What follows belongs to an exercise in optimizing a design on an open flow for small area, a short achievable clock period and few clock cycles per item; a production flow would make more cautious choices.
Where RTL was checked, it was by simulation tests only, not by an equivalence proof against the original.
The series may have gaps, and a smaller design here may also do less where the tests do not look.
Only the layout flow was run in runs 2 to 4; the RTL was not checked for function there.

File: design.v
module mult(
	input clk, rst, start, in_is_signed,
	input[31:0] in_a, in_b,
        output mult_status,
	output reg[63:0] s);
	reg status,is_signed;
	localparam STATUS_GOING = 1'b1;	 
	localparam STATUS_FINISH = 1'b0;
	reg[4:0] state;
	reg [31:0] a;
        reg [31:0] b;
        reg [31:0] newb, newa;
	reg [63:0] acc;
	assign mult_status = status;
	always@(*)
	begin
	acc = s;
	newa = a;
	newb = b;
	if(is_signed == 0) begin
			if(state == 5'b00000) begin
				if(a[0] == 1) begin
			   		acc = b;
				end
				else begin
					acc = 0;
				end
			end
			if(state == 5'b00001) begin
				if(a[1] == 1) begin
			   		acc = acc + (b << 1);
				end
			end
			if(state == 5'b00010) begin
				if(a[2] == 1) begin
			   		acc = acc + (b << 2);
				end
			end
			if(state == 5'b00011) begin
				if(a[3] == 1) begin
			   		acc = acc + (b << 3);
				end
			end
			if(state == 5'b00100) begin
				if(a[4] == 1) begin
			   		acc = acc + (b << 4);
				end
			end
			if(state == 5'b00101) begin
				if(a[5] == 1) begin
			   		acc = acc + (b << 5);
				end
			end
			if(state == 5'b00110) begin
				if(a[6] == 1) begin
			   		acc = acc + (b << 6);
				end
			end
			if(state == 5'b00111) begin
				if(a[7] == 1) begin
			   		acc = acc + (b << 7);
				end
			end
			if(state == 5'b01000) begin
				if(a[8] == 1) begin
			   		acc = acc + (b << 8);
				end
			end
			if(state == 5'b01001) begin
				if(a[9] == 1) begin
			   		acc = acc + (b << 9);
				end
			end
			if(state == 5'b01010) begin
				if(a[10] == 1) begin
			   		acc = acc + (b << 10);
				end
			end
			if(state == 5'b01011) begin
				if(a[11] == 1) begin
			   		acc = acc + (b << 11);
				end
			end
			if(state == 5'b01100) begin
				if(a[12] == 1) begin
			   		acc = acc + (b << 12);
				end
			end
			if(state == 5'b01101) begin
				if(a[13] == 1) begin
			   		acc = acc + (b << 13);
				end
			end
			if(state == 5'b01110) begin
				if(a[14] == 1) begin
			   		acc = acc + (b << 14);
				end
			end
			if(state == 5'b01111) begin
				if(a[15] == 1) begin
			   		acc = acc + (b << 15);
				end
			end
			if(state == 5'b10000) begin
				if(a[16] == 1) begin
			   		acc = acc + (b << 16);
				end
			end
			if(state == 5'b10001) begin
				if(a[17] == 1) begin
			   		acc = acc + (b << 17);
				end
			end
			if(state == 5'b10010) begin
				if(a[18] == 1) begin
			   		acc = acc + (b << 18);
				end
			end
			if(state == 5'b10011) begin
				if(a[19] == 1) begin
			   		acc = acc + (b << 19);
				end
			end
			if(state == 5'b10100) begin
				if(a[20] == 1) begin
			   		acc = acc + (b << 20);
				end
			end
			if(state == 5'b10101) begin
				if(a[21] == 1) begin
			   		acc = acc + (b << 21);
				end
			end
			if(state == 5'b10110) begin
				if(a[22] == 1) begin
			   		acc = acc + (b << 22);
				end
			end
			if(state == 5'b10111) begin
				if(a[23] == 1) begin
			   		acc = acc + (b << 23);
				end
			end
			if(state == 5'b11000) begin
				if(a[24] == 1) begin
			   		acc = acc + (b << 24);
				end
			end
			if(state == 5'b11001) begin
				if(a[25] == 1) begin
			   		acc = acc + (b << 25);
				end
			end
			if(state == 5'b11010) begin
				if(a[26] == 1) begin
			   		acc = acc + (b << 26);
				end
			end
			if(state == 5'b11011) begin
				if(a[27] == 1) begin
			   		acc = acc + (b << 27);
				end
			end
			if(state == 5'b11100) begin
				if(a[28] == 1) begin
			   		acc = acc + (b << 28);
				end
			end
			if(state == 5'b11101) begin
				if(a[29] == 1) begin
			   		acc = acc + (b << 29);
				end
			end
			if(state == 5'b11110) begin
				if(a[30] == 1) begin
			   		acc = acc + (b << 30);
				end
			end
		if(state == 5'b11111) begin
			if(a[31] == 1) begin
		   		acc = acc + (b << 31);
			end
		end
	end
	else begin
			if(b[31] == 1 && a[31] == 0) begin
				newb = ~b + 1;
				newa = a;
			end
			else if(a[31] == 1 && b[31] == 0) begin
				newa = ~a +1;
				newb = b;
			end
			else if(a[31] == 1 && b[31] == 1)begin
				newa = ~a+1;
				newb = ~b+1;
			end
			else begin
				newa = a;
				newb = b;
			end
			if(state == 5'b00000) begin
				if(newa[0] == 1) begin
			   		acc = newb;
				end
				else begin
					acc = 0;
				end
			end
			if(state == 5'b00001) begin
				if(newa[1] == 1) begin
			   		acc = acc + (newb << 1);
				end
			end
			if(state == 5'b00010) begin
				if(newa[2] == 1) begin
			   		acc = acc + (newb << 2);
				end
			end
			if(state == 5'b00011) begin
				if(newa[3] == 1) begin
			   		acc = acc + (newb << 3);
				end
			end
			if(state == 5'b00100) begin
				if(newa[4] == 1) begin
			   		acc = acc + (newb << 4);
				end
			end
			if(state == 5'b00101) begin
				if(newa[5] == 1) begin
			   		acc = acc + (newb << 5);
				end
			end
			if(state == 5'b00110) begin
				if(newa[6] == 1) begin
			   		acc = acc + (newb << 6);
				end
			end
			if(state == 5'b00111) begin
				if(newa[7] == 1) begin
			   		acc = acc + (newb << 7);
				end
			end
			if(state == 5'b01000) begin
				if(newa[8] == 1) begin
			   		acc = acc + (newb << 8);
				end
			end
			if(state == 5'b01001) begin
				if(newa[9] == 1) begin
			   		acc = acc + (newb << 9);
				end
			end
			if(state == 5'b01010) begin
				if(newa[10] == 1) begin
			   		acc = acc + (newb << 10);
				end
			end
			if(state == 5'b01011) begin
				if(newa[11] == 1) begin
			   		acc = acc + (newb << 11);
				end
			end
			if(state == 5'b01100) begin
				if(newa[12] == 1) begin
			   		acc = acc + (newb << 12);
				end
			end
			if(state == 5'b01101) begin
				if(newa[13] == 1) begin
			   		acc = acc + (newb << 13);
				end
			end
			if(state == 5'b01110) begin
				if(newa[14] == 1) begin
			   		acc = acc + (newb << 14);
				end
			end
			if(state == 5'b01111) begin
				if(newa[15] == 1) begin
			   		acc = acc + (newb << 15);
				end
			end
			if(state == 5'b10000) begin
				if(newa[16] == 1) begin
			   		acc = acc + (newb << 16);
				end
			end
			if(state == 5'b10001) begin
				if(newa[17] == 1) begin
			   		acc = acc + (newb << 17);
				end
			end
			if(state == 5'b10010) begin
				if(newa[18] == 1) begin
			   		acc = acc + (newb << 18);
				end
			end
			if(state == 5'b10011) begin
				if(newa[19] == 1) begin
			   		acc = acc + (newb << 19);
				end
			end
			if(state == 5'b10100) begin
				if(newa[20] == 1) begin
			   		acc = acc + (newb << 20);
				end
			end
			if(state == 5'b10101) begin
				if(newa[21] == 1) begin
			   		acc = acc + (newb << 21);
				end
			end
			if(state == 5'b10110) begin
				if(newa[22] == 1) begin
			   		acc = acc + (newb << 22);
				end
			end
			if(state == 5'b10111) begin
				if(newa[23] == 1) begin
			   		acc = acc + (newb << 23);
				end
			end
			if(state == 5'b11000) begin
				if(newa[24] == 1) begin
			   		acc = acc + (newb << 24);
				end
			end
			if(state == 5'b11001) begin
				if(newa[25] == 1) begin
			   		acc = acc + (newb << 25);
				end
			end
			if(state == 5'b11010) begin
				if(newa[26] == 1) begin
			   		acc = acc + (newb << 26);
				end
			end
			if(state == 5'b11011) begin
				if(newa[27] == 1) begin
			   		acc = acc + (newb << 27);
				end
			end
			if(state == 5'b11100) begin
				if(newa[28] == 1) begin
			   		acc = acc + (newb << 28);
				end
			end
			if(state == 5'b11101) begin
				if(newa[29] == 1) begin
			   		acc = acc + (newb << 29);
				end
			end
			if(state == 5'b11110) begin
				if(newa[30] == 1) begin
			   		acc = acc + (newb << 30);
				end
			end
		if(state == 5'b11111) begin
			if(newa[31] == 1) begin
		   		acc = acc + (newb << 31);
			end
			if(a[31] != b[31]) begin
				acc = ~acc+1;	 
			end
		end
	end
	end
	always@(posedge clk)
	begin
	if(rst) begin
		status <= STATUS_FINISH;
		state <= 5'b0;
	end
	else if(status == STATUS_FINISH) begin
		if(start) begin
			is_signed <= in_is_signed;
			status <= STATUS_GOING;
			state <= 5'b0;
			a <= in_a;
			b <= in_b;
		end
	end
	else begin
		s <= acc;
		if(state == 5'b11111)
			status <= STATUS_FINISH;	 
		state <= state + 1;		 
	end
	end
endmodule
File: run.sh
#!/bin/bash
# synth_recipe.tcl (not shown) runs the flow's synth.tcl, then flattens the netlist and writes it again
# the make line also repeats each setting of config.mk as NAME=value (left out here)
make -C /OpenROAD-flow-scripts/flow DESIGN_CONFIG=/design/flow/config.mk WORK_HOME=/design/flow/orfs CLKGATE_MAP_FILE= SYNTH_SCRIPT=/design/flow/synth_recipe.tcl finish
File: config.mk
export PLATFORM = sky130hd
export DESIGN_NAME = mult
export DESIGN_NICKNAME = mult
export VERILOG_FILES = /design/flow/design.v
export SDC_FILE = /design/flow/constraint.sdc
export NUM_CORES = 4
export LEC_CHECK = 0
export CAP_MARGIN = 20
export CORE_MARGIN = 2
export CORE_UTILIZATION = 40
export SLEW_MARGIN = 20
File: constraint.sdc
create_clock -name core_clock -period 50.0 [get_ports {clk}]
set_input_delay 10.0000 -clock core_clock [delete_from_list [all_inputs] [get_ports {clk}]]
set_output_delay 10.0000 -clock core_clock [all_outputs]
set_load 0.01 [all_outputs]
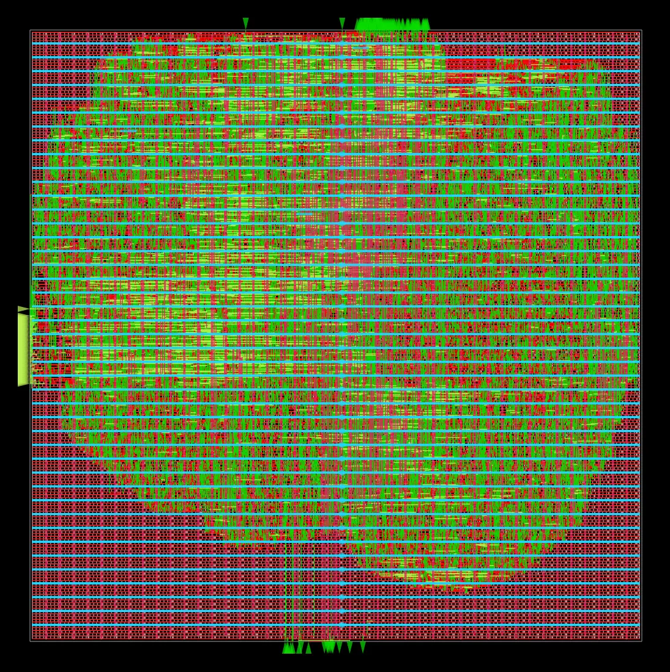
**Above:** run 1 (finished layout with every layer on).
number of core rows: 219
Ports: 133

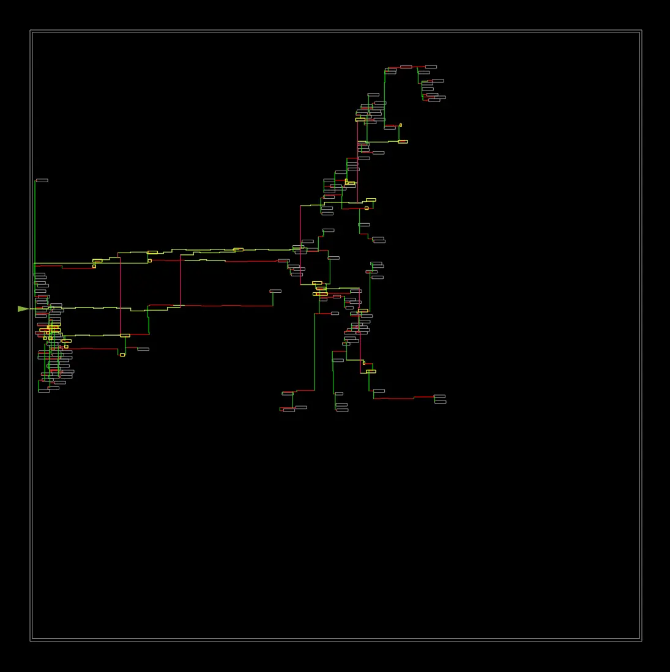
**Above:** run 1 (the clock network).
Max Clock Skew: 0.0336 ns
Seq cells: 135

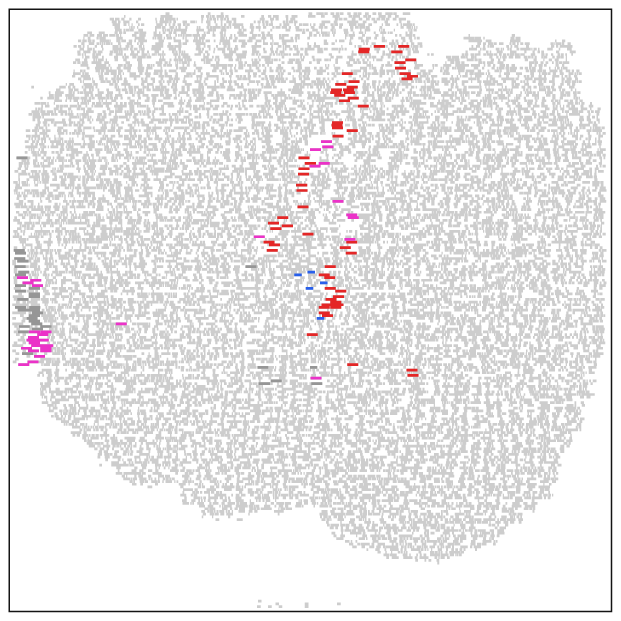
**Above:** run 1 (register map, names as in the netlist).
Drawn at 1 px/um.
- red: `s` (sequential cells 64)
- blue: `state` (sequential cells 5; where centre)
- magenta: `a` (sequential cells 32)
- not coloured: 34
Seq area share: 2.64%

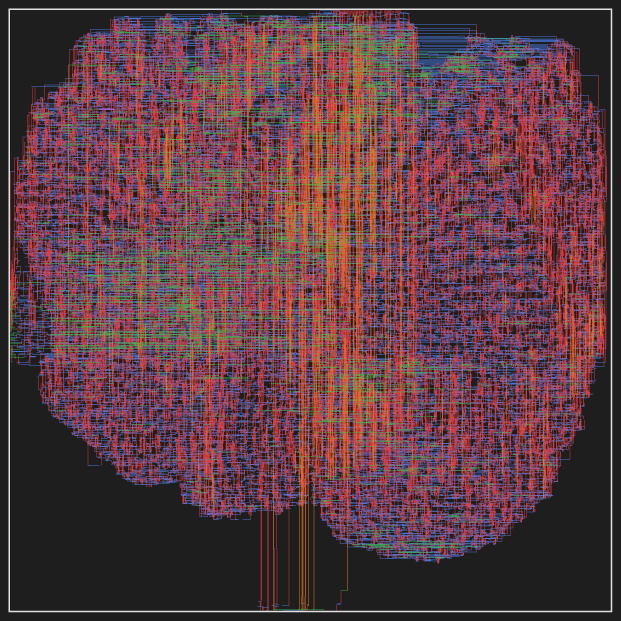
**Above:** run 1 (wiring by layer).
Drawn at 1 px/um.
- purple: metal 5 (wire length 41.2 um)
- green: metal 3 (wire length 35.3 mm)
- blue: metal 1 (wire length 229 mm)
- orange: metal 4 (wire length 28.4 mm)
- red: metal 2 (wire length 240 mm)
routed len/inst: 21.0 um
vias: 152726
drt total wl: 533000 um

==> impl_results.md, run 1 <==
* Util after Layout at between 40 and 50%
* Post-synth cell types at 148
* Worst-path maximum fanout at between 40 and 50
* Drt pass-1 iters at 6
* Post-synthesis sequential area ratio at approximately 2.8%
* Port bufs at between 100 and 150
* CP top delay family: compound AO/OA/AOI/OAI gates
* Post-synthesis mux area share at about 4.8%
* Area delta synth->final at 6.01%
* Slew at the pin with the worst max-slew slack at ~1.4 ns
* Synth warn at 1
* CTS clk-pin slew, worst paths at approximately 0.090 ns
* TNS Setup at 0 ns
* Gr busiest metal: met2
* Yosys top cell by area: ha_1
* Post-DP Area at between 150000 and 200000 sq um
* Most frequent CP cell: ha_1
* CP Class: reg2reg
* Grt met1 use at 36.2%
* Critical Path RT at 50.27 ns
* Met3 global-route usage at under 10%
* H-tree depth at 4
* Die W at between 600 and 700 um
* Primary FF master, synth: edfxtp_1
* Initial antenna violation count at 34
* HPWL Detailed at roughly 430000 um
* Drt drc at 0
* Final Cell Area at 151000 sq um
* Synth Area per Inst at between 6 and 7 sq um
* Synth Area in XOR/XNOR at between 10 and 15%
* Clock sinks at around 140
* Grt ovf at 0
* Unrepaired setup endpoints after global routing: no
* Top-area cell type share of the netlist area at around 18%
* Cell count after synthesis at between 20000 and 25000
* # hold bufs at CTS at 0
* Global Route met2 Usage at a little under half
* Global-route usage over all layers at between 20 and 30%
* CTS Buf Count at 17
* Fmax at 21.5 MHz
* Final setup fails at 0
* CTS max path bufs at 2
* Post-Synth Simple-Gate Area at roughly 22%
* Initial Util at ~40%
* Rel. slew slack at between 7 and 8%
* Hold crit path type: reg2reg
* Hold Vio Cnt, Final at 0
* Largest family of logic cells by synthesized area: compound AO/OA/AOI/OAI gates
* Tcrit/Tclk final at 93.1%
* Pins Over Slew Limit at 0
* Vias in the first global route at around 140k
* Adder-cell share of the synthesized area at between 10% and 20%
* Critical Path Start Type: flip-flop
* ANT nets after route at 0
* Top cells by area, synth: ha_1 (18%), xnor2_1 (11%), a21oi_1 (7.8%)
* Die Height at roughly 600 um
* DR vias/cell at 6.00
* Dpl cells at 25358
* Arr. time, crit path at between 40 and 50 ns
* Status: complete, no violations
* Clock latency (worst-skew pair) at ~0.55 ns
* Post-synth EDFFs at about 130
* Fin crit period at ~47 ns
* Post-synthesis compound-gate area fraction at between 30% and 40%
* Ys async rst share at 0%
* Layout cell share with drive strength beyond 1 at under 10%
* Synth Register Bits at approximately 140
Testbench counts for the RTL of run 1, summed over its fixed seeds: cycles 105,600, items 3,200.
[run 1: final timing paths]
| kind | from | end | slack [ns] | cells past startpoint |
|---|---|---|---|---|
| setup / recovery | state[1] | s[63] | 3.45 | 225 |
| hold reg to reg | state[0] | state[0] | 0.62 | 2 |
| setup reg to reg | state[1] | s[63] | 3.45 | 225 |
| hold / removal | state[0] | state[0] | 0.62 | 2 |
[run 1: cell usage in the layout (no fill, tap or decap), types with 51 or more instances in the layout]
cell type and instances:
a211o_1 73, a211oi_1 191, a21boi_0 160, a21o_1 498, a21oi_1 2220, a31oi_1 141
and2_1 181, and3_1 176, buf_4 279, clkdlybuf4s50_1 132, edfxtp_1 129, fa_1 62
ha_1 1996, inv_1 1370, mux2_2 438, mux2i_1 182, nand2_1 1658, nand2b_1 283
nand3_1 419, nand4_1 168, nor2_1 1826, nor2b_1 270, nor3_1 531, nor3b_1 51
nor4_1 158, o211ai_1 145, o21a_1 508, o21ai_0 1582, o21ai_1 63, o21bai_1 662
o31ai_1 185, or2_2 121, or3_1 202, or4_1 65, xnor2_1 1749, xnor2_2 51
xor2_1 531
[run 1: worst reg2reg max path, delay by kind of cell, from the launching register on]
kind                       cells  cell delay (ns)
AOI/OAI and AO/OA             74            16.06
adders and majority gates     32             9.98
xor gates and xnor gates      42             8.30
and+or+nand+nor               52             8.16
buffers and inverters         20             2.12
muxes                          5             1.36
DFF                            1             0.37
[run 1: through the flow]
step           setup WS [ns]  hold WS, ns
2_1_floorplan           6.62        0.560
3_3_place_gp            1.64        0.590
3_5_place_dp            1.63        0.596
4_1_cts                 1.39        0.617
5_1_grt               0.0102        0.663
6_report                3.45        0.622
[run 1: metal layers]
metal  up-vias  routed length, um  share of wire, %
met3       927              35300               6.6
met4         6              28400               5.3
met1     71401             229000                43
met2      4833             240000                45
met5         -                 41            0.0077
li1      75559                  -                 -
[run 1: cell type report]
cell class                      instances  area (sq um)
Fill cell                           37451        204000
Multi-Input combinational cell      18675        132000
Tap cell                             4751          5940
Inverter                             1385          5200
Sequential cell                       135          3990
Timing Repair Buffer                  418          3520
Clock buffer                           18           429
Clock inverter                         13           121
Antenna cell                           42           105
[run 1: sequential cells by signal, summed over array words and instances, names as in the netlist]
signal     flops
is_signed      1
b             32
s             64
state          5
a             32
status         1
[run 1: repair_timing]
item / CTS / global route
setup buffers: 0 / 2
endpoints found under the setup margin: 0 / 6
gates resized for setup: 0 / 44
[run 1: cell families (layout without fill, tap and decap cells)]
kind of cell / Yosys count / after routing
AO/OA/AOI/OAI: 7175 / 7175
AND/OR/NAND/NOR: 6450 / 6452
XOR/XNOR: 2365 / 2365
adder cells (fa/ha/maj): 2060 / 2060
buffers and inverters: 1942 / 1834
multiplexers: 623 / 623
flip-flops: 135 / 135
other: 0 / 42
[run 1: Yosys cell counts (52+ instances only)]
| master | number |
|---|---|
| o21a_1 | 508 |
| nor3_1 | 543 |
| or3_1 | 202 |
| o31ai_1 | 189 |
| nor3b_1 | 52 |
| nor4_1 | 158 |
| nand2b_1 | 284 |
| a31oi_1 | 141 |
| a211o_1 | 73 |
| fa_1 | 62 |
| and2_1 | 181 |
| inv_1 | 1379 |
| nor2b_1 | 272 |
| clkbuf_1 | 404 |
| a21o_1 | 499 |
| o21bai_1 | 662 |
| nand3_1 | 426 |
| and3_1 | 177 |
| o21ai_0 | 1594 |
| or4_1 | 65 |
| o21ai_1 | 53 |
| ha_1 | 1996 |
| edfxtp_1 | 129 |
| a21boi_0 | 161 |
| nand2_1 | 1659 |
| xor2_1 | 540 |
| nand4_1 | 168 |
| or2_2 | 121 |
| buf_1 | 102 |
| xnor2_1 | 1767 |
| mux2i_1 | 183 |
| a21oi_1 | 2229 |
| nor2_1 | 1838 |
| a211oi_1 | 192 |
| mux2_2 | 438 |
| o211ai_1 | 145 |
==> run 2: a larger rewrite; changed files in full <==
==> design.v <==
module mult(
	input clk, rst, start, in_is_signed,
	input [31:0] in_a, in_b,
	output mult_status,
	output [63:0] s);
	reg [32:0] n;	 
	reg busy;
	reg [18:0] w;	 
	reg [17:0] wlo;	 
	reg [45:0] acc;	 
	assign mult_status = busy;
	wire sha = &in_a[31:17] | ~|in_a[31:17];
	wire shb = &in_b[31:17] | ~|in_b[31:17];
	wire use_a = sha & ~shb;
	wire [31:0] m = use_a ? in_a : in_b;
	wire [31:0] nn = use_a ? in_b : in_a;
	wire msign = in_is_signed & m[31];
	wire corr = ~in_is_signed & m[31];
	always @(posedge clk) begin
		if (rst) begin
			busy <= 1'b0;
		end else if (!busy) begin
			if (start) begin
				n <= {in_is_signed & nn[31], nn};
				wlo <= m[17:0];
				if (sha | shb) begin
					w <= {m[17:0], 1'b0};
					acc <= corr ? {nn, 14'b0} : 46'b0;
				end else begin
					w <= {{4{msign}}, m[31:17]};
					acc <= 46'b0;
					busy <= 1'b1;
				end
			end
		end else begin
			acc <= s[45:0];
			w <= {wlo, 1'b0};
			busy <= 1'b0;
		end
	end
	wire [8:0] one, two, neg;
	wire [34:0] nx = {n[32], n, 1'b0};
	assign one[0] = w[1] ^ w[0];
	assign two[0] = (w[2] & ~w[1] & ~w[0]) | (~w[2] & w[1] & w[0]);
	assign neg[0] = w[2];
	assign one[1] = w[3] ^ w[2];
	assign two[1] = (w[4] & ~w[3] & ~w[2]) | (~w[4] & w[3] & w[2]);
	assign neg[1] = w[4];
	assign one[2] = w[5] ^ w[4];
	assign two[2] = (w[6] & ~w[5] & ~w[4]) | (~w[6] & w[5] & w[4]);
	assign neg[2] = w[6];
	assign one[3] = w[7] ^ w[6];
	assign two[3] = (w[8] & ~w[7] & ~w[6]) | (~w[8] & w[7] & w[6]);
	assign neg[3] = w[8];
	assign one[4] = w[9] ^ w[8];
	assign two[4] = (w[10] & ~w[9] & ~w[8]) | (~w[10] & w[9] & w[8]);
	assign neg[4] = w[10];
	assign one[5] = w[11] ^ w[10];
	assign two[5] = (w[12] & ~w[11] & ~w[10]) | (~w[12] & w[11] & w[10]);
	assign neg[5] = w[12];
	assign one[6] = w[13] ^ w[12];
	assign two[6] = (w[14] & ~w[13] & ~w[12]) | (~w[14] & w[13] & w[12]);
	assign neg[6] = w[14];
	assign one[7] = w[15] ^ w[14];
	assign two[7] = (w[16] & ~w[15] & ~w[14]) | (~w[16] & w[15] & w[14]);
	assign neg[7] = w[16];
	assign one[8] = w[17] ^ w[16];
	assign two[8] = (w[18] & ~w[17] & ~w[16]) | (~w[18] & w[17] & w[16]);
	assign neg[8] = w[18];
	wire [33:0] pp0 = (({34{one[0]}} & nx[34:1]) | ({34{two[0]}} & nx[33:0])) ^ {34{neg[0]}};
	wire [33:0] pp1 = (({34{one[1]}} & nx[34:1]) | ({34{two[1]}} & nx[33:0])) ^ {34{neg[1]}};
	wire [33:0] pp2 = (({34{one[2]}} & nx[34:1]) | ({34{two[2]}} & nx[33:0])) ^ {34{neg[2]}};
	wire [33:0] pp3 = (({34{one[3]}} & nx[34:1]) | ({34{two[3]}} & nx[33:0])) ^ {34{neg[3]}};
	wire [33:0] pp4 = (({34{one[4]}} & nx[34:1]) | ({34{two[4]}} & nx[33:0])) ^ {34{neg[4]}};
	wire [33:0] pp5 = (({34{one[5]}} & nx[34:1]) | ({34{two[5]}} & nx[33:0])) ^ {34{neg[5]}};
	wire [33:0] pp6 = (({34{one[6]}} & nx[34:1]) | ({34{two[6]}} & nx[33:0])) ^ {34{neg[6]}};
	wire [33:0] pp7 = (({34{one[7]}} & nx[34:1]) | ({34{two[7]}} & nx[33:0])) ^ {34{neg[7]}};
	wire [33:0] pp8 = (({34{one[8]}} & nx[34:1]) | ({34{two[8]}} & nx[33:0])) ^ {34{neg[8]}};
	wire hs1;
	wire hc2;
	wire hs3;
	wire hc4;
	wire fs5;
	wire fc6;
	wire fs7;
	wire fc8;
	wire fs9;
	wire fc10;
	wire fs11;
	wire fc12;
	wire fs13;
	wire fc14;
	wire fs15;
	wire fc16;
	wire fs17;
	wire fc18;
	wire fs19;
	wire fc20;
	wire fs21;
	wire fc22;
	wire fs23;
	wire fc24;
	wire fs25;
	wire fc26;
	wire fs27;
	wire fc28;
	wire fs29;
	wire fc30;
	wire fs31;
	wire fc32;
	wire fs33;
	wire fc34;
	wire fs35;
	wire fc36;
	wire hs37;
	wire hc38;
	wire fs39;
	wire fc40;
	wire hs41;
	wire hc42;
	wire fs43;
	wire fc44;
	wire hs45;
	wire hc46;
	wire hs47;
	wire hc48;
	wire hs49;
	wire hc50;
	wire fs51;
	wire fc52;
	wire hs53;
	wire hc54;
	wire fs55;
	wire fc56;
	wire hs57;
	wire hc58;
	wire fs59;
	wire fc60;
	wire fs61;
	wire fc62;
	wire hs63;
	wire hc64;
	wire fs65;
	wire fc66;
	wire fs67;
	wire fc68;
	wire hs69;
	wire hc70;
	wire fs71;
	wire fc72;
	wire fs73;
	wire fc74;
	wire fs75;
	wire fc76;
	wire fs77;
	wire fc78;
	wire fs79;
	wire fc80;
	wire fs81;
	wire fc82;
	wire fs83;
	wire fc84;
	wire fs85;
	wire fc86;
	wire fs87;
	wire fc88;
	wire fs89;
	wire fc90;
	wire fs91;
	wire fc92;
	wire fs93;
	wire fc94;
	wire fs95;
	wire fc96;
	wire fs97;
	wire fc98;
	wire fs99;
	wire fc100;
	wire fs101;
	wire fc102;
	wire fs103;
	wire fc104;
	wire fs105;
	wire fc106;
	wire fs107;
	wire fc108;
	wire fs109;
	wire fc110;
	wire fs111;
	wire fc112;
	wire fs113;
	wire fc114;
	wire fs115;
	wire fc116;
	wire fs117;
	wire fc118;
	wire fs119;
	wire fc120;
	wire fs121;
	wire fc122;
	wire fs123;
	wire fc124;
	wire fs125;
	wire fc126;
	wire fs127;
	wire fc128;
	wire fs129;
	wire fc130;
	wire fs131;
	wire fc132;
	wire fs133;
	wire fc134;
	wire fs135;
	wire fc136;
	wire fs137;
	wire fc138;
	wire fs139;
	wire fc140;
	wire fs141;
	wire fc142;
	wire fs143;
	wire fc144;
	wire fs145;
	wire fc146;
	wire fs147;
	wire fc148;
	wire fs149;
	wire fc150;
	wire fs151;
	wire fc152;
	wire fs153;
	wire fc154;
	wire fs155;
	wire fc156;
	wire fs157;
	wire fc158;
	wire fs159;
	wire fc160;
	wire fs161;
	wire fc162;
	wire fs163;
	wire fc164;
	wire fs165;
	wire fc166;
	wire fs167;
	wire fc168;
	wire fs169;
	wire fc170;
	wire fs171;
	wire fc172;
	wire fs173;
	wire fc174;
	wire fs175;
	wire fc176;
	wire fs177;
	wire fc178;
	wire fs179;
	wire fc180;
	wire fs181;
	wire fc182;
	wire fs183;
	wire fc184;
	wire fs185;
	wire fc186;
	wire fs187;
	wire fc188;
	wire fs189;
	wire fc190;
	wire fs191;
	wire fc192;
	wire fs193;
	wire fc194;
	wire fs195;
	wire fc196;
	wire fs197;
	wire fc198;
	wire fs199;
	wire fc200;
	wire fs201;
	wire fc202;
	wire fs203;
	wire fc204;
	wire fs205;
	wire fc206;
	wire hs207;
	wire hc208;
	wire fs209;
	wire fc210;
	wire fs211;
	wire fc212;
	wire fs213;
	wire fc214;
	wire hs215;
	wire hc216;
	wire fs217;
	wire fc218;
	wire hs219;
	wire hc220;
	wire hs221;
	wire hc222;
	wire hs223;
	wire hc224;
	wire fs225;
	wire fc226;
	wire hs227;
	wire hc228;
	wire fs229;
	wire fc230;
	wire hs231;
	wire hc232;
	wire fs233;
	wire fc234;
	wire fs235;
	wire fc236;
	wire fs237;
	wire fc238;
	wire fs239;
	wire fc240;
	wire fs241;
	wire fc242;
	wire fs243;
	wire fc244;
	wire fs245;
	wire fc246;
	wire fs247;
	wire fc248;
	wire fs249;
	wire fc250;
	wire fs251;
	wire fc252;
	wire fs253;
	wire fc254;
	wire fs255;
	wire fc256;
	wire fs257;
	wire fc258;
	wire fs259;
	wire fc260;
	wire fs261;
	wire fc262;
	wire fs263;
	wire fc264;
	wire fs265;
	wire fc266;
	wire fs267;
	wire fc268;
	wire fs269;
	wire fc270;
	wire fs271;
	wire fc272;
	wire fs273;
	wire fc274;
	wire fs275;
	wire fc276;
	wire fs277;
	wire fc278;
	wire fs279;
	wire fc280;
	wire fs281;
	wire fc282;
	wire fs283;
	wire fc284;
	wire fs285;
	wire fc286;
	wire fs287;
	wire fc288;
	wire fs289;
	wire fc290;
	wire fs291;
	wire fc292;
	wire fs293;
	wire fc294;
	wire fs295;
	wire fc296;
	wire fs297;
	wire fc298;
	wire fs299;
	wire fc300;
	wire fs301;
	wire fc302;
	wire fs303;
	wire fc304;
	wire fs305;
	wire fc306;
	wire fs307;
	wire fc308;
	wire fs309;
	wire fc310;
	wire fs311;
	wire fc312;
	wire fs313;
	wire fc314;
	wire fs315;
	wire fc316;
	wire fs317;
	wire fc318;
	wire fs319;
	wire fc320;
	wire fs321;
	wire fc322;
	wire fs323;
	wire fc324;
	wire fs325;
	wire fc326;
	wire fs327;
	wire fc328;
	wire fs329;
	wire fc330;
	wire fs331;
	wire fc332;
	wire fs333;
	wire fc334;
	wire fs335;
	wire fc336;
	wire fs337;
	wire fc338;
	wire fs339;
	wire fc340;
	wire fs341;
	wire fc342;
	wire fs343;
	wire fc344;
	wire fs345;
	wire fc346;
	wire fs347;
	wire fc348;
	wire fs349;
	wire fc350;
	wire fs351;
	wire fc352;
	wire fs353;
	wire fc354;
	wire fs355;
	wire fc356;
	wire fs357;
	wire fc358;
	wire fs359;
	wire fc360;
	wire fs361;
	wire fc362;
	wire fs363;
	wire fc364;
	wire fs365;
	wire fc366;
	wire fs367;
	wire fc368;
	wire fs369;
	wire fc370;
	wire hs371;
	wire hc372;
	wire fs373;
	wire fc374;
	wire hs375;
	wire hc376;
	wire hs377;
	wire hc378;
	wire hs379;
	wire hc380;
	wire fs381;
	wire fc382;
	wire fs383;
	wire fc384;
	wire fs385;
	wire fc386;
	wire fs387;
	wire fc388;
	wire fs389;
	wire fc390;
	wire fs391;
	wire fc392;
	wire fs393;
	wire fc394;
	wire fs395;
	wire fc396;
	wire fs397;
	wire fc398;
	wire fs399;
	wire fc400;
	wire fs401;
	wire fc402;
	wire fs403;
	wire fc404;
	wire fs405;
	wire fc406;
	wire fs407;
	wire fc408;
	wire fs409;
	wire fc410;
	wire fs411;
	wire fc412;
	wire fs413;
	wire fc414;
	wire fs415;
	wire fc416;
	wire fs417;
	wire fc418;
	wire fs419;
	wire fc420;
	wire fs421;
	wire fc422;
	wire fs423;
	wire fc424;
	wire fs425;
	wire fc426;
	wire fs427;
	wire fc428;
	wire fs429;
	wire fc430;
	wire fs431;
	wire fc432;
	wire fs433;
	wire fc434;
	wire fs435;
	wire fc436;
	wire fs437;
	wire fc438;
	wire fs439;
	wire fc440;
	wire fs441;
	wire fc442;
	wire fs443;
	wire fc444;
	wire fs445;
	wire fc446;
	wire fs447;
	wire fc448;
	wire fs449;
	wire fc450;
	wire fs451;
	wire fc452;
	wire fs453;
	wire fc454;
	wire fs455;
	wire fc456;
	wire fs457;
	wire fc458;
	wire fs459;
	wire fc460;
	wire fs461;
	wire fc462;
	wire fs463;
	wire fc464;
	wire hs465;
	wire hc466;
	wire hs467;
	wire hc468;
	wire hs469;
	wire hc470;
	wire fs471;
	wire fc472;
	wire fs473;
	wire fc474;
	wire fs475;
	wire fc476;
	wire fs477;
	wire fc478;
	wire fs479;
	wire fc480;
	wire fs481;
	wire fc482;
	wire fs483;
	wire fc484;
	wire fs485;
	wire fc486;
	wire fs487;
	wire fc488;
	wire fs489;
	wire fc490;
	wire fs491;
	wire fc492;
	wire fs493;
	wire fc494;
	wire fs495;
	wire fc496;
	wire fs497;
	wire fc498;
	wire fs499;
	wire fc500;
	wire fs501;
	wire fc502;
	wire fs503;
	wire fc504;
	wire fs505;
	wire fc506;
	wire fs507;
	wire fc508;
	wire fs509;
	wire fc510;
	wire fs511;
	wire fc512;
	wire fs513;
	wire fc514;
	wire fs515;
	wire fc516;
	wire fs517;
	wire fc518;
	wire fs519;
	wire fc520;
	wire fs521;
	wire fc522;
	wire fs523;
	wire fc524;
	wire fs525;
	wire fc526;
	wire fs527;
	wire fc528;
	wire fs529;
	wire fc530;
	wire fs531;
	wire fc532;
	wire fs533;
	wire fc534;
	wire fs535;
	wire fc536;
	wire fs537;
	wire fc538;
	wire fs539;
	wire fc540;
	wire fs541;
	wire fc542;
	wire fs543;
	wire fc544;
	wire fs545;
	wire fc546;
	wire fs547;
	wire fc548;
	wire fs549;
	wire fc550;
	wire fs551;
	wire fc552;
	wire fs553;
	wire fc554;
	wire fs555;
	wire fc556;
	wire fs557;
	wire fc558;
	wire fs559;
	wire fc560;
	wire fs561;
	wire fc562;
	wire hs563;
	wire hc564;
	wire hs565;
	wire hc566;
	wire hs567;
	wire hc568;
	wire hs569;
	wire hc570;
	wire hs571;
	wire hc572;
	wire hs573;
	wire hc574;
	wire hs575;
	wire hc576;
	wire hs577;
	wire hc578;
	wire hs579;
	wire hc580;
	wire hs581;
	wire hc582;
	wire hs583;
	wire hc584;
	wire hs585;
	wire hc586;
	wire hs587;
	wire hc588;
	wire hs589;
	wire hc590;
	assign hs1 = neg[8] ^ pp0[16];
	assign hc2 = neg[8] & pp0[16];
	assign hs3 = pp0[17] ^ pp1[15];
	assign hc4 = pp0[17] & pp1[15];
	assign fs5 = acc[0] ^ pp0[18] ^ pp1[16];
	assign fc6 = (acc[0] & pp0[18]) | (pp1[16] & (acc[0] ^ pp0[18]));
	assign fs7 = acc[1] ^ pp0[19] ^ pp1[17];
	assign fc8 = (acc[1] & pp0[19]) | (pp1[17] & (acc[1] ^ pp0[19]));
	assign fs9 = acc[2] ^ pp0[20] ^ pp1[18];
	assign fc10 = (acc[2] & pp0[20]) | (pp1[18] & (acc[2] ^ pp0[20]));
	assign fs11 = acc[3] ^ pp0[21] ^ pp1[19];
	assign fc12 = (acc[3] & pp0[21]) | (pp1[19] & (acc[3] ^ pp0[21]));
	assign fs13 = acc[4] ^ pp0[22] ^ pp1[20];
	assign fc14 = (acc[4] & pp0[22]) | (pp1[20] & (acc[4] ^ pp0[22]));
	assign fs15 = acc[5] ^ pp0[23] ^ pp1[21];
	assign fc16 = (acc[5] & pp0[23]) | (pp1[21] & (acc[5] ^ pp0[23]));
	assign fs17 = acc[6] ^ pp0[24] ^ pp1[22];
	assign fc18 = (acc[6] & pp0[24]) | (pp1[22] & (acc[6] ^ pp0[24]));
	assign fs19 = acc[7] ^ pp0[25] ^ pp1[23];
	assign fc20 = (acc[7] & pp0[25]) | (pp1[23] & (acc[7] ^ pp0[25]));
	assign fs21 = acc[8] ^ pp0[26] ^ pp1[24];
	assign fc22 = (acc[8] & pp0[26]) | (pp1[24] & (acc[8] ^ pp0[26]));
	assign fs23 = acc[9] ^ pp0[27] ^ pp1[25];
	assign fc24 = (acc[9] & pp0[27]) | (pp1[25] & (acc[9] ^ pp0[27]));
	assign fs25 = acc[10] ^ pp0[28] ^ pp1[26];
	assign fc26 = (acc[10] & pp0[28]) | (pp1[26] & (acc[10] ^ pp0[28]));
	assign fs27 = acc[11] ^ pp0[29] ^ pp1[27];
	assign fc28 = (acc[11] & pp0[29]) | (pp1[27] & (acc[11] ^ pp0[29]));
	assign fs29 = acc[12] ^ pp0[30] ^ pp1[28];
	assign fc30 = (acc[12] & pp0[30]) | (pp1[28] & (acc[12] ^ pp0[30]));
	assign fs31 = acc[13] ^ pp0[31] ^ pp1[29];
	assign fc32 = (acc[13] & pp0[31]) | (pp1[29] & (acc[13] ^ pp0[31]));
	assign fs33 = acc[14] ^ pp0[32] ^ pp1[30];
	assign fc34 = (acc[14] & pp0[32]) | (pp1[30] & (acc[14] ^ pp0[32]));
	assign fs35 = ~(acc[15] ^ ~pp0[33]);
	assign fc36 = acc[15] | ~pp0[33];
	assign hs37 = pp1[31] ^ pp2[29];
	assign hc38 = pp1[31] & pp2[29];
	assign fs39 = ~(acc[16] ^ pp1[32]);
	assign fc40 = acc[16] | pp1[32];
	assign hs41 = pp2[30] ^ pp3[28];
	assign hc42 = pp2[30] & pp3[28];
	assign fs43 = acc[17] ^ ~pp1[33] ^ pp2[31];
	assign fc44 = (acc[17] & ~pp1[33]) | (pp2[31] & (acc[17] ^ ~pp1[33]));
	assign hs45 = ~acc[18];
	assign hc46 = acc[18];
	assign hs47 = neg[5] ^ pp0[10];
	assign hc48 = neg[5] & pp0[10];
	assign hs49 = pp0[11] ^ pp1[9];
	assign hc50 = pp0[11] & pp1[9];
	assign fs51 = neg[6] ^ pp0[12] ^ pp1[10];
	assign fc52 = (neg[6] & pp0[12]) | (pp1[10] & (neg[6] ^ pp0[12]));
	assign hs53 = pp2[8] ^ pp3[6];
	assign hc54 = pp2[8] & pp3[6];
	assign fs55 = pp0[13] ^ pp1[11] ^ pp2[9];
	assign fc56 = (pp0[13] & pp1[11]) | (pp2[9] & (pp0[13] ^ pp1[11]));
	assign hs57 = pp3[7] ^ pp4[5];
	assign hc58 = pp3[7] & pp4[5];
	assign fs59 = neg[7] ^ pp0[14] ^ pp1[12];
	assign fc60 = (neg[7] & pp0[14]) | (pp1[12] & (neg[7] ^ pp0[14]));
	assign fs61 = pp2[10] ^ pp3[8] ^ pp4[6];
	assign fc62 = (pp2[10] & pp3[8]) | (pp4[6] & (pp2[10] ^ pp3[8]));
	assign hs63 = pp5[4] ^ pp6[2];
	assign hc64 = pp5[4] & pp6[2];
	assign fs65 = pp0[15] ^ pp1[13] ^ pp2[11];
	assign fc66 = (pp0[15] & pp1[13]) | (pp2[11] & (pp0[15] ^ pp1[13]));
	assign fs67 = pp3[9] ^ pp4[7] ^ pp5[5];
	assign fc68 = (pp3[9] & pp4[7]) | (pp5[5] & (pp3[9] ^ pp4[7]));
	assign hs69 = pp6[3] ^ pp7[1];
	assign hc70 = pp6[3] & pp7[1];
	assign fs71 = pp1[14] ^ pp2[12] ^ pp3[10];
	assign fc72 = (pp1[14] & pp2[12]) | (pp3[10] & (pp1[14] ^ pp2[12]));
	assign fs73 = pp4[8] ^ pp5[6] ^ pp6[4];
	assign fc74 = (pp4[8] & pp5[6]) | (pp6[4] & (pp4[8] ^ pp5[6]));
	assign fs75 = pp7[2] ^ pp8[0] ^ hs1;
	assign fc76 = (pp7[2] & pp8[0]) | (hs1 & (pp7[2] ^ pp8[0]));
	assign fs77 = pp2[13] ^ pp3[11] ^ pp4[9];
	assign fc78 = (pp2[13] & pp3[11]) | (pp4[9] & (pp2[13] ^ pp3[11]));
	assign fs79 = pp5[7] ^ pp6[5] ^ pp7[3];
	assign fc80 = (pp5[7] & pp6[5]) | (pp7[3] & (pp5[7] ^ pp6[5]));
	assign fs81 = pp8[1] ^ hc2 ^ hs3;
	assign fc82 = (pp8[1] & hc2) | (hs3 & (pp8[1] ^ hc2));
	assign fs83 = pp2[14] ^ pp3[12] ^ pp4[10];
	assign fc84 = (pp2[14] & pp3[12]) | (pp4[10] & (pp2[14] ^ pp3[12]));
	assign fs85 = pp5[8] ^ pp6[6] ^ pp7[4];
	assign fc86 = (pp5[8] & pp6[6]) | (pp7[4] & (pp5[8] ^ pp6[6]));
	assign fs87 = pp8[2] ^ hc4 ^ fs5;
	assign fc88 = (pp8[2] & hc4) | (fs5 & (pp8[2] ^ hc4));
	assign fs89 = pp2[15] ^ pp3[13] ^ pp4[11];
	assign fc90 = (pp2[15] & pp3[13]) | (pp4[11] & (pp2[15] ^ pp3[13]));
	assign fs91 = pp5[9] ^ pp6[7] ^ pp7[5];
	assign fc92 = (pp5[9] & pp6[7]) | (pp7[5] & (pp5[9] ^ pp6[7]));
	assign fs93 = pp8[3] ^ fc6 ^ fs7;
	assign fc94 = (pp8[3] & fc6) | (fs7 & (pp8[3] ^ fc6));
	assign fs95 = pp2[16] ^ pp3[14] ^ pp4[12];
	assign fc96 = (pp2[16] & pp3[14]) | (pp4[12] & (pp2[16] ^ pp3[14]));
	assign fs97 = pp5[10] ^ pp6[8] ^ pp7[6];
	assign fc98 = (pp5[10] & pp6[8]) | (pp7[6] & (pp5[10] ^ pp6[8]));
	assign fs99 = pp8[4] ^ fc8 ^ fs9;
	assign fc100 = (pp8[4] & fc8) | (fs9 & (pp8[4] ^ fc8));
	assign fs101 = pp2[17] ^ pp3[15] ^ pp4[13];
	assign fc102 = (pp2[17] & pp3[15]) | (pp4[13] & (pp2[17] ^ pp3[15]));
	assign fs103 = pp5[11] ^ pp6[9] ^ pp7[7];
	assign fc104 = (pp5[11] & pp6[9]) | (pp7[7] & (pp5[11] ^ pp6[9]));
	assign fs105 = pp8[5] ^ fc10 ^ fs11;
	assign fc106 = (pp8[5] & fc10) | (fs11 & (pp8[5] ^ fc10));
	assign fs107 = pp2[18] ^ pp3[16] ^ pp4[14];
	assign fc108 = (pp2[18] & pp3[16]) | (pp4[14] & (pp2[18] ^ pp3[16]));
	assign fs109 = pp5[12] ^ pp6[10] ^ pp7[8];
	assign fc110 = (pp5[12] & pp6[10]) | (pp7[8] & (pp5[12] ^ pp6[10]));
	assign fs111 = pp8[6] ^ fc12 ^ fs13;
	assign fc112 = (pp8[6] & fc12) | (fs13 & (pp8[6] ^ fc12));
	assign fs113 = pp2[19] ^ pp3[17] ^ pp4[15];
	assign fc114 = (pp2[19] & pp3[17]) | (pp4[15] & (pp2[19] ^ pp3[17]));
	assign fs115 = pp5[13] ^ pp6[11] ^ pp7[9];
	assign fc116 = (pp5[13] & pp6[11]) | (pp7[9] & (pp5[13] ^ pp6[11]));
	assign fs117 = pp8[7] ^ fc14 ^ fs15;
	assign fc118 = (pp8[7] & fc14) | (fs15 & (pp8[7] ^ fc14));
	assign fs119 = pp2[20] ^ pp3[18] ^ pp4[16];
	assign fc120 = (pp2[20] & pp3[18]) | (pp4[16] & (pp2[20] ^ pp3[18]));
	assign fs121 = pp5[14] ^ pp6[12] ^ pp7[10];
	assign fc122 = (pp5[14] & pp6[12]) | (pp7[10] & (pp5[14] ^ pp6[12]));
	assign fs123 = pp8[8] ^ fc16 ^ fs17;
	assign fc124 = (pp8[8] & fc16) | (fs17 & (pp8[8] ^ fc16));
	assign fs125 = pp2[21] ^ pp3[19] ^ pp4[17];
	assign fc126 = (pp2[21] & pp3[19]) | (pp4[17] & (pp2[21] ^ pp3[19]));
	assign fs127 = pp5[15] ^ pp6[13] ^ pp7[11];
	assign fc128 = (pp5[15] & pp6[13]) | (pp7[11] & (pp5[15] ^ pp6[13]));
	assign fs129 = pp8[9] ^ fc18 ^ fs19;
	assign fc130 = (pp8[9] & fc18) | (fs19 & (pp8[9] ^ fc18));
	assign fs131 = pp2[22] ^ pp3[20] ^ pp4[18];
	assign fc132 = (pp2[22] & pp3[20]) | (pp4[18] & (pp2[22] ^ pp3[20]));
	assign fs133 = pp5[16] ^ pp6[14] ^ pp7[12];
	assign fc134 = (pp5[16] & pp6[14]) | (pp7[12] & (pp5[16] ^ pp6[14]));
	assign fs135 = pp8[10] ^ fc20 ^ fs21;
	assign fc136 = (pp8[10] & fc20) | (fs21 & (pp8[10] ^ fc20));
	assign fs137 = pp2[23] ^ pp3[21] ^ pp4[19];
	assign fc138 = (pp2[23] & pp3[21]) | (pp4[19] & (pp2[23] ^ pp3[21]));
	assign fs139 = pp5[17] ^ pp6[15] ^ pp7[13];
	assign fc140 = (pp5[17] & pp6[15]) | (pp7[13] & (pp5[17] ^ pp6[15]));
	assign fs141 = pp8[11] ^ fc22 ^ fs23;
	assign fc142 = (pp8[11] & fc22) | (fs23 & (pp8[11] ^ fc22));
	assign fs143 = pp2[24] ^ pp3[22] ^ pp4[20];
	assign fc144 = (pp2[24] & pp3[22]) | (pp4[20] & (pp2[24] ^ pp3[22]));
	assign fs145 = pp5[18] ^ pp6[16] ^ pp7[14];
	assign fc146 = (pp5[18] & pp6[16]) | (pp7[14] & (pp5[18] ^ pp6[16]));
	assign fs147 = pp8[12] ^ fc24 ^ fs25;
	assign fc148 = (pp8[12] & fc24) | (fs25 & (pp8[12] ^ fc24));
	assign fs149 = pp2[25] ^ pp3[23] ^ pp4[21];
	assign fc150 = (pp2[25] & pp3[23]) | (pp4[21] & (pp2[25] ^ pp3[23]));
	assign fs151 = pp5[19] ^ pp6[17] ^ pp7[15];
	assign fc152 = (pp5[19] & pp6[17]) | (pp7[15] & (pp5[19] ^ pp6[17]));
	assign fs153 = pp8[13] ^ fc26 ^ fs27;
	assign fc154 = (pp8[13] & fc26) | (fs27 & (pp8[13] ^ fc26));
	assign fs155 = pp2[26] ^ pp3[24] ^ pp4[22];
	assign fc156 = (pp2[26] & pp3[24]) | (pp4[22] & (pp2[26] ^ pp3[24]));
	assign fs157 = pp5[20] ^ pp6[18] ^ pp7[16];
	assign fc158 = (pp5[20] & pp6[18]) | (pp7[16] & (pp5[20] ^ pp6[18]));
	assign fs159 = pp8[14] ^ fc28 ^ fs29;
	assign fc160 = (pp8[14] & fc28) | (fs29 & (pp8[14] ^ fc28));
	assign fs161 = pp2[27] ^ pp3[25] ^ pp4[23];
	assign fc162 = (pp2[27] & pp3[25]) | (pp4[23] & (pp2[27] ^ pp3[25]));
	assign fs163 = pp5[21] ^ pp6[19] ^ pp7[17];
	assign fc164 = (pp5[21] & pp6[19]) | (pp7[17] & (pp5[21] ^ pp6[19]));
	assign fs165 = pp8[15] ^ fc30 ^ fs31;
	assign fc166 = (pp8[15] & fc30) | (fs31 & (pp8[15] ^ fc30));
	assign fs167 = pp2[28] ^ pp3[26] ^ pp4[24];
	assign fc168 = (pp2[28] & pp3[26]) | (pp4[24] & (pp2[28] ^ pp3[26]));
	assign fs169 = pp5[22] ^ pp6[20] ^ pp7[18];
	assign fc170 = (pp5[22] & pp6[20]) | (pp7[18] & (pp5[22] ^ pp6[20]));
	assign fs171 = pp8[16] ^ fc32 ^ fs33;
	assign fc172 = (pp8[16] & fc32) | (fs33 & (pp8[16] ^ fc32));
	assign fs173 = pp3[27] ^ pp4[25] ^ pp5[23];
	assign fc174 = (pp3[27] & pp4[25]) | (pp5[23] & (pp3[27] ^ pp4[25]));
	assign fs175 = pp6[21] ^ pp7[19] ^ pp8[17];
	assign fc176 = (pp6[21] & pp7[19]) | (pp8[17] & (pp6[21] ^ pp7[19]));
	assign fs177 = fc34 ^ fs35 ^ hs37;
	assign fc178 = (fc34 & fs35) | (hs37 & (fc34 ^ fs35));
	assign fs179 = pp4[26] ^ pp5[24] ^ pp6[22];
	assign fc180 = (pp4[26] & pp5[24]) | (pp6[22] & (pp4[26] ^ pp5[24]));
	assign fs181 = pp7[20] ^ pp8[18] ^ fc36;
	assign fc182 = (pp7[20] & pp8[18]) | (fc36 & (pp7[20] ^ pp8[18]));
	assign fs183 = hc38 ^ fs39 ^ hs41;
	assign fc184 = (hc38 & fs39) | (hs41 & (hc38 ^ fs39));
	assign fs185 = pp3[29] ^ pp4[27] ^ pp5[25];
	assign fc186 = (pp3[29] & pp4[27]) | (pp5[25] & (pp3[29] ^ pp4[27]));
	assign fs187 = pp6[23] ^ pp7[21] ^ pp8[19];
	assign fc188 = (pp6[23] & pp7[21]) | (pp8[19] & (pp6[23] ^ pp7[21]));
	assign fs189 = fc40 ^ hc42 ^ fs43;
	assign fc190 = (fc40 & hc42) | (fs43 & (fc40 ^ hc42));
	assign fs191 = hs45 ^ pp2[32] ^ pp3[30];
	assign fc192 = (hs45 & pp2[32]) | (pp3[30] & (hs45 ^ pp2[32]));
	assign fs193 = pp4[28] ^ pp5[26] ^ pp6[24];
	assign fc194 = (pp4[28] & pp5[26]) | (pp6[24] & (pp4[28] ^ pp5[26]));
	assign fs195 = pp7[22] ^ pp8[20] ^ fc44;
	assign fc196 = (pp7[22] & pp8[20]) | (fc44 & (pp7[22] ^ pp8[20]));
	assign fs197 = acc[19] ^ hc46 ^ ~pp2[33];
	assign fc198 = (acc[19] & hc46) | (~pp2[33] & (acc[19] ^ hc46));
	assign fs199 = pp3[31] ^ pp4[29] ^ pp5[27];
	assign fc200 = (pp3[31] & pp4[29]) | (pp5[27] & (pp3[31] ^ pp4[29]));
	assign fs201 = pp6[25] ^ pp7[23] ^ pp8[21];
	assign fc202 = (pp6[25] & pp7[23]) | (pp8[21] & (pp6[25] ^ pp7[23]));
	assign fs203 = ~(acc[20] ^ pp3[32]);
	assign fc204 = acc[20] | pp3[32];
	assign fs205 = pp4[30] ^ pp5[28] ^ pp6[26];
	assign fc206 = (pp4[30] & pp5[28]) | (pp6[26] & (pp4[30] ^ pp5[28]));
	assign hs207 = pp7[24] ^ pp8[22];
	assign hc208 = pp7[24] & pp8[22];
	assign fs209 = acc[21] ^ ~pp3[33] ^ pp4[31];
	assign fc210 = (acc[21] & ~pp3[33]) | (pp4[31] & (acc[21] ^ ~pp3[33]));
	assign fs211 = pp5[29] ^ pp6[27] ^ pp7[25];
	assign fc212 = (pp5[29] & pp6[27]) | (pp7[25] & (pp5[29] ^ pp6[27]));
	assign fs213 = ~(acc[22] ^ pp4[32]);
	assign fc214 = acc[22] | pp4[32];
	assign hs215 = pp5[30] ^ pp6[28];
	assign hc216 = pp5[30] & pp6[28];
	assign fs217 = acc[23] ^ ~pp4[33] ^ pp5[31];
	assign fc218 = (acc[23] & ~pp4[33]) | (pp5[31] & (acc[23] ^ ~pp4[33]));
	assign hs219 = ~acc[24];
	assign hc220 = acc[24];
	assign hs221 = neg[3] ^ pp0[6];
	assign hc222 = neg[3] & pp0[6];
	assign hs223 = pp0[7] ^ pp1[5];
	assign hc224 = pp0[7] & pp1[5];
	assign fs225 = neg[4] ^ pp0[8] ^ pp1[6];
	assign fc226 = (neg[4] & pp0[8]) | (pp1[6] & (neg[4] ^ pp0[8]));
	assign hs227 = pp2[4] ^ pp3[2];
	assign hc228 = pp2[4] & pp3[2];
	assign fs229 = pp0[9] ^ pp1[7] ^ pp2[5];
	assign fc230 = (pp0[9] & pp1[7]) | (pp2[5] & (pp0[9] ^ pp1[7]));
	assign hs231 = pp3[3] ^ pp4[1];
	assign hc232 = pp3[3] & pp4[1];
	assign fs233 = pp1[8] ^ pp2[6] ^ pp3[4];
	assign fc234 = (pp1[8] & pp2[6]) | (pp3[4] & (pp1[8] ^ pp2[6]));
	assign fs235 = pp4[2] ^ pp5[0] ^ hs47;
	assign fc236 = (pp4[2] & pp5[0]) | (hs47 & (pp4[2] ^ pp5[0]));
	assign fs237 = pp2[7] ^ pp3[5] ^ pp4[3];
	assign fc238 = (pp2[7] & pp3[5]) | (pp4[3] & (pp2[7] ^ pp3[5]));
	assign fs239 = pp5[1] ^ hc48 ^ hs49;
	assign fc240 = (pp5[1] & hc48) | (hs49 & (pp5[1] ^ hc48));
	assign fs241 = pp4[4] ^ pp5[2] ^ pp6[0];
	assign fc242 = (pp4[4] & pp5[2]) | (pp6[0] & (pp4[4] ^ pp5[2]));
	assign fs243 = hc50 ^ fs51 ^ hs53;
	assign fc244 = (hc50 & fs51) | (hs53 & (hc50 ^ fs51));
	assign fs245 = pp5[3] ^ pp6[1] ^ fc52;
	assign fc246 = (pp5[3] & pp6[1]) | (fc52 & (pp5[3] ^ pp6[1]));
	assign fs247 = hc54 ^ fs55 ^ hs57;
	assign fc248 = (hc54 & fs55) | (hs57 & (hc54 ^ fs55));
	assign fs249 = pp7[0] ^ fc56 ^ hc58;
	assign fc250 = (pp7[0] & fc56) | (hc58 & (pp7[0] ^ fc56));
	assign fs251 = fs59 ^ fs61 ^ hs63;
	assign fc252 = (fs59 & fs61) | (hs63 & (fs59 ^ fs61));
	assign fs253 = fc60 ^ fc62 ^ hc64;
	assign fc254 = (fc60 & fc62) | (hc64 & (fc60 ^ fc62));
	assign fs255 = fs65 ^ fs67 ^ hs69;
	assign fc256 = (fs65 & fs67) | (hs69 & (fs65 ^ fs67));
	assign fs257 = fc66 ^ fc68 ^ hc70;
	assign fc258 = (fc66 & fc68) | (hc70 & (fc66 ^ fc68));
	assign fs259 = fs71 ^ fs73 ^ fs75;
	assign fc260 = (fs71 & fs73) | (fs75 & (fs71 ^ fs73));
	assign fs261 = fc72 ^ fc74 ^ fs77;
	assign fc262 = (fc72 & fc74) | (fs77 & (fc72 ^ fc74));
	assign fs263 = fs79 ^ fc76 ^ fs81;
	assign fc264 = (fs79 & fc76) | (fs81 & (fs79 ^ fc76));
	assign fs265 = fc78 ^ fc80 ^ fs83;
	assign fc266 = (fc78 & fc80) | (fs83 & (fc78 ^ fc80));
	assign fs267 = fs85 ^ fc82 ^ fs87;
	assign fc268 = (fs85 & fc82) | (fs87 & (fs85 ^ fc82));
	assign fs269 = fc84 ^ fc86 ^ fs89;
	assign fc270 = (fc84 & fc86) | (fs89 & (fc84 ^ fc86));
	assign fs271 = fs91 ^ fc88 ^ fs93;
	assign fc272 = (fs91 & fc88) | (fs93 & (fs91 ^ fc88));
	assign fs273 = fc90 ^ fc92 ^ fs95;
	assign fc274 = (fc90 & fc92) | (fs95 & (fc90 ^ fc92));
	assign fs275 = fs97 ^ fc94 ^ fs99;
	assign fc276 = (fs97 & fc94) | (fs99 & (fs97 ^ fc94));
	assign fs277 = fc96 ^ fc98 ^ fs101;
	assign fc278 = (fc96 & fc98) | (fs101 & (fc96 ^ fc98));
	assign fs279 = fs103 ^ fc100 ^ fs105;
	assign fc280 = (fs103 & fc100) | (fs105 & (fs103 ^ fc100));
	assign fs281 = fc102 ^ fc104 ^ fs107;
	assign fc282 = (fc102 & fc104) | (fs107 & (fc102 ^ fc104));
	assign fs283 = fs109 ^ fc106 ^ fs111;
	assign fc284 = (fs109 & fc106) | (fs111 & (fs109 ^ fc106));
	assign fs285 = fc108 ^ fc110 ^ fs113;
	assign fc286 = (fc108 & fc110) | (fs113 & (fc108 ^ fc110));
	assign fs287 = fs115 ^ fc112 ^ fs117;
	assign fc288 = (fs115 & fc112) | (fs117 & (fs115 ^ fc112));
	assign fs289 = fc114 ^ fc116 ^ fs119;
	assign fc290 = (fc114 & fc116) | (fs119 & (fc114 ^ fc116));
	assign fs291 = fs121 ^ fc118 ^ fs123;
	assign fc292 = (fs121 & fc118) | (fs123 & (fs121 ^ fc118));
	assign fs293 = fc120 ^ fc122 ^ fs125;
	assign fc294 = (fc120 & fc122) | (fs125 & (fc120 ^ fc122));
	assign fs295 = fs127 ^ fc124 ^ fs129;
	assign fc296 = (fs127 & fc124) | (fs129 & (fs127 ^ fc124));
	assign fs297 = fc126 ^ fc128 ^ fs131;
	assign fc298 = (fc126 & fc128) | (fs131 & (fc126 ^ fc128));
	assign fs299 = fs133 ^ fc130 ^ fs135;
	assign fc300 = (fs133 & fc130) | (fs135 & (fs133 ^ fc130));
	assign fs301 = fc132 ^ fc134 ^ fs137;
	assign fc302 = (fc132 & fc134) | (fs137 & (fc132 ^ fc134));
	assign fs303 = fs139 ^ fc136 ^ fs141;
	assign fc304 = (fs139 & fc136) | (fs141 & (fs139 ^ fc136));
	assign fs305 = fc138 ^ fc140 ^ fs143;
	assign fc306 = (fc138 & fc140) | (fs143 & (fc138 ^ fc140));
	assign fs307 = fs145 ^ fc142 ^ fs147;
	assign fc308 = (fs145 & fc142) | (fs147 & (fs145 ^ fc142));
	assign fs309 = fc144 ^ fc146 ^ fs149;
	assign fc310 = (fc144 & fc146) | (fs149 & (fc144 ^ fc146));
	assign fs311 = fs151 ^ fc148 ^ fs153;
	assign fc312 = (fs151 & fc148) | (fs153 & (fs151 ^ fc148));
	assign fs313 = fc150 ^ fc152 ^ fs155;
	assign fc314 = (fc150 & fc152) | (fs155 & (fc150 ^ fc152));
	assign fs315 = fs157 ^ fc154 ^ fs159;
	assign fc316 = (fs157 & fc154) | (fs159 & (fs157 ^ fc154));
	assign fs317 = fc156 ^ fc158 ^ fs161;
	assign fc318 = (fc156 & fc158) | (fs161 & (fc156 ^ fc158));
	assign fs319 = fs163 ^ fc160 ^ fs165;
	assign fc320 = (fs163 & fc160) | (fs165 & (fs163 ^ fc160));
	assign fs321 = fc162 ^ fc164 ^ fs167;
	assign fc322 = (fc162 & fc164) | (fs167 & (fc162 ^ fc164));
	assign fs323 = fs169 ^ fc166 ^ fs171;
	assign fc324 = (fs169 & fc166) | (fs171 & (fs169 ^ fc166));
	assign fs325 = fc168 ^ fc170 ^ fs173;
	assign fc326 = (fc168 & fc170) | (fs173 & (fc168 ^ fc170));
	assign fs327 = fs175 ^ fc172 ^ fs177;
	assign fc328 = (fs175 & fc172) | (fs177 & (fs175 ^ fc172));
	assign fs329 = fc174 ^ fc176 ^ fs179;
	assign fc330 = (fc174 & fc176) | (fs179 & (fc174 ^ fc176));
	assign fs331 = fc178 ^ fs181 ^ fs183;
	assign fc332 = (fc178 & fs181) | (fs183 & (fc178 ^ fs181));
	assign fs333 = fc180 ^ fs185 ^ fs187;
	assign fc334 = (fc180 & fs185) | (fs187 & (fc180 ^ fs185));
	assign fs335 = fc182 ^ fc184 ^ fs189;
	assign fc336 = (fc182 & fc184) | (fs189 & (fc182 ^ fc184));
	assign fs337 = fc186 ^ fc188 ^ fs191;
	assign fc338 = (fc186 & fc188) | (fs191 & (fc186 ^ fc188));
	assign fs339 = fs193 ^ fc190 ^ fs195;
	assign fc340 = (fs193 & fc190) | (fs195 & (fs193 ^ fc190));
	assign fs341 = fc192 ^ fc194 ^ fs197;
	assign fc342 = (fc192 & fc194) | (fs197 & (fc192 ^ fc194));
	assign fs343 = fs199 ^ fs201 ^ fc196;
	assign fc344 = (fs199 & fs201) | (fc196 & (fs199 ^ fs201));
	assign fs345 = fc198 ^ fc200 ^ fc202;
	assign fc346 = (fc198 & fc200) | (fc202 & (fc198 ^ fc200));
	assign fs347 = fs203 ^ fs205 ^ hs207;
	assign fc348 = (fs203 & fs205) | (hs207 & (fs203 ^ fs205));
	assign fs349 = pp8[23] ^ fc204 ^ fc206;
	assign fc350 = (pp8[23] & fc204) | (fc206 & (pp8[23] ^ fc204));
	assign fs351 = hc208 ^ fs209 ^ fs211;
	assign fc352 = (hc208 & fs209) | (fs211 & (hc208 ^ fs209));
	assign fs353 = pp7[26] ^ pp8[24] ^ fc210;
	assign fc354 = (pp7[26] & pp8[24]) | (fc210 & (pp7[26] ^ pp8[24]));
	assign fs355 = fc212 ^ fs213 ^ hs215;
	assign fc356 = (fc212 & fs213) | (hs215 & (fc212 ^ fs213));
	assign fs357 = pp6[29] ^ pp7[27] ^ pp8[25];
	assign fc358 = (pp6[29] & pp7[27]) | (pp8[25] & (pp6[29] ^ pp7[27]));
	assign fs359 = fc214 ^ hc216 ^ fs217;
	assign fc360 = (fc214 & hc216) | (fs217 & (fc214 ^ hc216));
	assign fs361 = hs219 ^ pp5[32] ^ pp6[30];
	assign fc362 = (hs219 & pp5[32]) | (pp6[30] & (hs219 ^ pp5[32]));
	assign fs363 = pp7[28] ^ pp8[26] ^ fc218;
	assign fc364 = (pp7[28] & pp8[26]) | (fc218 & (pp7[28] ^ pp8[26]));
	assign fs365 = acc[25] ^ hc220 ^ ~pp5[33];
	assign fc366 = (acc[25] & hc220) | (~pp5[33] & (acc[25] ^ hc220));
	assign fs367 = pp6[31] ^ pp7[29] ^ pp8[27];
	assign fc368 = (pp6[31] & pp7[29]) | (pp8[27] & (pp6[31] ^ pp7[29]));
	assign fs369 = ~(acc[26] ^ pp6[32]);
	assign fc370 = acc[26] | pp6[32];
	assign hs371 = pp7[30] ^ pp8[28];
	assign hc372 = pp7[30] & pp8[28];
	assign fs373 = acc[27] ^ ~pp6[33] ^ pp7[31];
	assign fc374 = (acc[27] & ~pp6[33]) | (pp7[31] & (acc[27] ^ ~pp6[33]));
	assign hs375 = ~acc[28];
	assign hc376 = acc[28];
	assign hs377 = neg[2] ^ pp0[4];
	assign hc378 = neg[2] & pp0[4];
	assign hs379 = pp0[5] ^ pp1[3];
	assign hc380 = pp0[5] & pp1[3];
	assign fs381 = pp1[4] ^ pp2[2] ^ pp3[0];
	assign fc382 = (pp1[4] & pp2[2]) | (pp3[0] & (pp1[4] ^ pp2[2]));
	assign fs383 = pp2[3] ^ pp3[1] ^ hc222;
	assign fc384 = (pp2[3] & pp3[1]) | (hc222 & (pp2[3] ^ pp3[1]));
	assign fs385 = pp4[0] ^ hc224 ^ fs225;
	assign fc386 = (pp4[0] & hc224) | (fs225 & (pp4[0] ^ hc224));
	assign fs387 = fc226 ^ hc228 ^ fs229;
	assign fc388 = (fc226 & hc228) | (fs229 & (fc226 ^ hc228));
	assign fs389 = fc230 ^ hc232 ^ fs233;
	assign fc390 = (fc230 & hc232) | (fs233 & (fc230 ^ hc232));
	assign fs391 = fc234 ^ fs237 ^ fc236;
	assign fc392 = (fc234 & fs237) | (fc236 & (fc234 ^ fs237));
	assign fs393 = fc238 ^ fs241 ^ fc240;
	assign fc394 = (fc238 & fs241) | (fc240 & (fc238 ^ fs241));
	assign fs395 = fc242 ^ fc244 ^ fs245;
	assign fc396 = (fc242 & fc244) | (fs245 & (fc242 ^ fc244));
	assign fs397 = fc246 ^ fc248 ^ fs249;
	assign fc398 = (fc246 & fc248) | (fs249 & (fc246 ^ fc248));
	assign fs399 = fc250 ^ fc252 ^ fs253;
	assign fc400 = (fc250 & fc252) | (fs253 & (fc250 ^ fc252));
	assign fs401 = fc254 ^ fc256 ^ fs257;
	assign fc402 = (fc254 & fc256) | (fs257 & (fc254 ^ fc256));
	assign fs403 = fc258 ^ fs261 ^ fc260;
	assign fc404 = (fc258 & fs261) | (fc260 & (fc258 ^ fs261));
	assign fs405 = fc262 ^ fs265 ^ fc264;
	assign fc406 = (fc262 & fs265) | (fc264 & (fc262 ^ fs265));
	assign fs407 = fc266 ^ fs269 ^ fc268;
	assign fc408 = (fc266 & fs269) | (fc268 & (fc266 ^ fs269));
	assign fs409 = fc270 ^ fs273 ^ fc272;
	assign fc410 = (fc270 & fs273) | (fc272 & (fc270 ^ fs273));
	assign fs411 = fc274 ^ fs277 ^ fc276;
	assign fc412 = (fc274 & fs277) | (fc276 & (fc274 ^ fs277));
	assign fs413 = fc278 ^ fs281 ^ fc280;
	assign fc414 = (fc278 & fs281) | (fc280 & (fc278 ^ fs281));
	assign fs415 = fc282 ^ fs285 ^ fc284;
	assign fc416 = (fc282 & fs285) | (fc284 & (fc282 ^ fs285));
	assign fs417 = fc286 ^ fs289 ^ fc288;
	assign fc418 = (fc286 & fs289) | (fc288 & (fc286 ^ fs289));
	assign fs419 = fc290 ^ fs293 ^ fc292;
	assign fc420 = (fc290 & fs293) | (fc292 & (fc290 ^ fs293));
	assign fs421 = fc294 ^ fs297 ^ fc296;
	assign fc422 = (fc294 & fs297) | (fc296 & (fc294 ^ fs297));
	assign fs423 = fc298 ^ fs301 ^ fc300;
	assign fc424 = (fc298 & fs301) | (fc300 & (fc298 ^ fs301));
	assign fs425 = fc302 ^ fs305 ^ fc304;
	assign fc426 = (fc302 & fs305) | (fc304 & (fc302 ^ fs305));
	assign fs427 = fc306 ^ fs309 ^ fc308;
	assign fc428 = (fc306 & fs309) | (fc308 & (fc306 ^ fs309));
	assign fs429 = fc310 ^ fs313 ^ fc312;
	assign fc430 = (fc310 & fs313) | (fc312 & (fc310 ^ fs313));
	assign fs431 = fc314 ^ fs317 ^ fc316;
	assign fc432 = (fc314 & fs317) | (fc316 & (fc314 ^ fs317));
	assign fs433 = fc318 ^ fs321 ^ fc320;
	assign fc434 = (fc318 & fs321) | (fc320 & (fc318 ^ fs321));
	assign fs435 = fc322 ^ fs325 ^ fc324;
	assign fc436 = (fc322 & fs325) | (fc324 & (fc322 ^ fs325));
	assign fs437 = fc326 ^ fs329 ^ fc328;
	assign fc438 = (fc326 & fs329) | (fc328 & (fc326 ^ fs329));
	assign fs439 = fc330 ^ fs333 ^ fc332;
	assign fc440 = (fc330 & fs333) | (fc332 & (fc330 ^ fs333));
	assign fs441 = fc334 ^ fs337 ^ fc336;
	assign fc442 = (fc334 & fs337) | (fc336 & (fc334 ^ fs337));
	assign fs443 = fc338 ^ fs341 ^ fc340;
	assign fc444 = (fc338 & fs341) | (fc340 & (fc338 ^ fs341));
	assign fs445 = fc342 ^ fs345 ^ fs347;
	assign fc446 = (fc342 & fs345) | (fs347 & (fc342 ^ fs345));
	assign fs447 = fc346 ^ fc348 ^ fs349;
	assign fc448 = (fc346 & fc348) | (fs349 & (fc346 ^ fc348));
	assign fs449 = fc350 ^ fc352 ^ fs353;
	assign fc450 = (fc350 & fc352) | (fs353 & (fc350 ^ fc352));
	assign fs451 = fs357 ^ fc354 ^ fc356;
	assign fc452 = (fs357 & fc354) | (fc356 & (fs357 ^ fc354));
	assign fs453 = fc358 ^ fs361 ^ fc360;
	assign fc454 = (fc358 & fs361) | (fc360 & (fc358 ^ fs361));
	assign fs455 = fc362 ^ fs365 ^ fs367;
	assign fc456 = (fc362 & fs365) | (fs367 & (fc362 ^ fs365));
	assign fs457 = fc366 ^ fc368 ^ fs369;
	assign fc458 = (fc366 & fc368) | (fs369 & (fc366 ^ fc368));
	assign fs459 = pp8[29] ^ fc370 ^ hc372;
	assign fc460 = (pp8[29] & fc370) | (hc372 & (pp8[29] ^ fc370));
	assign fs461 = hs375 ^ pp7[32] ^ pp8[30];
	assign fc462 = (hs375 & pp7[32]) | (pp8[30] & (hs375 ^ pp7[32]));
	assign fs463 = acc[29] ^ hc376 ^ ~pp7[33];
	assign fc464 = (acc[29] & hc376) | (~pp7[33] & (acc[29] ^ hc376));
	assign hs465 = ~acc[30];
	assign hc466 = acc[30];
	assign hs467 = neg[1] ^ pp0[2];
	assign hc468 = neg[1] & pp0[2];
	assign hs469 = pp0[3] ^ pp1[1];
	assign hc470 = pp0[3] & pp1[1];
	assign fs471 = pp1[2] ^ pp2[0] ^ hs377;
	assign fc472 = (pp1[2] & pp2[0]) | (hs377 & (pp1[2] ^ pp2[0]));
	assign fs473 = pp2[1] ^ hc378 ^ hs379;
	assign fc474 = (pp2[1] & hc378) | (hs379 & (pp2[1] ^ hc378));
	assign fs475 = hc380 ^ fs381 ^ hs221;
	assign fc476 = (hc380 & fs381) | (hs221 & (hc380 ^ fs381));
	assign fs477 = fc382 ^ hs223 ^ fs383;
	assign fc478 = (fc382 & hs223) | (fs383 & (fc382 ^ hs223));
	assign fs479 = hs227 ^ fc384 ^ fs385;
	assign fc480 = (hs227 & fc384) | (fs385 & (hs227 ^ fc384));
	assign fs481 = hs231 ^ fc386 ^ fs387;
	assign fc482 = (hs231 & fc386) | (fs387 & (hs231 ^ fc386));
	assign fs483 = fc388 ^ fs389 ^ fs235;
	assign fc484 = (fc388 & fs389) | (fs235 & (fc388 ^ fs389));
	assign fs485 = fc390 ^ fs239 ^ fs391;
	assign fc486 = (fc390 & fs239) | (fs391 & (fc390 ^ fs239));
	assign fs487 = fs243 ^ fc392 ^ fs393;
	assign fc488 = (fs243 & fc392) | (fs393 & (fs243 ^ fc392));
	assign fs489 = fs247 ^ fc394 ^ fs395;
	assign fc490 = (fs247 & fc394) | (fs395 & (fs247 ^ fc394));
	assign fs491 = fs251 ^ fc396 ^ fs397;
	assign fc492 = (fs251 & fc396) | (fs397 & (fs251 ^ fc396));
	assign fs493 = fs255 ^ fc398 ^ fs399;
	assign fc494 = (fs255 & fc398) | (fs399 & (fs255 ^ fc398));
	assign fs495 = fc400 ^ fs401 ^ fs259;
	assign fc496 = (fc400 & fs401) | (fs259 & (fc400 ^ fs401));
	assign fs497 = fc402 ^ fs263 ^ fs403;
	assign fc498 = (fc402 & fs263) | (fs403 & (fc402 ^ fs263));
	assign fs499 = fs267 ^ fc404 ^ fs405;
	assign fc500 = (fs267 & fc404) | (fs405 & (fs267 ^ fc404));
	assign fs501 = fs271 ^ fc406 ^ fs407;
	assign fc502 = (fs271 & fc406) | (fs407 & (fs271 ^ fc406));
	assign fs503 = fs275 ^ fc408 ^ fs409;
	assign fc504 = (fs275 & fc408) | (fs409 & (fs275 ^ fc408));
	assign fs505 = fs279 ^ fc410 ^ fs411;
	assign fc506 = (fs279 & fc410) | (fs411 & (fs279 ^ fc410));
	assign fs507 = fs283 ^ fc412 ^ fs413;
	assign fc508 = (fs283 & fc412) | (fs413 & (fs283 ^ fc412));
	assign fs509 = fs287 ^ fc414 ^ fs415;
	assign fc510 = (fs287 & fc414) | (fs415 & (fs287 ^ fc414));
	assign fs511 = fs291 ^ fc416 ^ fs417;
	assign fc512 = (fs291 & fc416) | (fs417 & (fs291 ^ fc416));
	assign fs513 = fs295 ^ fc418 ^ fs419;
	assign fc514 = (fs295 & fc418) | (fs419 & (fs295 ^ fc418));
	assign fs515 = fs299 ^ fc420 ^ fs421;
	assign fc516 = (fs299 & fc420) | (fs421 & (fs299 ^ fc420));
	assign fs517 = fs303 ^ fc422 ^ fs423;
	assign fc518 = (fs303 & fc422) | (fs423 & (fs303 ^ fc422));
	assign fs519 = fs307 ^ fc424 ^ fs425;
	assign fc520 = (fs307 & fc424) | (fs425 & (fs307 ^ fc424));
	assign fs521 = fs311 ^ fc426 ^ fs427;
	assign fc522 = (fs311 & fc426) | (fs427 & (fs311 ^ fc426));
	assign fs523 = fs315 ^ fc428 ^ fs429;
	assign fc524 = (fs315 & fc428) | (fs429 & (fs315 ^ fc428));
	assign fs525 = fs319 ^ fc430 ^ fs431;
	assign fc526 = (fs319 & fc430) | (fs431 & (fs319 ^ fc430));
	assign fs527 = fs323 ^ fc432 ^ fs433;
	assign fc528 = (fs323 & fc432) | (fs433 & (fs323 ^ fc432));
	assign fs529 = fs327 ^ fc434 ^ fs435;
	assign fc530 = (fs327 & fc434) | (fs435 & (fs327 ^ fc434));
	assign fs531 = fs331 ^ fc436 ^ fs437;
	assign fc532 = (fs331 & fc436) | (fs437 & (fs331 ^ fc436));
	assign fs533 = fs335 ^ fc438 ^ fs439;
	assign fc534 = (fs335 & fc438) | (fs439 & (fs335 ^ fc438));
	assign fs535 = fs339 ^ fc440 ^ fs441;
	assign fc536 = (fs339 & fc440) | (fs441 & (fs339 ^ fc440));
	assign fs537 = fs343 ^ fc442 ^ fs443;
	assign fc538 = (fs343 & fc442) | (fs443 & (fs343 ^ fc442));
	assign fs539 = fc344 ^ fs445 ^ fc444;
	assign fc540 = (fc344 & fs445) | (fc444 & (fc344 ^ fs445));
	assign fs541 = fs351 ^ fc446 ^ fs447;
	assign fc542 = (fs351 & fc446) | (fs447 & (fs351 ^ fc446));
	assign fs543 = fs355 ^ fc448 ^ fs449;
	assign fc544 = (fs355 & fc448) | (fs449 & (fs355 ^ fc448));
	assign fs545 = fs359 ^ fc450 ^ fs451;
	assign fc546 = (fs359 & fc450) | (fs451 & (fs359 ^ fc450));
	assign fs547 = fs363 ^ fc452 ^ fs453;
	assign fc548 = (fs363 & fc452) | (fs453 & (fs363 ^ fc452));
	assign fs549 = fc364 ^ fs455 ^ fc454;
	assign fc550 = (fc364 & fs455) | (fc454 & (fc364 ^ fs455));
	assign fs551 = hs371 ^ fc456 ^ fs457;
	assign fc552 = (hs371 & fc456) | (fs457 & (hs371 ^ fc456));
	assign fs553 = fs373 ^ fc458 ^ fs459;
	assign fc554 = (fs373 & fc458) | (fs459 & (fs373 ^ fc458));
	assign fs555 = fc374 ^ fs461 ^ fc460;
	assign fc556 = (fc374 & fs461) | (fc460 & (fc374 ^ fs461));
	assign fs557 = pp8[31] ^ fc462 ^ fs463;
	assign fc558 = (pp8[31] & fc462) | (fs463 & (pp8[31] ^ fc462));
	assign fs559 = hs465 ^ pp8[32] ^ fc464;
	assign fc560 = (hs465 & pp8[32]) | (fc464 & (hs465 ^ pp8[32]));
	assign fs561 = acc[31] ^ hc466 ^ ~pp8[33];
	assign fc562 = (acc[31] & hc466) | (~pp8[33] & (acc[31] ^ hc466));
	assign hs563 = ~acc[32];
	assign hc564 = acc[32];
	assign hs565 = ~acc[33];
	assign hc566 = acc[33];
	assign hs567 = ~acc[34];
	assign hc568 = acc[34];
	assign hs569 = ~acc[35];
	assign hc570 = acc[35];
	assign hs571 = ~acc[36];
	assign hc572 = acc[36];
	assign hs573 = ~acc[37];
	assign hc574 = acc[37];
	assign hs575 = ~acc[38];
	assign hc576 = acc[38];
	assign hs577 = ~acc[39];
	assign hc578 = acc[39];
	assign hs579 = ~acc[40];
	assign hc580 = acc[40];
	assign hs581 = ~acc[41];
	assign hc582 = acc[41];
	assign hs583 = ~acc[42];
	assign hc584 = acc[42];
	assign hs585 = ~acc[43];
	assign hc586 = acc[43];
	assign hs587 = ~acc[44];
	assign hc588 = acc[44];
	assign hs589 = ~acc[45];
	assign hc590 = acc[45];
	wire [63:0] rx = {hc588, hc586, hc584, hc582, hc580, hc578, hc576, hc574, hc572, hc570, hc568, hc566, hc564, fc562, fc560, fc558, fc556, fc554, fc552, fc550, fc548, fc546, fc544, fc542, fc540, fc538, fc536, fc534, fc532, fc530, fc528, fc526, fc524, fc522, fc520, fc518, fc516, fc514, fc512, fc510, fc508, fc506, fc504, fc502, fc500, fc498, fc496, fc494, fc492, fc490, fc488, fc486, fc484, fc482, fc480, fc478, fc476, fc474, fc472, hc470, hc468, hs467, pp0[1], neg[0]};
	wire [63:0] ry = {hs589, hs587, hs585, hs583, hs581, hs579, hs577, hs575, hs573, hs571, hs569, hs567, hs565, hs563, fs561, fs559, fs557, fs555, fs553, fs551, fs549, fs547, fs545, fs543, fs541, fs539, fs537, fs535, fs533, fs531, fs529, fs527, fs525, fs523, fs521, fs519, fs517, fs515, fs513, fs511, fs509, fs507, fs505, fs503, fs501, fs499, fs497, fs495, fs493, fs491, fs489, fs487, fs485, fs483, fs481, fs479, fs477, fs475, fs473, fs471, hs469, pp1[0], 1'b0, pp0[0]};
	assign s = rx + ry;
endmodule
==> config.mk <==
export PLATFORM = sky130hd
export DESIGN_NAME = mult
export DESIGN_NICKNAME = mult
export VERILOG_FILES = /design/flow/design.v
export SDC_FILE = /design/flow/constraint.sdc
export NUM_CORES = 4
export LEC_CHECK = 0
export ABC_AREA = 1
export CAP_MARGIN = 20
export CORE_MARGIN = 2
export CORE_UTILIZATION = 40
export SLEW_MARGIN = 20
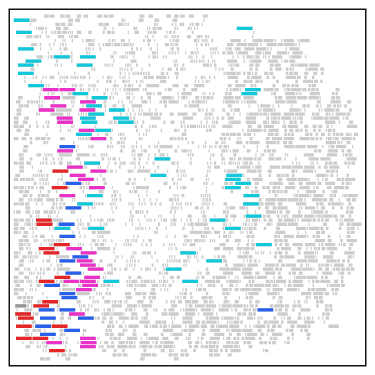
**Above:** run 2 (register map, names as in the netlist).
Drawn at 1.5 px/um.
- red: `wlo` (sequential cells 18; where south-west)
- magenta: `n` (sequential cells 33; where a vertical strip on the left)
- cyan: `acc` (sequential cells 46)
- blue: `w` (sequential cells 19; where south-west)
Util after Layout: 45.1%
register area: 3500 sq um
Seq area share: 14.5%

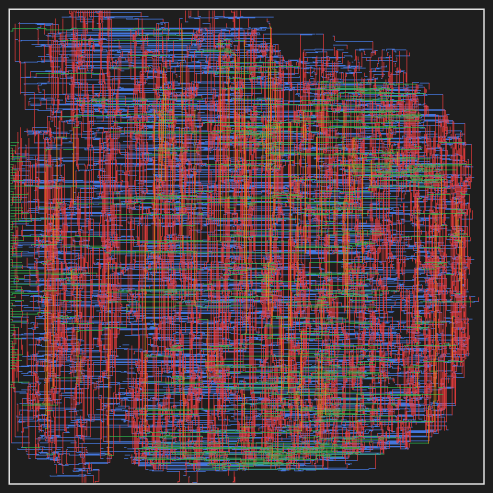
**Above:** run 2 (wiring by layer).
Drawn at 2 px/um.
- green: metal 3 (wire length 8900 um)
- orange: metal 4 (wire length 3470 um)
- red: metal 2 (wire length 43.1 mm)
- blue: metal 1 (wire length 39.2 mm)
vias: 20886
drt total wl: 94700 um

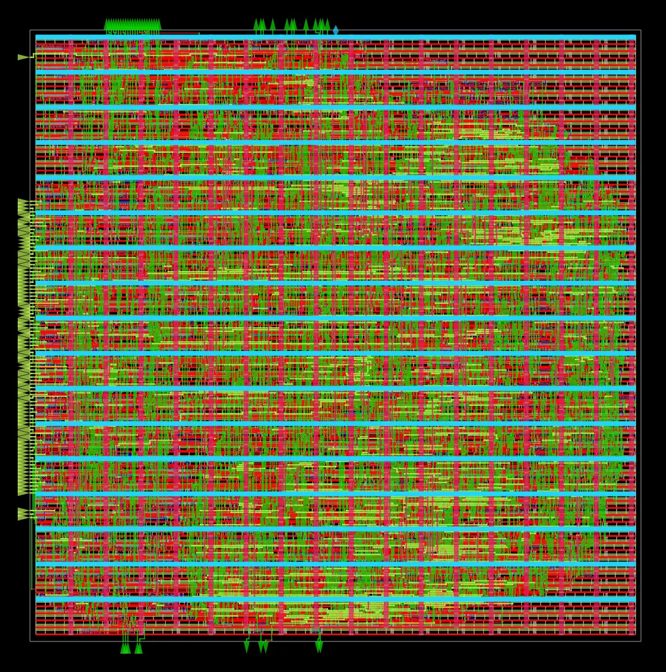
**Above:** run 2 (finished layout with every layer on).
Final Cell Area: 24200 sq um
Die ar.: 56000 sq um
Die Height: 237 um
Die W: 237 um
number of core rows: 85

==> run 2 against run 1 <==
Routed wire length decreased by 82%. Clock skew is 0.017 ns lower. Setup slack gained 28 ns. Cell area down 84%. Register-to-register slack improved by 39 ns. Maximum frequency increased to 2.5 times the previous value. Via count down 86%. Die area decreased by 84%. Critical path depth decreased by 204. Cell count is 86% lower. Critical path type is now reg2out.
==> impl_results.md, run 2 <==
* CTS max path bufs at 2 (unchanged)
* Largest family of logic cells by synthesized area: adder cells (was compound AO/OA/AOI/OAI gates)
* Status: complete, no violations (unchanged)
* Synth Area per Inst at 7.82 sq um (was 6.86 sq um)
* ANT nets after route at 0 (unchanged)
* Top cells by count, synth: inv_1 (489), nand2_1 (394), xor2_1 (324), o22ai_1 (287), fa_1 (251) (was a21oi_1 (2229), ha_1 (1996), nor2_1 (1838), xnor2_1 (1767), nand2_1 (1659))
* Post-synthesis mux area share at 0% (was 4.76%)
* CP Class: reg2out (was reg2reg)
* Post-CTS Setup Bufs at 0 (unchanged)
* Drt pass-1 iters at 6 (unchanged)
* Final setup fails at 0 (unchanged)
* Critical Path Start Type: flip-flop (unchanged)
* Max Clock Skew at 0.0164 ns (was 0.0336 ns)
* Clock latency (worst-skew pair) at 0.44 ns (was 0.55 ns)
* Most frequent CP cell: fa_1 (was ha_1)
* Cell count after synthesis at 2769 (was 20750)
* Grt ovf at 0 (unchanged)
* Ports at 133 (unchanged)
* Critical Path RT at 40.00 ns (was 50.27 ns)
* Fmax at 54.7 MHz (was 21.5 MHz)
* Initial Util at 40.3% (was 40.1%)
* Ys async rst share at 0% (unchanged)
* Tcrit/Tclk final at 36.6% (was 93.1%)
* Worst-path maximum fanout at 33 (was 47)
* Top-area cell type share of the netlist area at 23.2% (was 17.5%)
* Pins Over Slew Limit at 0 (unchanged)
* Primary FF master, synth: edfxtp_1 (unchanged)
* Most frequent cells in the layout: inv_1 (489), nand2_1 (392), xor2_1 (324) (was a21oi_1 (2220), ha_1 (1996), nor2_1 (1826))
* H-tree depth at 4 (unchanged)
* Synth Register Bits at 117 (was 135)
* Area delta synth->final at 11.9% (was 6.01%)
* Fill count at 5467 (was 37451)
* Drt drc at 0 (unchanged)
* Cts repair resizes at 0 (unchanged)
* Post-synth EDFFs at 116 (was 129)
* Rel. slew slack at 27.8% (was 7.41%)
* Yosys top cell by area: fa_1 (was ha_1)
* Unrepaired setup endpoints after global routing: no (unchanged)
* CTS Buf Count at 17 (unchanged)
* Synth warn at 1 (unchanged)
* HPWL Detailed at 74400 um (was 435000 um)
* # hold bufs at CTS at 0 (unchanged)
* Fin Hold WS at 0.541 ns (was 0.622 ns)
* Slew at the pin with the worst max-slew slack at 1.07 ns (was 1.39 ns)
-- run 2: changes by cell type after synthesis, moves of 890 or more --
cell / previous run / this run
a21oi_1: 2229 / 105
ha_1: 1996 / 89
o21ai_0: 1594 / 112
inv_1: 1379 / 489
nor2_1: 1838 / 171
nand2_1: 1659 / 394
xnor2_1: 1767 / 11
-- run 2: metrics by stage --
stage          instance area, sq um  instances
6_report                      24200       3531
5_1_grt                       24200       3530
4_1_cts                       24200       3530
3_5_place_dp                  23700       3498
3_3_place_gp                  23700       3498
2_1_floorplan                 21700       2769
-- run 2: cells by family after synthesis --
group | after synthesis
AO/OA/AOI/OAI | 589
buffers and inverters | 674
adder cells (fa/ha/maj) | 340
AND/OR/NAND/NOR | 714
flip-flops | 117
XOR/XNOR | 335
-- run 2: routing by layer --
layer	GRT usage [%]	share of wire, %	vias to the layer above
met5	0	0	-
met1	45.9	41	10422
met4	12.3	3.7	0
met3	6.25	9.4	173
met2	54.5	46	1191
li1	-	-	9100
-- run 2: worst paths after layout --
kind | startpoint | end | slack, ns | depth (start not counted)
setup reg to reg | w[14] | acc[41] | 42.45 | 24
hold / removal | wlo[15] | w[16] | 0.54 | 2
hold reg to reg | wlo[15] | w[16] | 0.54 | 2
setup / recovery | w[4] | s[42] | 31.71 | 21
-- run 2: worst max-delay path: cells and delay by family (launching register included) --
kind	cells	cell delay (ns)
AO/OA/AOI/OAI	6	1.44
adder cells (fa/ha/maj)	6	3.06
XOR/XNOR	2	0.67
buffers and inverters	6	1.98
AND/OR/NAND/NOR	1	0.29
flip-flops	1	0.33
-- run 2: area by class of cell --
cell class / count / share of cell area (%)
multi-input combinational: 1978 / 64.4
sequential: 117 / 14.5
antenna: 1 / 0.0103
clock buffer: 17 / 1.76
clock inverter: 15 / 0.666
inverter: 529 / 8.20
timing repair buffer: 178 / 6.88
tap: 696 / 3.59
==> inputs of run 3 (changes only) <==
--- a/design.v
+++ b/design.v
@@ -5,7 +5,7 @@
 	output [63:0] s);
 	reg [32:0] n;	 
 	reg busy;
-	reg [18:0] w;	 
+	reg [8:0] one, two, neg;	 
 	reg [17:0] wlo;	 
 	reg [45:0] acc;	 
 	assign mult_status = busy;
@@ -16,6 +16,35 @@
 	wire [31:0] nn = use_a ? in_b : in_a;
 	wire msign = in_is_signed & m[31];
 	wire corr = ~in_is_signed & m[31];
+	wire [18:0] wn = busy ? {wlo, 1'b0} : (sha | shb) ? {m[17:0], 1'b0} : {{4{msign}}, m[31:17]};
+	wire [8:0] one_n, two_n, neg_n;
+	assign one_n[0] = wn[1] ^ wn[0];
+	assign two_n[0] = (wn[2] & ~wn[1] & ~wn[0]) | (~wn[2] & wn[1] & wn[0]);
+	assign neg_n[0] = wn[2];
+	assign one_n[1] = wn[3] ^ wn[2];
+	assign two_n[1] = (wn[4] & ~wn[3] & ~wn[2]) | (~wn[4] & wn[3] & wn[2]);
+	assign neg_n[1] = wn[4];
+	assign one_n[2] = wn[5] ^ wn[4];
+	assign two_n[2] = (wn[6] & ~wn[5] & ~wn[4]) | (~wn[6] & wn[5] & wn[4]);
+	assign neg_n[2] = wn[6];
+	assign one_n[3] = wn[7] ^ wn[6];
+	assign two_n[3] = (wn[8] & ~wn[7] & ~wn[6]) | (~wn[8] & wn[7] & wn[6]);
+	assign neg_n[3] = wn[8];
+	assign one_n[4] = wn[9] ^ wn[8];
+	assign two_n[4] = (wn[10] & ~wn[9] & ~wn[8]) | (~wn[10] & wn[9] & wn[8]);
+	assign neg_n[4] = wn[10];
+	assign one_n[5] = wn[11] ^ wn[10];
+	assign two_n[5] = (wn[12] & ~wn[11] & ~wn[10]) | (~wn[12] & wn[11] & wn[10]);
+	assign neg_n[5] = wn[12];
+	assign one_n[6] = wn[13] ^ wn[12];
+	assign two_n[6] = (wn[14] & ~wn[13] & ~wn[12]) | (~wn[14] & wn[13] & wn[12]);
+	assign neg_n[6] = wn[14];
+	assign one_n[7] = wn[15] ^ wn[14];
+	assign two_n[7] = (wn[16] & ~wn[15] & ~wn[14]) | (~wn[16] & wn[15] & wn[14]);
+	assign neg_n[7] = wn[16];
+	assign one_n[8] = wn[17] ^ wn[16];
+	assign two_n[8] = (wn[18] & ~wn[17] & ~wn[16]) | (~wn[18] & wn[17] & wn[16]);
+	assign neg_n[8] = wn[18];
 	always @(posedge clk) begin
 		if (rst) begin
 			busy <= 1'b0;
@@ -23,50 +52,17 @@
 			if (start) begin
 				n <= {in_is_signed & nn[31], nn};
 				wlo <= m[17:0];
-				if (sha | shb) begin
-					w <= {m[17:0], 1'b0};
-					acc <= corr ? {nn, 14'b0} : 46'b0;
-				end else begin
-					w <= {{4{msign}}, m[31:17]};
-					acc <= 46'b0;
-					busy <= 1'b1;
-				end
+				one <= one_n; two <= two_n; neg <= neg_n;
+				acc <= (corr & (sha | shb)) ? {nn, 14'b0} : 46'b0;
+				busy <= ~(sha | shb);
 			end
 		end else begin
 			acc <= s[45:0];
-			w <= {wlo, 1'b0};
+			one <= one_n; two <= two_n; neg <= neg_n;
 			busy <= 1'b0;
 		end
 	end
-	wire [8:0] one, two, neg;
 	wire [34:0] nx = {n[32], n, 1'b0};
-	assign one[0] = w[1] ^ w[0];
-	assign two[0] = (w[2] & ~w[1] & ~w[0]) | (~w[2] & w[1] & w[0]);
-	assign neg[0] = w[2];
-	assign one[1] = w[3] ^ w[2];
-	assign two[1] = (w[4] & ~w[3] & ~w[2]) | (~w[4] & w[3] & w[2]);
-	assign neg[1] = w[4];
-	assign one[2] = w[5] ^ w[4];
-	assign two[2] = (w[6] & ~w[5] & ~w[4]) | (~w[6] & w[5] & w[4]);
-	assign neg[2] = w[6];
-	assign one[3] = w[7] ^ w[6];
-	assign two[3] = (w[8] & ~w[7] & ~w[6]) | (~w[8] & w[7] & w[6]);
-	assign neg[3] = w[8];
-	assign one[4] = w[9] ^ w[8];
-	assign two[4] = (w[10] & ~w[9] & ~w[8]) | (~w[10] & w[9] & w[8]);
-	assign neg[4] = w[10];
-	assign one[5] = w[11] ^ w[10];
-	assign two[5] = (w[12] & ~w[11] & ~w[10]) | (~w[12] & w[11] & w[10]);
-	assign neg[5] = w[12];
-	assign one[6] = w[13] ^ w[12];
-	assign two[6] = (w[14] & ~w[13] & ~w[12]) | (~w[14] & w[13] & w[12]);
-	assign neg[6] = w[14];
-	assign one[7] = w[15] ^ w[14];
-	assign two[7] = (w[16] & ~w[15] & ~w[14]) | (~w[16] & w[15] & w[14]);
-	assign neg[7] = w[16];
-	assign one[8] = w[17] ^ w[16];
-	assign two[8] = (w[18] & ~w[17] & ~w[16]) | (~w[18] & w[17] & w[16]);
-	assign neg[8] = w[18];
 	wire [33:0] pp0 = (({34{one[0]}} & nx[34:1]) | ({34{two[0]}} & nx[33:0])) ^ {34{neg[0]}};
 	wire [33:0] pp1 = (({34{one[1]}} & nx[34:1]) | ({34{two[1]}} & nx[33:0])) ^ {34{neg[1]}};
 	wire [33:0] pp2 = (({34{one[2]}} & nx[34:1]) | ({34{two[2]}} & nx[33:0])) ^ {34{neg[2]}};
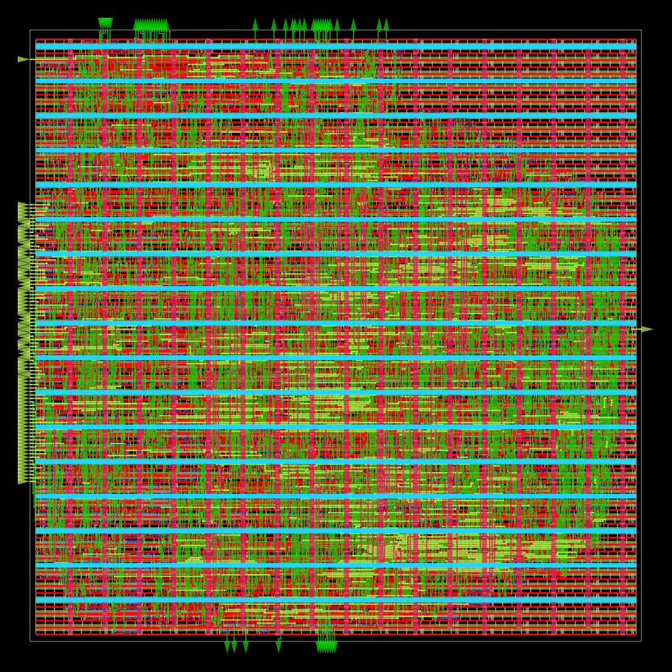
**Above:** run 3 (finished layout with every layer on).
Die W: 240 um
Die ar.: 57800 sq um
drt total wl: 95100 um
Final Cell Area: 25000 sq um

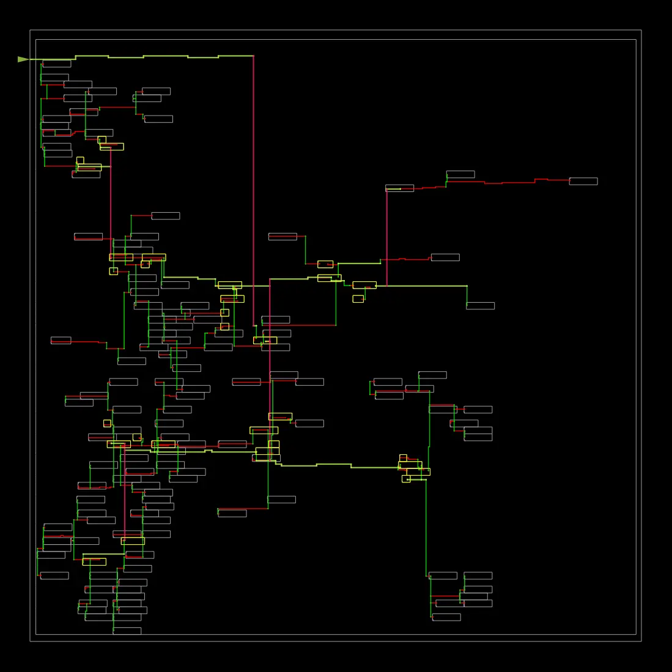
**Above:** run 3 (the clock network).
Max Clock Skew: 0.0160 ns
Seq cells: 125
clock latency (worst-skew pair): 0.46 ns

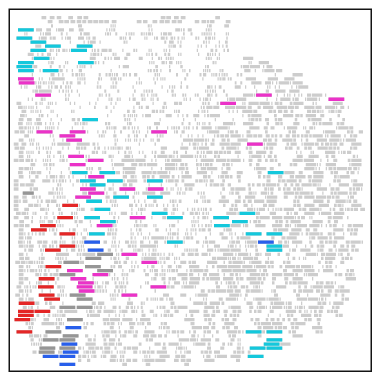
**Above:** run 3 (register map, names as in the netlist).
Drawn at 1.5 px/um.
- red: `wlo` (sequential cells 18; where south-west)
- blue: `neg` (sequential cells 9)
- magenta: `n` (sequential cells 33)
- cyan: `acc` (sequential cells 46; where all over the die)
- not coloured: 19
Seq area share: 15.0%

==> run 3 against run 2 <==
Maximum frequency grew 4.2%. Setup slack gained 0.74 ns. Critical path depth shrank 1. Flip-flop and latch count grew 8. Worst hold slack gained 0.026 ns.
==> impl_results.md, run 3 <==
* Status: complete, no violations (unchanged)
* Inserted Diodes at 0 (was 1)
* Fill count at 5566 (was 5467)
* Worst Setup SP: n[22] (was w[4])
* Port bufs at 132 (unchanged)
* Global-route usage over all layers at 33.5% (was 34.0%)
* Most common cell after layout, fill and taps aside: inv_1 (unchanged)
* Most flop-heavy register: acc (unchanged)
* Most frequent cells in the layout: inv_1 (514), nand2_1 (452), xor2_1 (337) (was inv_1 (489), nand2_1 (392), xor2_1 (324))
* Hold crit path type: reg2reg (unchanged)
* Yosys top cell by area: fa_1 (unchanged)
* Vias in the first global route at 22008 (was 21540)
* Critical Path RT at 40.00 ns (about the same)
* H-tree depth at 4 (unchanged)
* Clock sinks at 125 (was 117)
* Number of core rows at 86 (was 85)
* Registers with the most flip-flops: acc (46), n (33), wlo (18) (was acc (46), n (33), w (19))
* Primary FF master, synth: edfxtp_1 (unchanged)
* ANT nets after route at 0 (unchanged)
* Most common cell in the synthesized netlist: inv_1 (unchanged)
* Hold Path Cell Cnt at 2 (unchanged)
* Initial antenna violation count at 0 (was 2)
* Post-synth cell types at 43 (was 51)
* Arr. time, crit path at 7.55 ns (was 8.29 ns)
* Register-to-Register Path Depth at 22 (was 24)
* R2r endpoint: acc[40] (was acc[41])
* Worst reg2reg setup slack at 43.13 ns (was 42.45 ns)
* Top-area cell type share of the netlist area at 22.5% (was 23.2%)
* Synth Area per Inst at 7.76 sq um (was 7.82 sq um)
* Ports at 133 (unchanged)
* CTS clk-pin slew, worst paths at 0.08 ns (was 0.07 ns)
* Worst R2R Start: n[32] (was w[14])
* Layout cell share with drive strength beyond 1 at 4.23% (was 4.06%)
* Register area at 3740 sq um (was 3500 sq um)
* Post-CTS Setup Bufs at 0 (unchanged)
* Top cells by count, synth: inv_1 (514), nand2_1 (452), xor2_1 (337), o22ai_1 (299), fa_1 (251) (was inv_1 (489), nand2_1 (394), xor2_1 (324), o22ai_1 (287), fa_1 (251))
* Area delta synth->final at 11.8% (was 11.9%)
* Pins Over Slew Limit at 0 (unchanged)
* Hold Vio Cnt, Final at 0 (unchanged)
* Unrepaired setup endpoints after global routing: no (unchanged)
* Cell count after synthesis at 2880 (was 2769)
* Rel. slew slack at 34.1% (was 27.8%)
* Drt pass-1 iters at 6 (unchanged)
* Tcrit/Tclk final at 35.1% (was 36.6%)
## run 3: cell count changes after synthesis, moves of 8 or more
cell,change
clkbuf_1,-12
edfxtp_1,+8
inv_1,+25
nand2_1,+58
nand3_1,+26
nand3b_1,+8
nor2_1,+18
nor4_1,-9
o21ai_0,-17
o21ai_1,-17
o221ai_1,-13
o22ai_1,+12
xor2_1,+13
## run 3: per-layer routing
layer | up-vias | GRT usage, %
li1 | 9372 | -
met1 | 10573 | 43.8
met2 | 1261 | 53.6
met3 | 245 | 6.99
met4 | 0 | 14.0
met5 | - | 0
## run 3: logic make-up (layout without fill, tap and decap cells)
| kind of cell | count (synthesis) | count (layout) | synth area share [%] |
|---|---|---|---|
| DFF | 125 | 125 | 16.8 |
| xor gates and xnor gates | 345 | 345 | 13.5 |
| buffers and inverters | 696 | 770 | 12.0 |
| AOI/OAI and AO/OA | 554 | 554 | 14.8 |
| adders and majority gates | 340 | 340 | 27.5 |
| and+or+nand+nor | 820 | 820 | 15.5 |
## run 3: cell type report
class / count / area share [%]
repair buffers: 180 / 6.73
multi-input cells: 2059 / 63.8
flip-flops and latches: 125 / 15.0
well taps: 748 / 3.75
clock inverters: 14 / 0.611
clock buffers: 17 / 1.70
inverters: 559 / 8.40
## run 3: worst min path at each step
stage / start / end / slack, ns
global placement: wlo[17] / neg[8] / 0.55
detailed placement: wlo[17] / neg[8] / 0.54
CTS: wlo[17] / neg[8] / 0.57
finish: wlo[17] / neg[8] / 0.57
floorplan: wlo[17] / neg[8] / 0.53
global route: wlo[17] / neg[8] / 0.62
## run 3: metrics by stage
stage	instances	hold WS (ns)	setup WS [ns]	util, %
floorplan	2880	0.529	34.73	-
global placement	3671	0.546	33.13	44.2
detailed placement	3671	0.544	33.12	44.2
CTS	3702	0.565	32.61	45.3
global route	3702	0.619	32.25	45.3
finish	3702	0.567	32.45	45.3
## run 3: worst max-delay path: stages (launching register included)
cell	delay [ns]
edfxtp_1	0.33
clkinv_1	0.54
o22ai_1	0.49
xor2_1	0.22
fa_1	0.47
fa_1	0.49
fa_1	0.42
inv_1	0.09
fa_1	0.43
fa_1	0.55
inv_1	0.05
ha_1	0.41
a21oi_1	0.31
o21ai_0	0.24
a21oi_1	0.31
o21ai_0	0.18
inv_1	0.09
o21ai_0	0.29
or2_2	0.41
and2_1	0.20
clkdlybuf4s50_1	0.57
==> inputs of run 4 (changes only) <==
--- a/design.v
+++ b/design.v
@@ -1254,5 +1254,252 @@
 	assign hc590 = acc[45];
 	wire [63:0] rx = {hc588, hc586, hc584, hc582, hc580, hc578, hc576, hc574, hc572, hc570, hc568, hc566, hc564, fc562, fc560, fc558, fc556, fc554, fc552, fc550, fc548, fc546, fc544, fc542, fc540, fc538, fc536, fc534, fc532, fc530, fc528, fc526, fc524, fc522, fc520, fc518, fc516, fc514, fc512, fc510, fc508, fc506, fc504, fc502, fc500, fc498, fc496, fc494, fc492, fc490, fc488, fc486, fc484, fc482, fc480, fc478, fc476, fc474, fc472, hc470, hc468, hs467, pp0[1], neg[0]};
 	wire [63:0] ry = {hs589, hs587, hs585, hs583, hs581, hs579, hs577, hs575, hs573, hs571, hs569, hs567, hs565, hs563, fs561, fs559, fs557, fs555, fs553, fs551, fs549, fs547, fs545, fs543, fs541, fs539, fs537, fs535, fs533, fs531, fs529, fs527, fs525, fs523, fs521, fs519, fs517, fs515, fs513, fs511, fs509, fs507, fs505, fs503, fs501, fs499, fs497, fs495, fs493, fs491, fs489, fs487, fs485, fs483, fs481, fs479, fs477, fs475, fs473, fs471, hs469, pp1[0], 1'b0, pp0[0]};
-	assign s = rx + ry;
+	wire [63:0] g0 = rx & ry, p0 = rx ^ ry;
+	wire gu1_1 = g0[1] | (p0[1] & g0[0]);
+	wire pu1_1 = p0[1] & p0[0];
+	wire gu1_3 = g0[3] | (p0[3] & g0[2]);
+	wire pu1_3 = p0[3] & p0[2];
+	wire gu1_5 = g0[5] | (p0[5] & g0[4]);
+	wire pu1_5 = p0[5] & p0[4];
+	wire gu1_7 = g0[7] | (p0[7] & g0[6]);
+	wire pu1_7 = p0[7] & p0[6];
+	wire gu1_9 = g0[9] | (p0[9] & g0[8]);
+	wire pu1_9 = p0[9] & p0[8];
+	wire gu1_11 = g0[11] | (p0[11] & g0[10]);
+	wire pu1_11 = p0[11] & p0[10];
+	wire gu1_13 = g0[13] | (p0[13] & g0[12]);
+	wire pu1_13 = p0[13] & p0[12];
+	wire gu1_15 = g0[15] | (p0[15] & g0[14]);
+	wire pu1_15 = p0[15] & p0[14];
+	wire gu1_17 = g0[17] | (p0[17] & g0[16]);
+	wire pu1_17 = p0[17] & p0[16];
+	wire gu1_19 = g0[19] | (p0[19] & g0[18]);
+	wire pu1_19 = p0[19] & p0[18];
+	wire gu1_21 = g0[21] | (p0[21] & g0[20]);
+	wire pu1_21 = p0[21] & p0[20];
+	wire gu1_23 = g0[23] | (p0[23] & g0[22]);
+	wire pu1_23 = p0[23] & p0[22];
+	wire gu1_25 = g0[25] | (p0[25] & g0[24]);
+	wire pu1_25 = p0[25] & p0[24];
+	wire gu1_27 = g0[27] | (p0[27] & g0[26]);
+	wire pu1_27 = p0[27] & p0[26];
+	wire gu1_29 = g0[29] | (p0[29] & g0[28]);
+	wire pu1_29 = p0[29] & p0[28];
+	wire gu1_31 = g0[31] | (p0[31] & g0[30]);
+	wire pu1_31 = p0[31] & p0[30];
+	wire gu1_33 = g0[33] | (p0[33] & g0[32]);
+	wire pu1_33 = p0[33] & p0[32];
+	wire gu1_35 = g0[35] | (p0[35] & g0[34]);
+	wire pu1_35 = p0[35] & p0[34];
+	wire gu1_37 = g0[37] | (p0[37] & g0[36]);
+	wire pu1_37 = p0[37] & p0[36];
+	wire gu1_39 = g0[39] | (p0[39] & g0[38]);
+	wire pu1_39 = p0[39] & p0[38];
+	wire gu1_41 = g0[41] | (p0[41] & g0[40]);
+	wire pu1_41 = p0[41] & p0[40];
+	wire gu1_43 = g0[43] | (p0[43] & g0[42]);
+	wire pu1_43 = p0[43] & p0[42];
+	wire gu1_45 = g0[45] | (p0[45] & g0[44]);
+	wire pu1_45 = p0[45] & p0[44];
+	wire gu1_47 = g0[47] | (p0[47] & g0[46]);
+	wire pu1_47 = p0[47] & p0[46];
+	wire gu1_49 = g0[49] | (p0[49] & g0[48]);
+	wire pu1_49 = p0[49] & p0[48];
+	wire gu1_51 = g0[51] | (p0[51] & g0[50]);
+	wire pu1_51 = p0[51] & p0[50];
+	wire gu1_53 = g0[53] | (p0[53] & g0[52]);
+	wire pu1_53 = p0[53] & p0[52];
+	wire gu1_55 = g0[55] | (p0[55] & g0[54]);
+	wire pu1_55 = p0[55] & p0[54];
+	wire gu1_57 = g0[57] | (p0[57] & g0[56]);
+	wire pu1_57 = p0[57] & p0[56];
+	wire gu1_59 = g0[59] | (p0[59] & g0[58]);
+	wire pu1_59 = p0[59] & p0[58];
+	wire gu1_61 = g0[61] | (p0[61] & g0[60]);
+	wire pu1_61 = p0[61] & p0[60];
+	wire gu1_63 = g0[63] | (p0[63] & g0[62]);
+	wire pu1_63 = p0[63] & p0[62];
+	wire gu2_3 = gu1_3 | (pu1_3 & gu1_1);
+	wire pu2_3 = pu1_3 & pu1_1;
+	wire gu2_7 = gu1_7 | (pu1_7 & gu1_5);
+	wire pu2_7 = pu1_7 & pu1_5;
+	wire gu2_11 = gu1_11 | (pu1_11 & gu1_9);
+	wire pu2_11 = pu1_11 & pu1_9;
+	wire gu2_15 = gu1_15 | (pu1_15 & gu1_13);
+	wire pu2_15 = pu1_15 & pu1_13;
+	wire gu2_19 = gu1_19 | (pu1_19 & gu1_17);
+	wire pu2_19 = pu1_19 & pu1_17;
+	wire gu2_23 = gu1_23 | (pu1_23 & gu1_21);
+	wire pu2_23 = pu1_23 & pu1_21;
+	wire gu2_27 = gu1_27 | (pu1_27 & gu1_25);
+	wire pu2_27 = pu1_27 & pu1_25;
+	wire gu2_31 = gu1_31 | (pu1_31 & gu1_29);
+	wire pu2_31 = pu1_31 & pu1_29;
+	wire gu2_35 = gu1_35 | (pu1_35 & gu1_33);
+	wire pu2_35 = pu1_35 & pu1_33;
+	wire gu2_39 = gu1_39 | (pu1_39 & gu1_37);
+	wire pu2_39 = pu1_39 & pu1_37;
+	wire gu2_43 = gu1_43 | (pu1_43 & gu1_41);
+	wire pu2_43 = pu1_43 & pu1_41;
+	wire gu2_47 = gu1_47 | (pu1_47 & gu1_45);
+	wire pu2_47 = pu1_47 & pu1_45;
+	wire gu2_51 = gu1_51 | (pu1_51 & gu1_49);
+	wire pu2_51 = pu1_51 & pu1_49;
+	wire gu2_55 = gu1_55 | (pu1_55 & gu1_53);
+	wire pu2_55 = pu1_55 & pu1_53;
+	wire gu2_59 = gu1_59 | (pu1_59 & gu1_57);
+	wire pu2_59 = pu1_59 & pu1_57;
+	wire gu2_63 = gu1_63 | (pu1_63 & gu1_61);
+	wire pu2_63 = pu1_63 & pu1_61;
+	wire gu3_7 = gu2_7 | (pu2_7 & gu2_3);
+	wire pu3_7 = pu2_7 & pu2_3;
+	wire gu3_15 = gu2_15 | (pu2_15 & gu2_11);
+	wire pu3_15 = pu2_15 & pu2_11;
+	wire gu3_23 = gu2_23 | (pu2_23 & gu2_19);
+	wire pu3_23 = pu2_23 & pu2_19;
+	wire gu3_31 = gu2_31 | (pu2_31 & gu2_27);
+	wire pu3_31 = pu2_31 & pu2_27;
+	wire gu3_39 = gu2_39 | (pu2_39 & gu2_35);
+	wire pu3_39 = pu2_39 & pu2_35;
+	wire gu3_47 = gu2_47 | (pu2_47 & gu2_43);
+	wire pu3_47 = pu2_47 & pu2_43;
+	wire gu3_55 = gu2_55 | (pu2_55 & gu2_51);
+	wire pu3_55 = pu2_55 & pu2_51;
+	wire gu3_63 = gu2_63 | (pu2_63 & gu2_59);
+	wire pu3_63 = pu2_63 & pu2_59;
+	wire gu4_15 = gu3_15 | (pu3_15 & gu3_7);
+	wire pu4_15 = pu3_15 & pu3_7;
+	wire gu4_31 = gu3_31 | (pu3_31 & gu3_23);
+	wire pu4_31 = pu3_31 & pu3_23;
+	wire gu4_47 = gu3_47 | (pu3_47 & gu3_39);
+	wire pu4_47 = pu3_47 & pu3_39;
+	wire gu4_63 = gu3_63 | (pu3_63 & gu3_55);
+	wire pu4_63 = pu3_63 & pu3_55;
+	wire gu5_31 = gu4_31 | (pu4_31 & gu4_15);
+	wire pu5_31 = pu4_31 & pu4_15;
+	wire gu5_63 = gu4_63 | (pu4_63 & gu4_47);
+	wire pu5_63 = pu4_63 & pu4_47;
+	wire gu6_63 = gu5_63 | (pu5_63 & gu5_31);
+	wire pu6_63 = pu5_63 & pu5_31;
+	wire gd8_47 = gu4_47 | (pu4_47 & gu5_31);
+	wire gd9_23 = gu3_23 | (pu3_23 & gu4_15);
+	wire gd9_39 = gu3_39 | (pu3_39 & gu5_31);
+	wire gd9_55 = gu3_55 | (pu3_55 & gd8_47);
+	wire gd10_11 = gu2_11 | (pu2_11 & gu3_7);
+	wire gd10_19 = gu2_19 | (pu2_19 & gu4_15);
+	wire gd10_27 = gu2_27 | (pu2_27 & gd9_23);
+	wire gd10_35 = gu2_35 | (pu2_35 & gu5_31);
+	wire gd10_43 = gu2_43 | (pu2_43 & gd9_39);
+	wire gd10_51 = gu2_51 | (pu2_51 & gd8_47);
+	wire gd10_59 = gu2_59 | (pu2_59 & gd9_55);
+	wire gd11_5 = gu1_5 | (pu1_5 & gu2_3);
+	wire gd11_9 = gu1_9 | (pu1_9 & gu3_7);
+	wire gd11_13 = gu1_13 | (pu1_13 & gd10_11);
+	wire gd11_17 = gu1_17 | (pu1_17 & gu4_15);
+	wire gd11_21 = gu1_21 | (pu1_21 & gd10_19);
+	wire gd11_25 = gu1_25 | (pu1_25 & gd9_23);
+	wire gd11_29 = gu1_29 | (pu1_29 & gd10_27);
+	wire gd11_33 = gu1_33 | (pu1_33 & gu5_31);
+	wire gd11_37 = gu1_37 | (pu1_37 & gd10_35);
+	wire gd11_41 = gu1_41 | (pu1_41 & gd9_39);
+	wire gd11_45 = gu1_45 | (pu1_45 & gd10_43);
+	wire gd11_49 = gu1_49 | (pu1_49 & gd8_47);
+	wire gd11_53 = gu1_53 | (pu1_53 & gd10_51);
+	wire gd11_57 = gu1_57 | (pu1_57 & gd9_55);
+	wire gd11_61 = gu1_61 | (pu1_61 & gd10_59);
+	wire gd12_2 = g0[2] | (p0[2] & gu1_1);
+	wire gd12_4 = g0[4] | (p0[4] & gu2_3);
+	wire gd12_6 = g0[6] | (p0[6] & gd11_5);
+	wire gd12_8 = g0[8] | (p0[8] & gu3_7);
+	wire gd12_10 = g0[10] | (p0[10] & gd11_9);
+	wire gd12_12 = g0[12] | (p0[12] & gd10_11);
+	wire gd12_14 = g0[14] | (p0[14] & gd11_13);
+	wire gd12_16 = g0[16] | (p0[16] & gu4_15);
+	wire gd12_18 = g0[18] | (p0[18] & gd11_17);
+	wire gd12_20 = g0[20] | (p0[20] & gd10_19);
+	wire gd12_22 = g0[22] | (p0[22] & gd11_21);
+	wire gd12_24 = g0[24] | (p0[24] & gd9_23);
+	wire gd12_26 = g0[26] | (p0[26] & gd11_25);
+	wire gd12_28 = g0[28] | (p0[28] & gd10_27);
+	wire gd12_30 = g0[30] | (p0[30] & gd11_29);
+	wire gd12_32 = g0[32] | (p0[32] & gu5_31);
+	wire gd12_34 = g0[34] | (p0[34] & gd11_33);
+	wire gd12_36 = g0[36] | (p0[36] & gd10_35);
+	wire gd12_38 = g0[38] | (p0[38] & gd11_37);
+	wire gd12_40 = g0[40] | (p0[40] & gd9_39);
+	wire gd12_42 = g0[42] | (p0[42] & gd11_41);
+	wire gd12_44 = g0[44] | (p0[44] & gd10_43);
+	wire gd12_46 = g0[46] | (p0[46] & gd11_45);
+	wire gd12_48 = g0[48] | (p0[48] & gd8_47);
+	wire gd12_50 = g0[50] | (p0[50] & gd11_49);
+	wire gd12_52 = g0[52] | (p0[52] & gd10_51);
+	wire gd12_54 = g0[54] | (p0[54] & gd11_53);
+	wire gd12_56 = g0[56] | (p0[56] & gd9_55);
+	wire gd12_58 = g0[58] | (p0[58] & gd11_57);
+	wire gd12_60 = g0[60] | (p0[60] & gd10_59);
+	wire gd12_62 = g0[62] | (p0[62] & gd11_61);
+	assign s[0] = p0[0];
+	assign s[1] = p0[1] ^ g0[0];
+	assign s[2] = p0[2] ^ gu1_1;
+	assign s[3] = p0[3] ^ gd12_2;
+	assign s[4] = p0[4] ^ gu2_3;
+	assign s[5] = p0[5] ^ gd12_4;
+	assign s[6] = p0[6] ^ gd11_5;
+	assign s[7] = p0[7] ^ gd12_6;
+	assign s[8] = p0[8] ^ gu3_7;
+	assign s[9] = p0[9] ^ gd12_8;
+	assign s[10] = p0[10] ^ gd11_9;
+	assign s[11] = p0[11] ^ gd12_10;
+	assign s[12] = p0[12] ^ gd10_11;
+	assign s[13] = p0[13] ^ gd12_12;
+	assign s[14] = p0[14] ^ gd11_13;
+	assign s[15] = p0[15] ^ gd12_14;
+	assign s[16] = p0[16] ^ gu4_15;
+	assign s[17] = p0[17] ^ gd12_16;
+	assign s[18] = p0[18] ^ gd11_17;
+	assign s[19] = p0[19] ^ gd12_18;
+	assign s[20] = p0[20] ^ gd10_19;
+	assign s[21] = p0[21] ^ gd12_20;
+	assign s[22] = p0[22] ^ gd11_21;
+	assign s[23] = p0[23] ^ gd12_22;
+	assign s[24] = p0[24] ^ gd9_23;
+	assign s[25] = p0[25] ^ gd12_24;
+	assign s[26] = p0[26] ^ gd11_25;
+	assign s[27] = p0[27] ^ gd12_26;
+	assign s[28] = p0[28] ^ gd10_27;
+	assign s[29] = p0[29] ^ gd12_28;
+	assign s[30] = p0[30] ^ gd11_29;
+	assign s[31] = p0[31] ^ gd12_30;
+	assign s[32] = p0[32] ^ gu5_31;
+	assign s[33] = p0[33] ^ gd12_32;
+	assign s[34] = p0[34] ^ gd11_33;
+	assign s[35] = p0[35] ^ gd12_34;
+	assign s[36] = p0[36] ^ gd10_35;
+	assign s[37] = p0[37] ^ gd12_36;
+	assign s[38] = p0[38] ^ gd11_37;
+	assign s[39] = p0[39] ^ gd12_38;
+	assign s[40] = p0[40] ^ gd9_39;
+	assign s[41] = p0[41] ^ gd12_40;
+	assign s[42] = p0[42] ^ gd11_41;
+	assign s[43] = p0[43] ^ gd12_42;
+	assign s[44] = p0[44] ^ gd10_43;
+	assign s[45] = p0[45] ^ gd12_44;
+	assign s[46] = p0[46] ^ gd11_45;
+	assign s[47] = p0[47] ^ gd12_46;
+	assign s[48] = p0[48] ^ gd8_47;
+	assign s[49] = p0[49] ^ gd12_48;
+	assign s[50] = p0[50] ^ gd11_49;
+	assign s[51] = p0[51] ^ gd12_50;
+	assign s[52] = p0[52] ^ gd10_51;
+	assign s[53] = p0[53] ^ gd12_52;
+	assign s[54] = p0[54] ^ gd11_53;
+	assign s[55] = p0[55] ^ gd12_54;
+	assign s[56] = p0[56] ^ gd9_55;
+	assign s[57] = p0[57] ^ gd12_56;
+	assign s[58] = p0[58] ^ gd11_57;
+	assign s[59] = p0[59] ^ gd12_58;
+	assign s[60] = p0[60] ^ gd10_59;
+	assign s[61] = p0[61] ^ gd12_60;
+	assign s[62] = p0[62] ^ gd11_61;
+	assign s[63] = p0[63] ^ gd12_62;
 endmodule
--- a/config.mk
+++ b/config.mk
@@ -5,7 +5,6 @@
 export SDC_FILE = /design/flow/constraint.sdc
 export NUM_CORES = 4
 export LEC_CHECK = 0
-export ABC_AREA = 1
 export CAP_MARGIN = 20
 export CORE_MARGIN = 2
 export CORE_UTILIZATION = 40
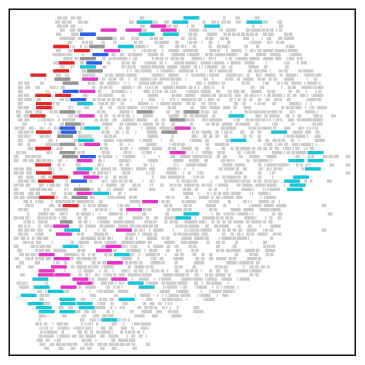
**Above:** run 4 (register map, names as in the netlist).
Drawn at 1.5 px/um.
- blue: `neg` (sequential cells 9)
- cyan: `acc` (sequential cells 46; where all over the die)
- red: `wlo` (sequential cells 18)
- magenta: `n` (sequential cells 33)
- not coloured: 19
register area: 3750 sq um
Util after Layout: 45.4%
Seq area share: 16.4%

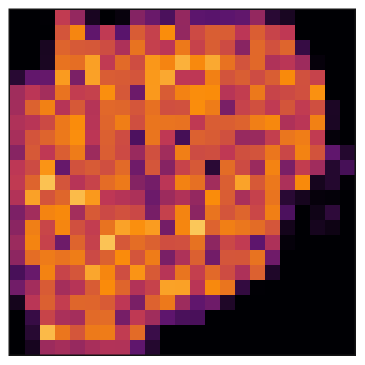
**Above:** run 4 (cell area per tile).
Drawn at 1.5 px/um. The die is cut into 23 by 23 equal tiles; black is low, pale yellow is high, 0 to 100% covered.
- tiles over 75% full: 6.2%
- mean over tiles: 42%
- nearly empty tiles: 21%
- emptiest ninth of the die: south-east
- fullest tile: 88%
Initial Util: 40.6%
core area: 50200 sq um

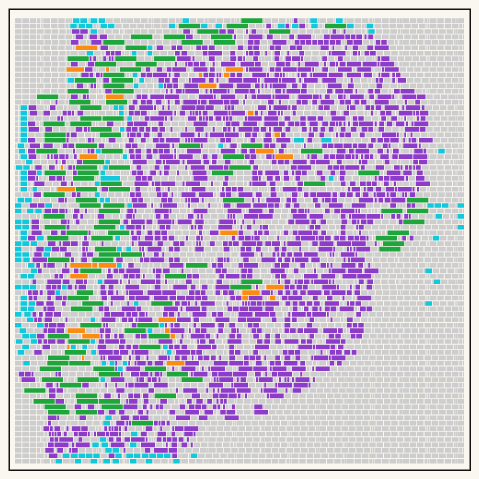
**Above:** run 4 (cells coloured by class).
Drawn at 2 px/um. Fill, decap, tap and diode cells in grey.
- purple: combinational and other logic (cells 1703)
- cyan: other buffers and delay cells (cells 184)
- green: flops (cells 125)
- orange: clock drivers and dummy loads (cells 32)
number of core rows: 82
Final Cell Area: 22800 sq um

==> run 4 against run 3 <==
Still clean on timing, DRC and antenna. Routed wire length decreased by 29%. Synthesized cell count down 30%. Worst hold slack better by 0.040 ns. Maximum frequency is 6.5% lower. Utilization increased by 0.15 points. Setup slack worse by 1.2 ns. Critical path type unchanged.
==> impl_results.md, run 4 <==
* Status: complete, no violations (unchanged)
* CP top delay family: adder cells (unchanged)
* Cts repair resizes at 0 (unchanged)
* Clock sinks at 125 (unchanged)
* Tcrit/Tclk final at 37.5% (was 35.1%)
* Dpl cells at 2681 (was 3671)
* Synth Register Bits at 125 (unchanged)
* Post-synth cell types at 62 (was 43)
* Worst R2R Start: one[1] (was n[32])
* Primary FF master, synth: edfxtp_1 (unchanged)
* Drt total wl at 67100 um (was 95100 um)
* Worst Setup SP: one[1] (was n[22])
* Critical Path Start Type: flip-flop (unchanged)
* Largest net degree at the start of global routing at 74 (was 59)
* Vias in the first global route at 16964 (was 22008)
* Final setup fails at 0 (unchanged)
* Hold crit path type: reg2reg (unchanged)
* Top-area cell type share of the netlist area at 27.7% (was 22.5%)
* Registers with the most flip-flops: acc (46), n (33), wlo (18) (unchanged)
* Hold Vio Cnt, Final at 0 (unchanged)
* Worst reg2reg setup slack at 41.91 ns (was 43.13 ns)
* Die Height at 230 um (was 240 um)
* Post-CTS Setup Bufs at 0 (unchanged)
* Worst-path maximum fanout at 19 (was 18)
* Most common cell in the synthesized netlist: inv_1 (unchanged)
* Area delta synth->final at 11.8% (about the same)
* Grt ovf at 0 (unchanged)
* Fin Hold WS at 0.607 ns (was 0.567 ns)
* Port bufs at 132 (unchanged)
* Post-synthesis sequential area ratio at 18.4% (was 16.8%)
* CTS max path bufs at 2 (unchanged)
* Crit. End Element: primary output (unchanged)
* Die ar. at 52800 sq um (was 57800 sq um)
* Largest register FFs at 46 (unchanged)
* CP max stage cell: o21ai_0 (was clkdlybuf4s50_1)
* Hold Startpoint: wlo[17] (unchanged)
* Clock latency (worst-skew pair) at 0.46 ns (about the same)
* Most frequent CP cell: fa_1 (unchanged)
* Cell count after synthesis at 2024 (was 2880)
* H-tree depth at 4 (unchanged)
* CP Class: reg2out (unchanged)
* Critical-path cell list: buf_4 -> a22oi_1 -> xnor2_1 -> fa_1 -> fa_1 -> inv_1 -> fa_1 -> fa_1 -> inv_1 -> fa_1 -> ha_1 -> a21oi_1 -> o21ai_0 -> a221oi_1 -> o221ai_1 -> o21ai_0 -> o21ai_0 -> a21boi_0 -> o21a_1 -> fa_1 -> inv_1 -> clkdlybuf4s50_1 (was clkinv_1 -> o22ai_1 -> xor2_1 -> fa_1 -> fa_1 -> fa_1 -> inv_1 -> fa_1 -> fa_1 -> inv_1 -> ha_1 -> a21oi_1 -> o21ai_0 -> a21oi_1 -> o21ai_0 -> inv_1 -> o21ai_0 -> or2_2 -> and2_1 -> clkdlybuf4s50_1)
* Most flop-heavy register: acc (unchanged)
* ANT nets after route at 0 (unchanged)
* Most common cell after layout, fill and taps aside: inv_1 (unchanged)
* Ports at 133 (unchanged)
* DR vias/cell at 5.79 (about the same)
* Most frequent cells in the layout: inv_1 (329), a22oi_1 (288), fa_1 (282) (was inv_1 (514), nand2_1 (452), xor2_1 (337))
* Critical Path RT at 40.00 ns (about the same)
* Vias at 15724 (was 21451)
* Synth Area per Inst at 10.1 sq um (was 7.76 sq um)
* CTS Buf Count at 17 (unchanged)
* Top cells by area, synth: fa_1 (28%), edfxtp_1 (18%), a22oi_1 (11%) (was fa_1 (22%), edfxtp_1 (17%), xor2_1 (13%))
* Synth warn at 1 (unchanged)
* Inserted Diodes at 0 (unchanged)
* Fin crit period at 18.76 ns (was 17.55 ns)
* Fill count at 4726 (was 5566)
* Die W at 230 um (was 240 um)
* Routed len/inst at 24.7 um (was 25.7 um)
* Post-DP Area at 22200 sq um (was 24400 sq um)
* TNS Setup at 0 ns (unchanged)
* Top cells by count, synth: inv_1 (329), a22oi_1 (288), fa_1 (282), xnor2_1 (210), clkbuf_1 (153) (was inv_1 (514), nand2_1 (452), xor2_1 (337), o22ai_1 (299), fa_1 (251))
* Pins Over Slew Limit at 0 (unchanged)
* Crit path largest cell delay at 0.80 ns (was 0.57 ns)
* # hold bufs at CTS at 0 (unchanged)
* Crit path buf inv count at 5 (unchanged)
* Layout Cells excl Fill at 2716 (was 3702)
* Unrepaired setup endpoints after global routing: no (unchanged)
* Initial antenna violation count at 1 (was 0)
* Layout cell share with drive strength beyond 1 at 7.34% (was 4.23%)
* Ys async rst share at 0% (unchanged)
* Slew at the pin with the worst max-slew slack at 1.05 ns (was 0.983 ns)
* Drt pass-1 iters at 6 (unchanged)
* Fmax at 53.3 MHz (was 57.0 MHz)
## run 4: cell types whose count changed after synthesis, sizes merged, moves of 37 or more
cell,delta
mux2,+47
a21oi,-75
o22ai,-292
clkinv,-37
inv,-192
nor2,-184
xnor2,+202
o21ai,-70
xor2,-200
nand2,-413
a22oi,+288
nand3,-78
clkbuf,+54
## run 4: cell type report
| type | count | area (sq um) | area share (%) |
|---|---|---|---|
| clock inverter | 14 | 144 | 0.632 |
| clock buffer | 18 | 429 | 1.88 |
| multi-input combinational | 1373 | 14600 | 64.2 |
| tap | 672 | 841 | 3.69 |
| sequential | 125 | 3750 | 16.4 |
| timing repair buffer | 184 | 1750 | 7.67 |
| inverter | 330 | 1240 | 5.44 |
## run 4: path summary, 6_finish.rpt
| check | cells past startpoint | end |
|---|---|---|
| setup / recovery | 22 | s[54] |
| hold / removal | 2 | neg[8] |
| setup reg to reg | 21 | acc[39] |
| hold reg to reg | 2 | neg[8] |
## run 4: stage by stage
step	utilization, %
final	45.4
after global routing	45.4
after detailed placement	44.2
after floorplan	-
after global placement	44.2
after CTS	45.3
## run 4: kinds of logic (layout without fill, tap and decap cells)
| kind of cell | after synthesis | count (layout) | synth area share, % |
|---|---|---|---|
| flip-flops | 125 | 125 | 18.4 |
| XOR/XNOR | 347 | 347 | 14.9 |
| adder cells (fa/ha/maj) | 370 | 370 | 33.1 |
| AND/OR/NAND/NOR | 142 | 142 | 3.70 |
| buffers and inverters | 526 | 546 | 9.87 |
| multiplexers | 66 | 66 | 3.64 |
| AO/OA/AOI/OAI | 448 | 448 | 16.4 |
## run 4: worst register-to-register path, stage by stage, from the launching register on
cell and delay, ns:
edfxtp_1 0.78, buf_4 0.39, a22oi_1 0.14, xnor2_1 0.25, fa_1 0.47, fa_1 0.55
inv_1 0.06, fa_1 0.44, fa_1 0.55, inv_1 0.06, fa_1 0.49, ha_1 0.37
a21oi_1 0.19, o21ai_0 0.12, a221oi_1 0.56, o221ai_1 0.24, o21ai_0 0.80, o21bai_1 0.22
a31o_2 0.31, fa_1 0.43, xor2_1 0.21, a32o_1 0.23
## run 4: routing by layer
layer | wire length [um] | track usage (%) | share of wire, %
met1 | 27100 | 34.5 | 40
met2 | 30600 | 39.8 | 46
met3 | 6240 | 6.03 | 9.3
met4 | 3160 | 13.2 | 4.7
met5 | 0 | 0 | 0

[what the ideal ports hide]
The results above use ideal ports. As a check the final layouts listed here were re-extracted and re-timed, cells and wires unchanged. Step 1 sets driving cells, clkbuf_16 on the clock port and buf_2 on the other inputs (assumed; they add their load-dependent delay and slew). Step 2, shift: input delay + t, output delay - t, t = (earliest + latest rising clock arrival at the registers) / 2. This alone moves slack from input paths to output paths. Three values: ideal ports, drivers, drivers and shift; two values: the first two.
| run | t, ns | setup WS [ns] | hold WS [ns] | latest minus earliest clock arrival (ns) |
|---|---|---|---|---|
| run 1 | 0.597 | 3.454 / 3.454 / 3.454 | 0.622 / 0.622 / 0.622 | 0.037 / 0.037 |
| run 2 | 0.496 | 31.709 / 31.648 / 32.144 | 0.541 / 0.541 / 0.541 | 0.016 / 0.016 |
| run 3 | 0.509 | 32.454 / 32.394 / 32.903 | 0.567 / 0.567 / 0.567 | 0.016 / 0.016 |
| run 4 | 0.506 | 31.238 / 31.181 / 31.687 | 0.607 / 0.607 / 0.607 | 0.016 / 0.017 |
After both steps every run listed still meets setup and hold.
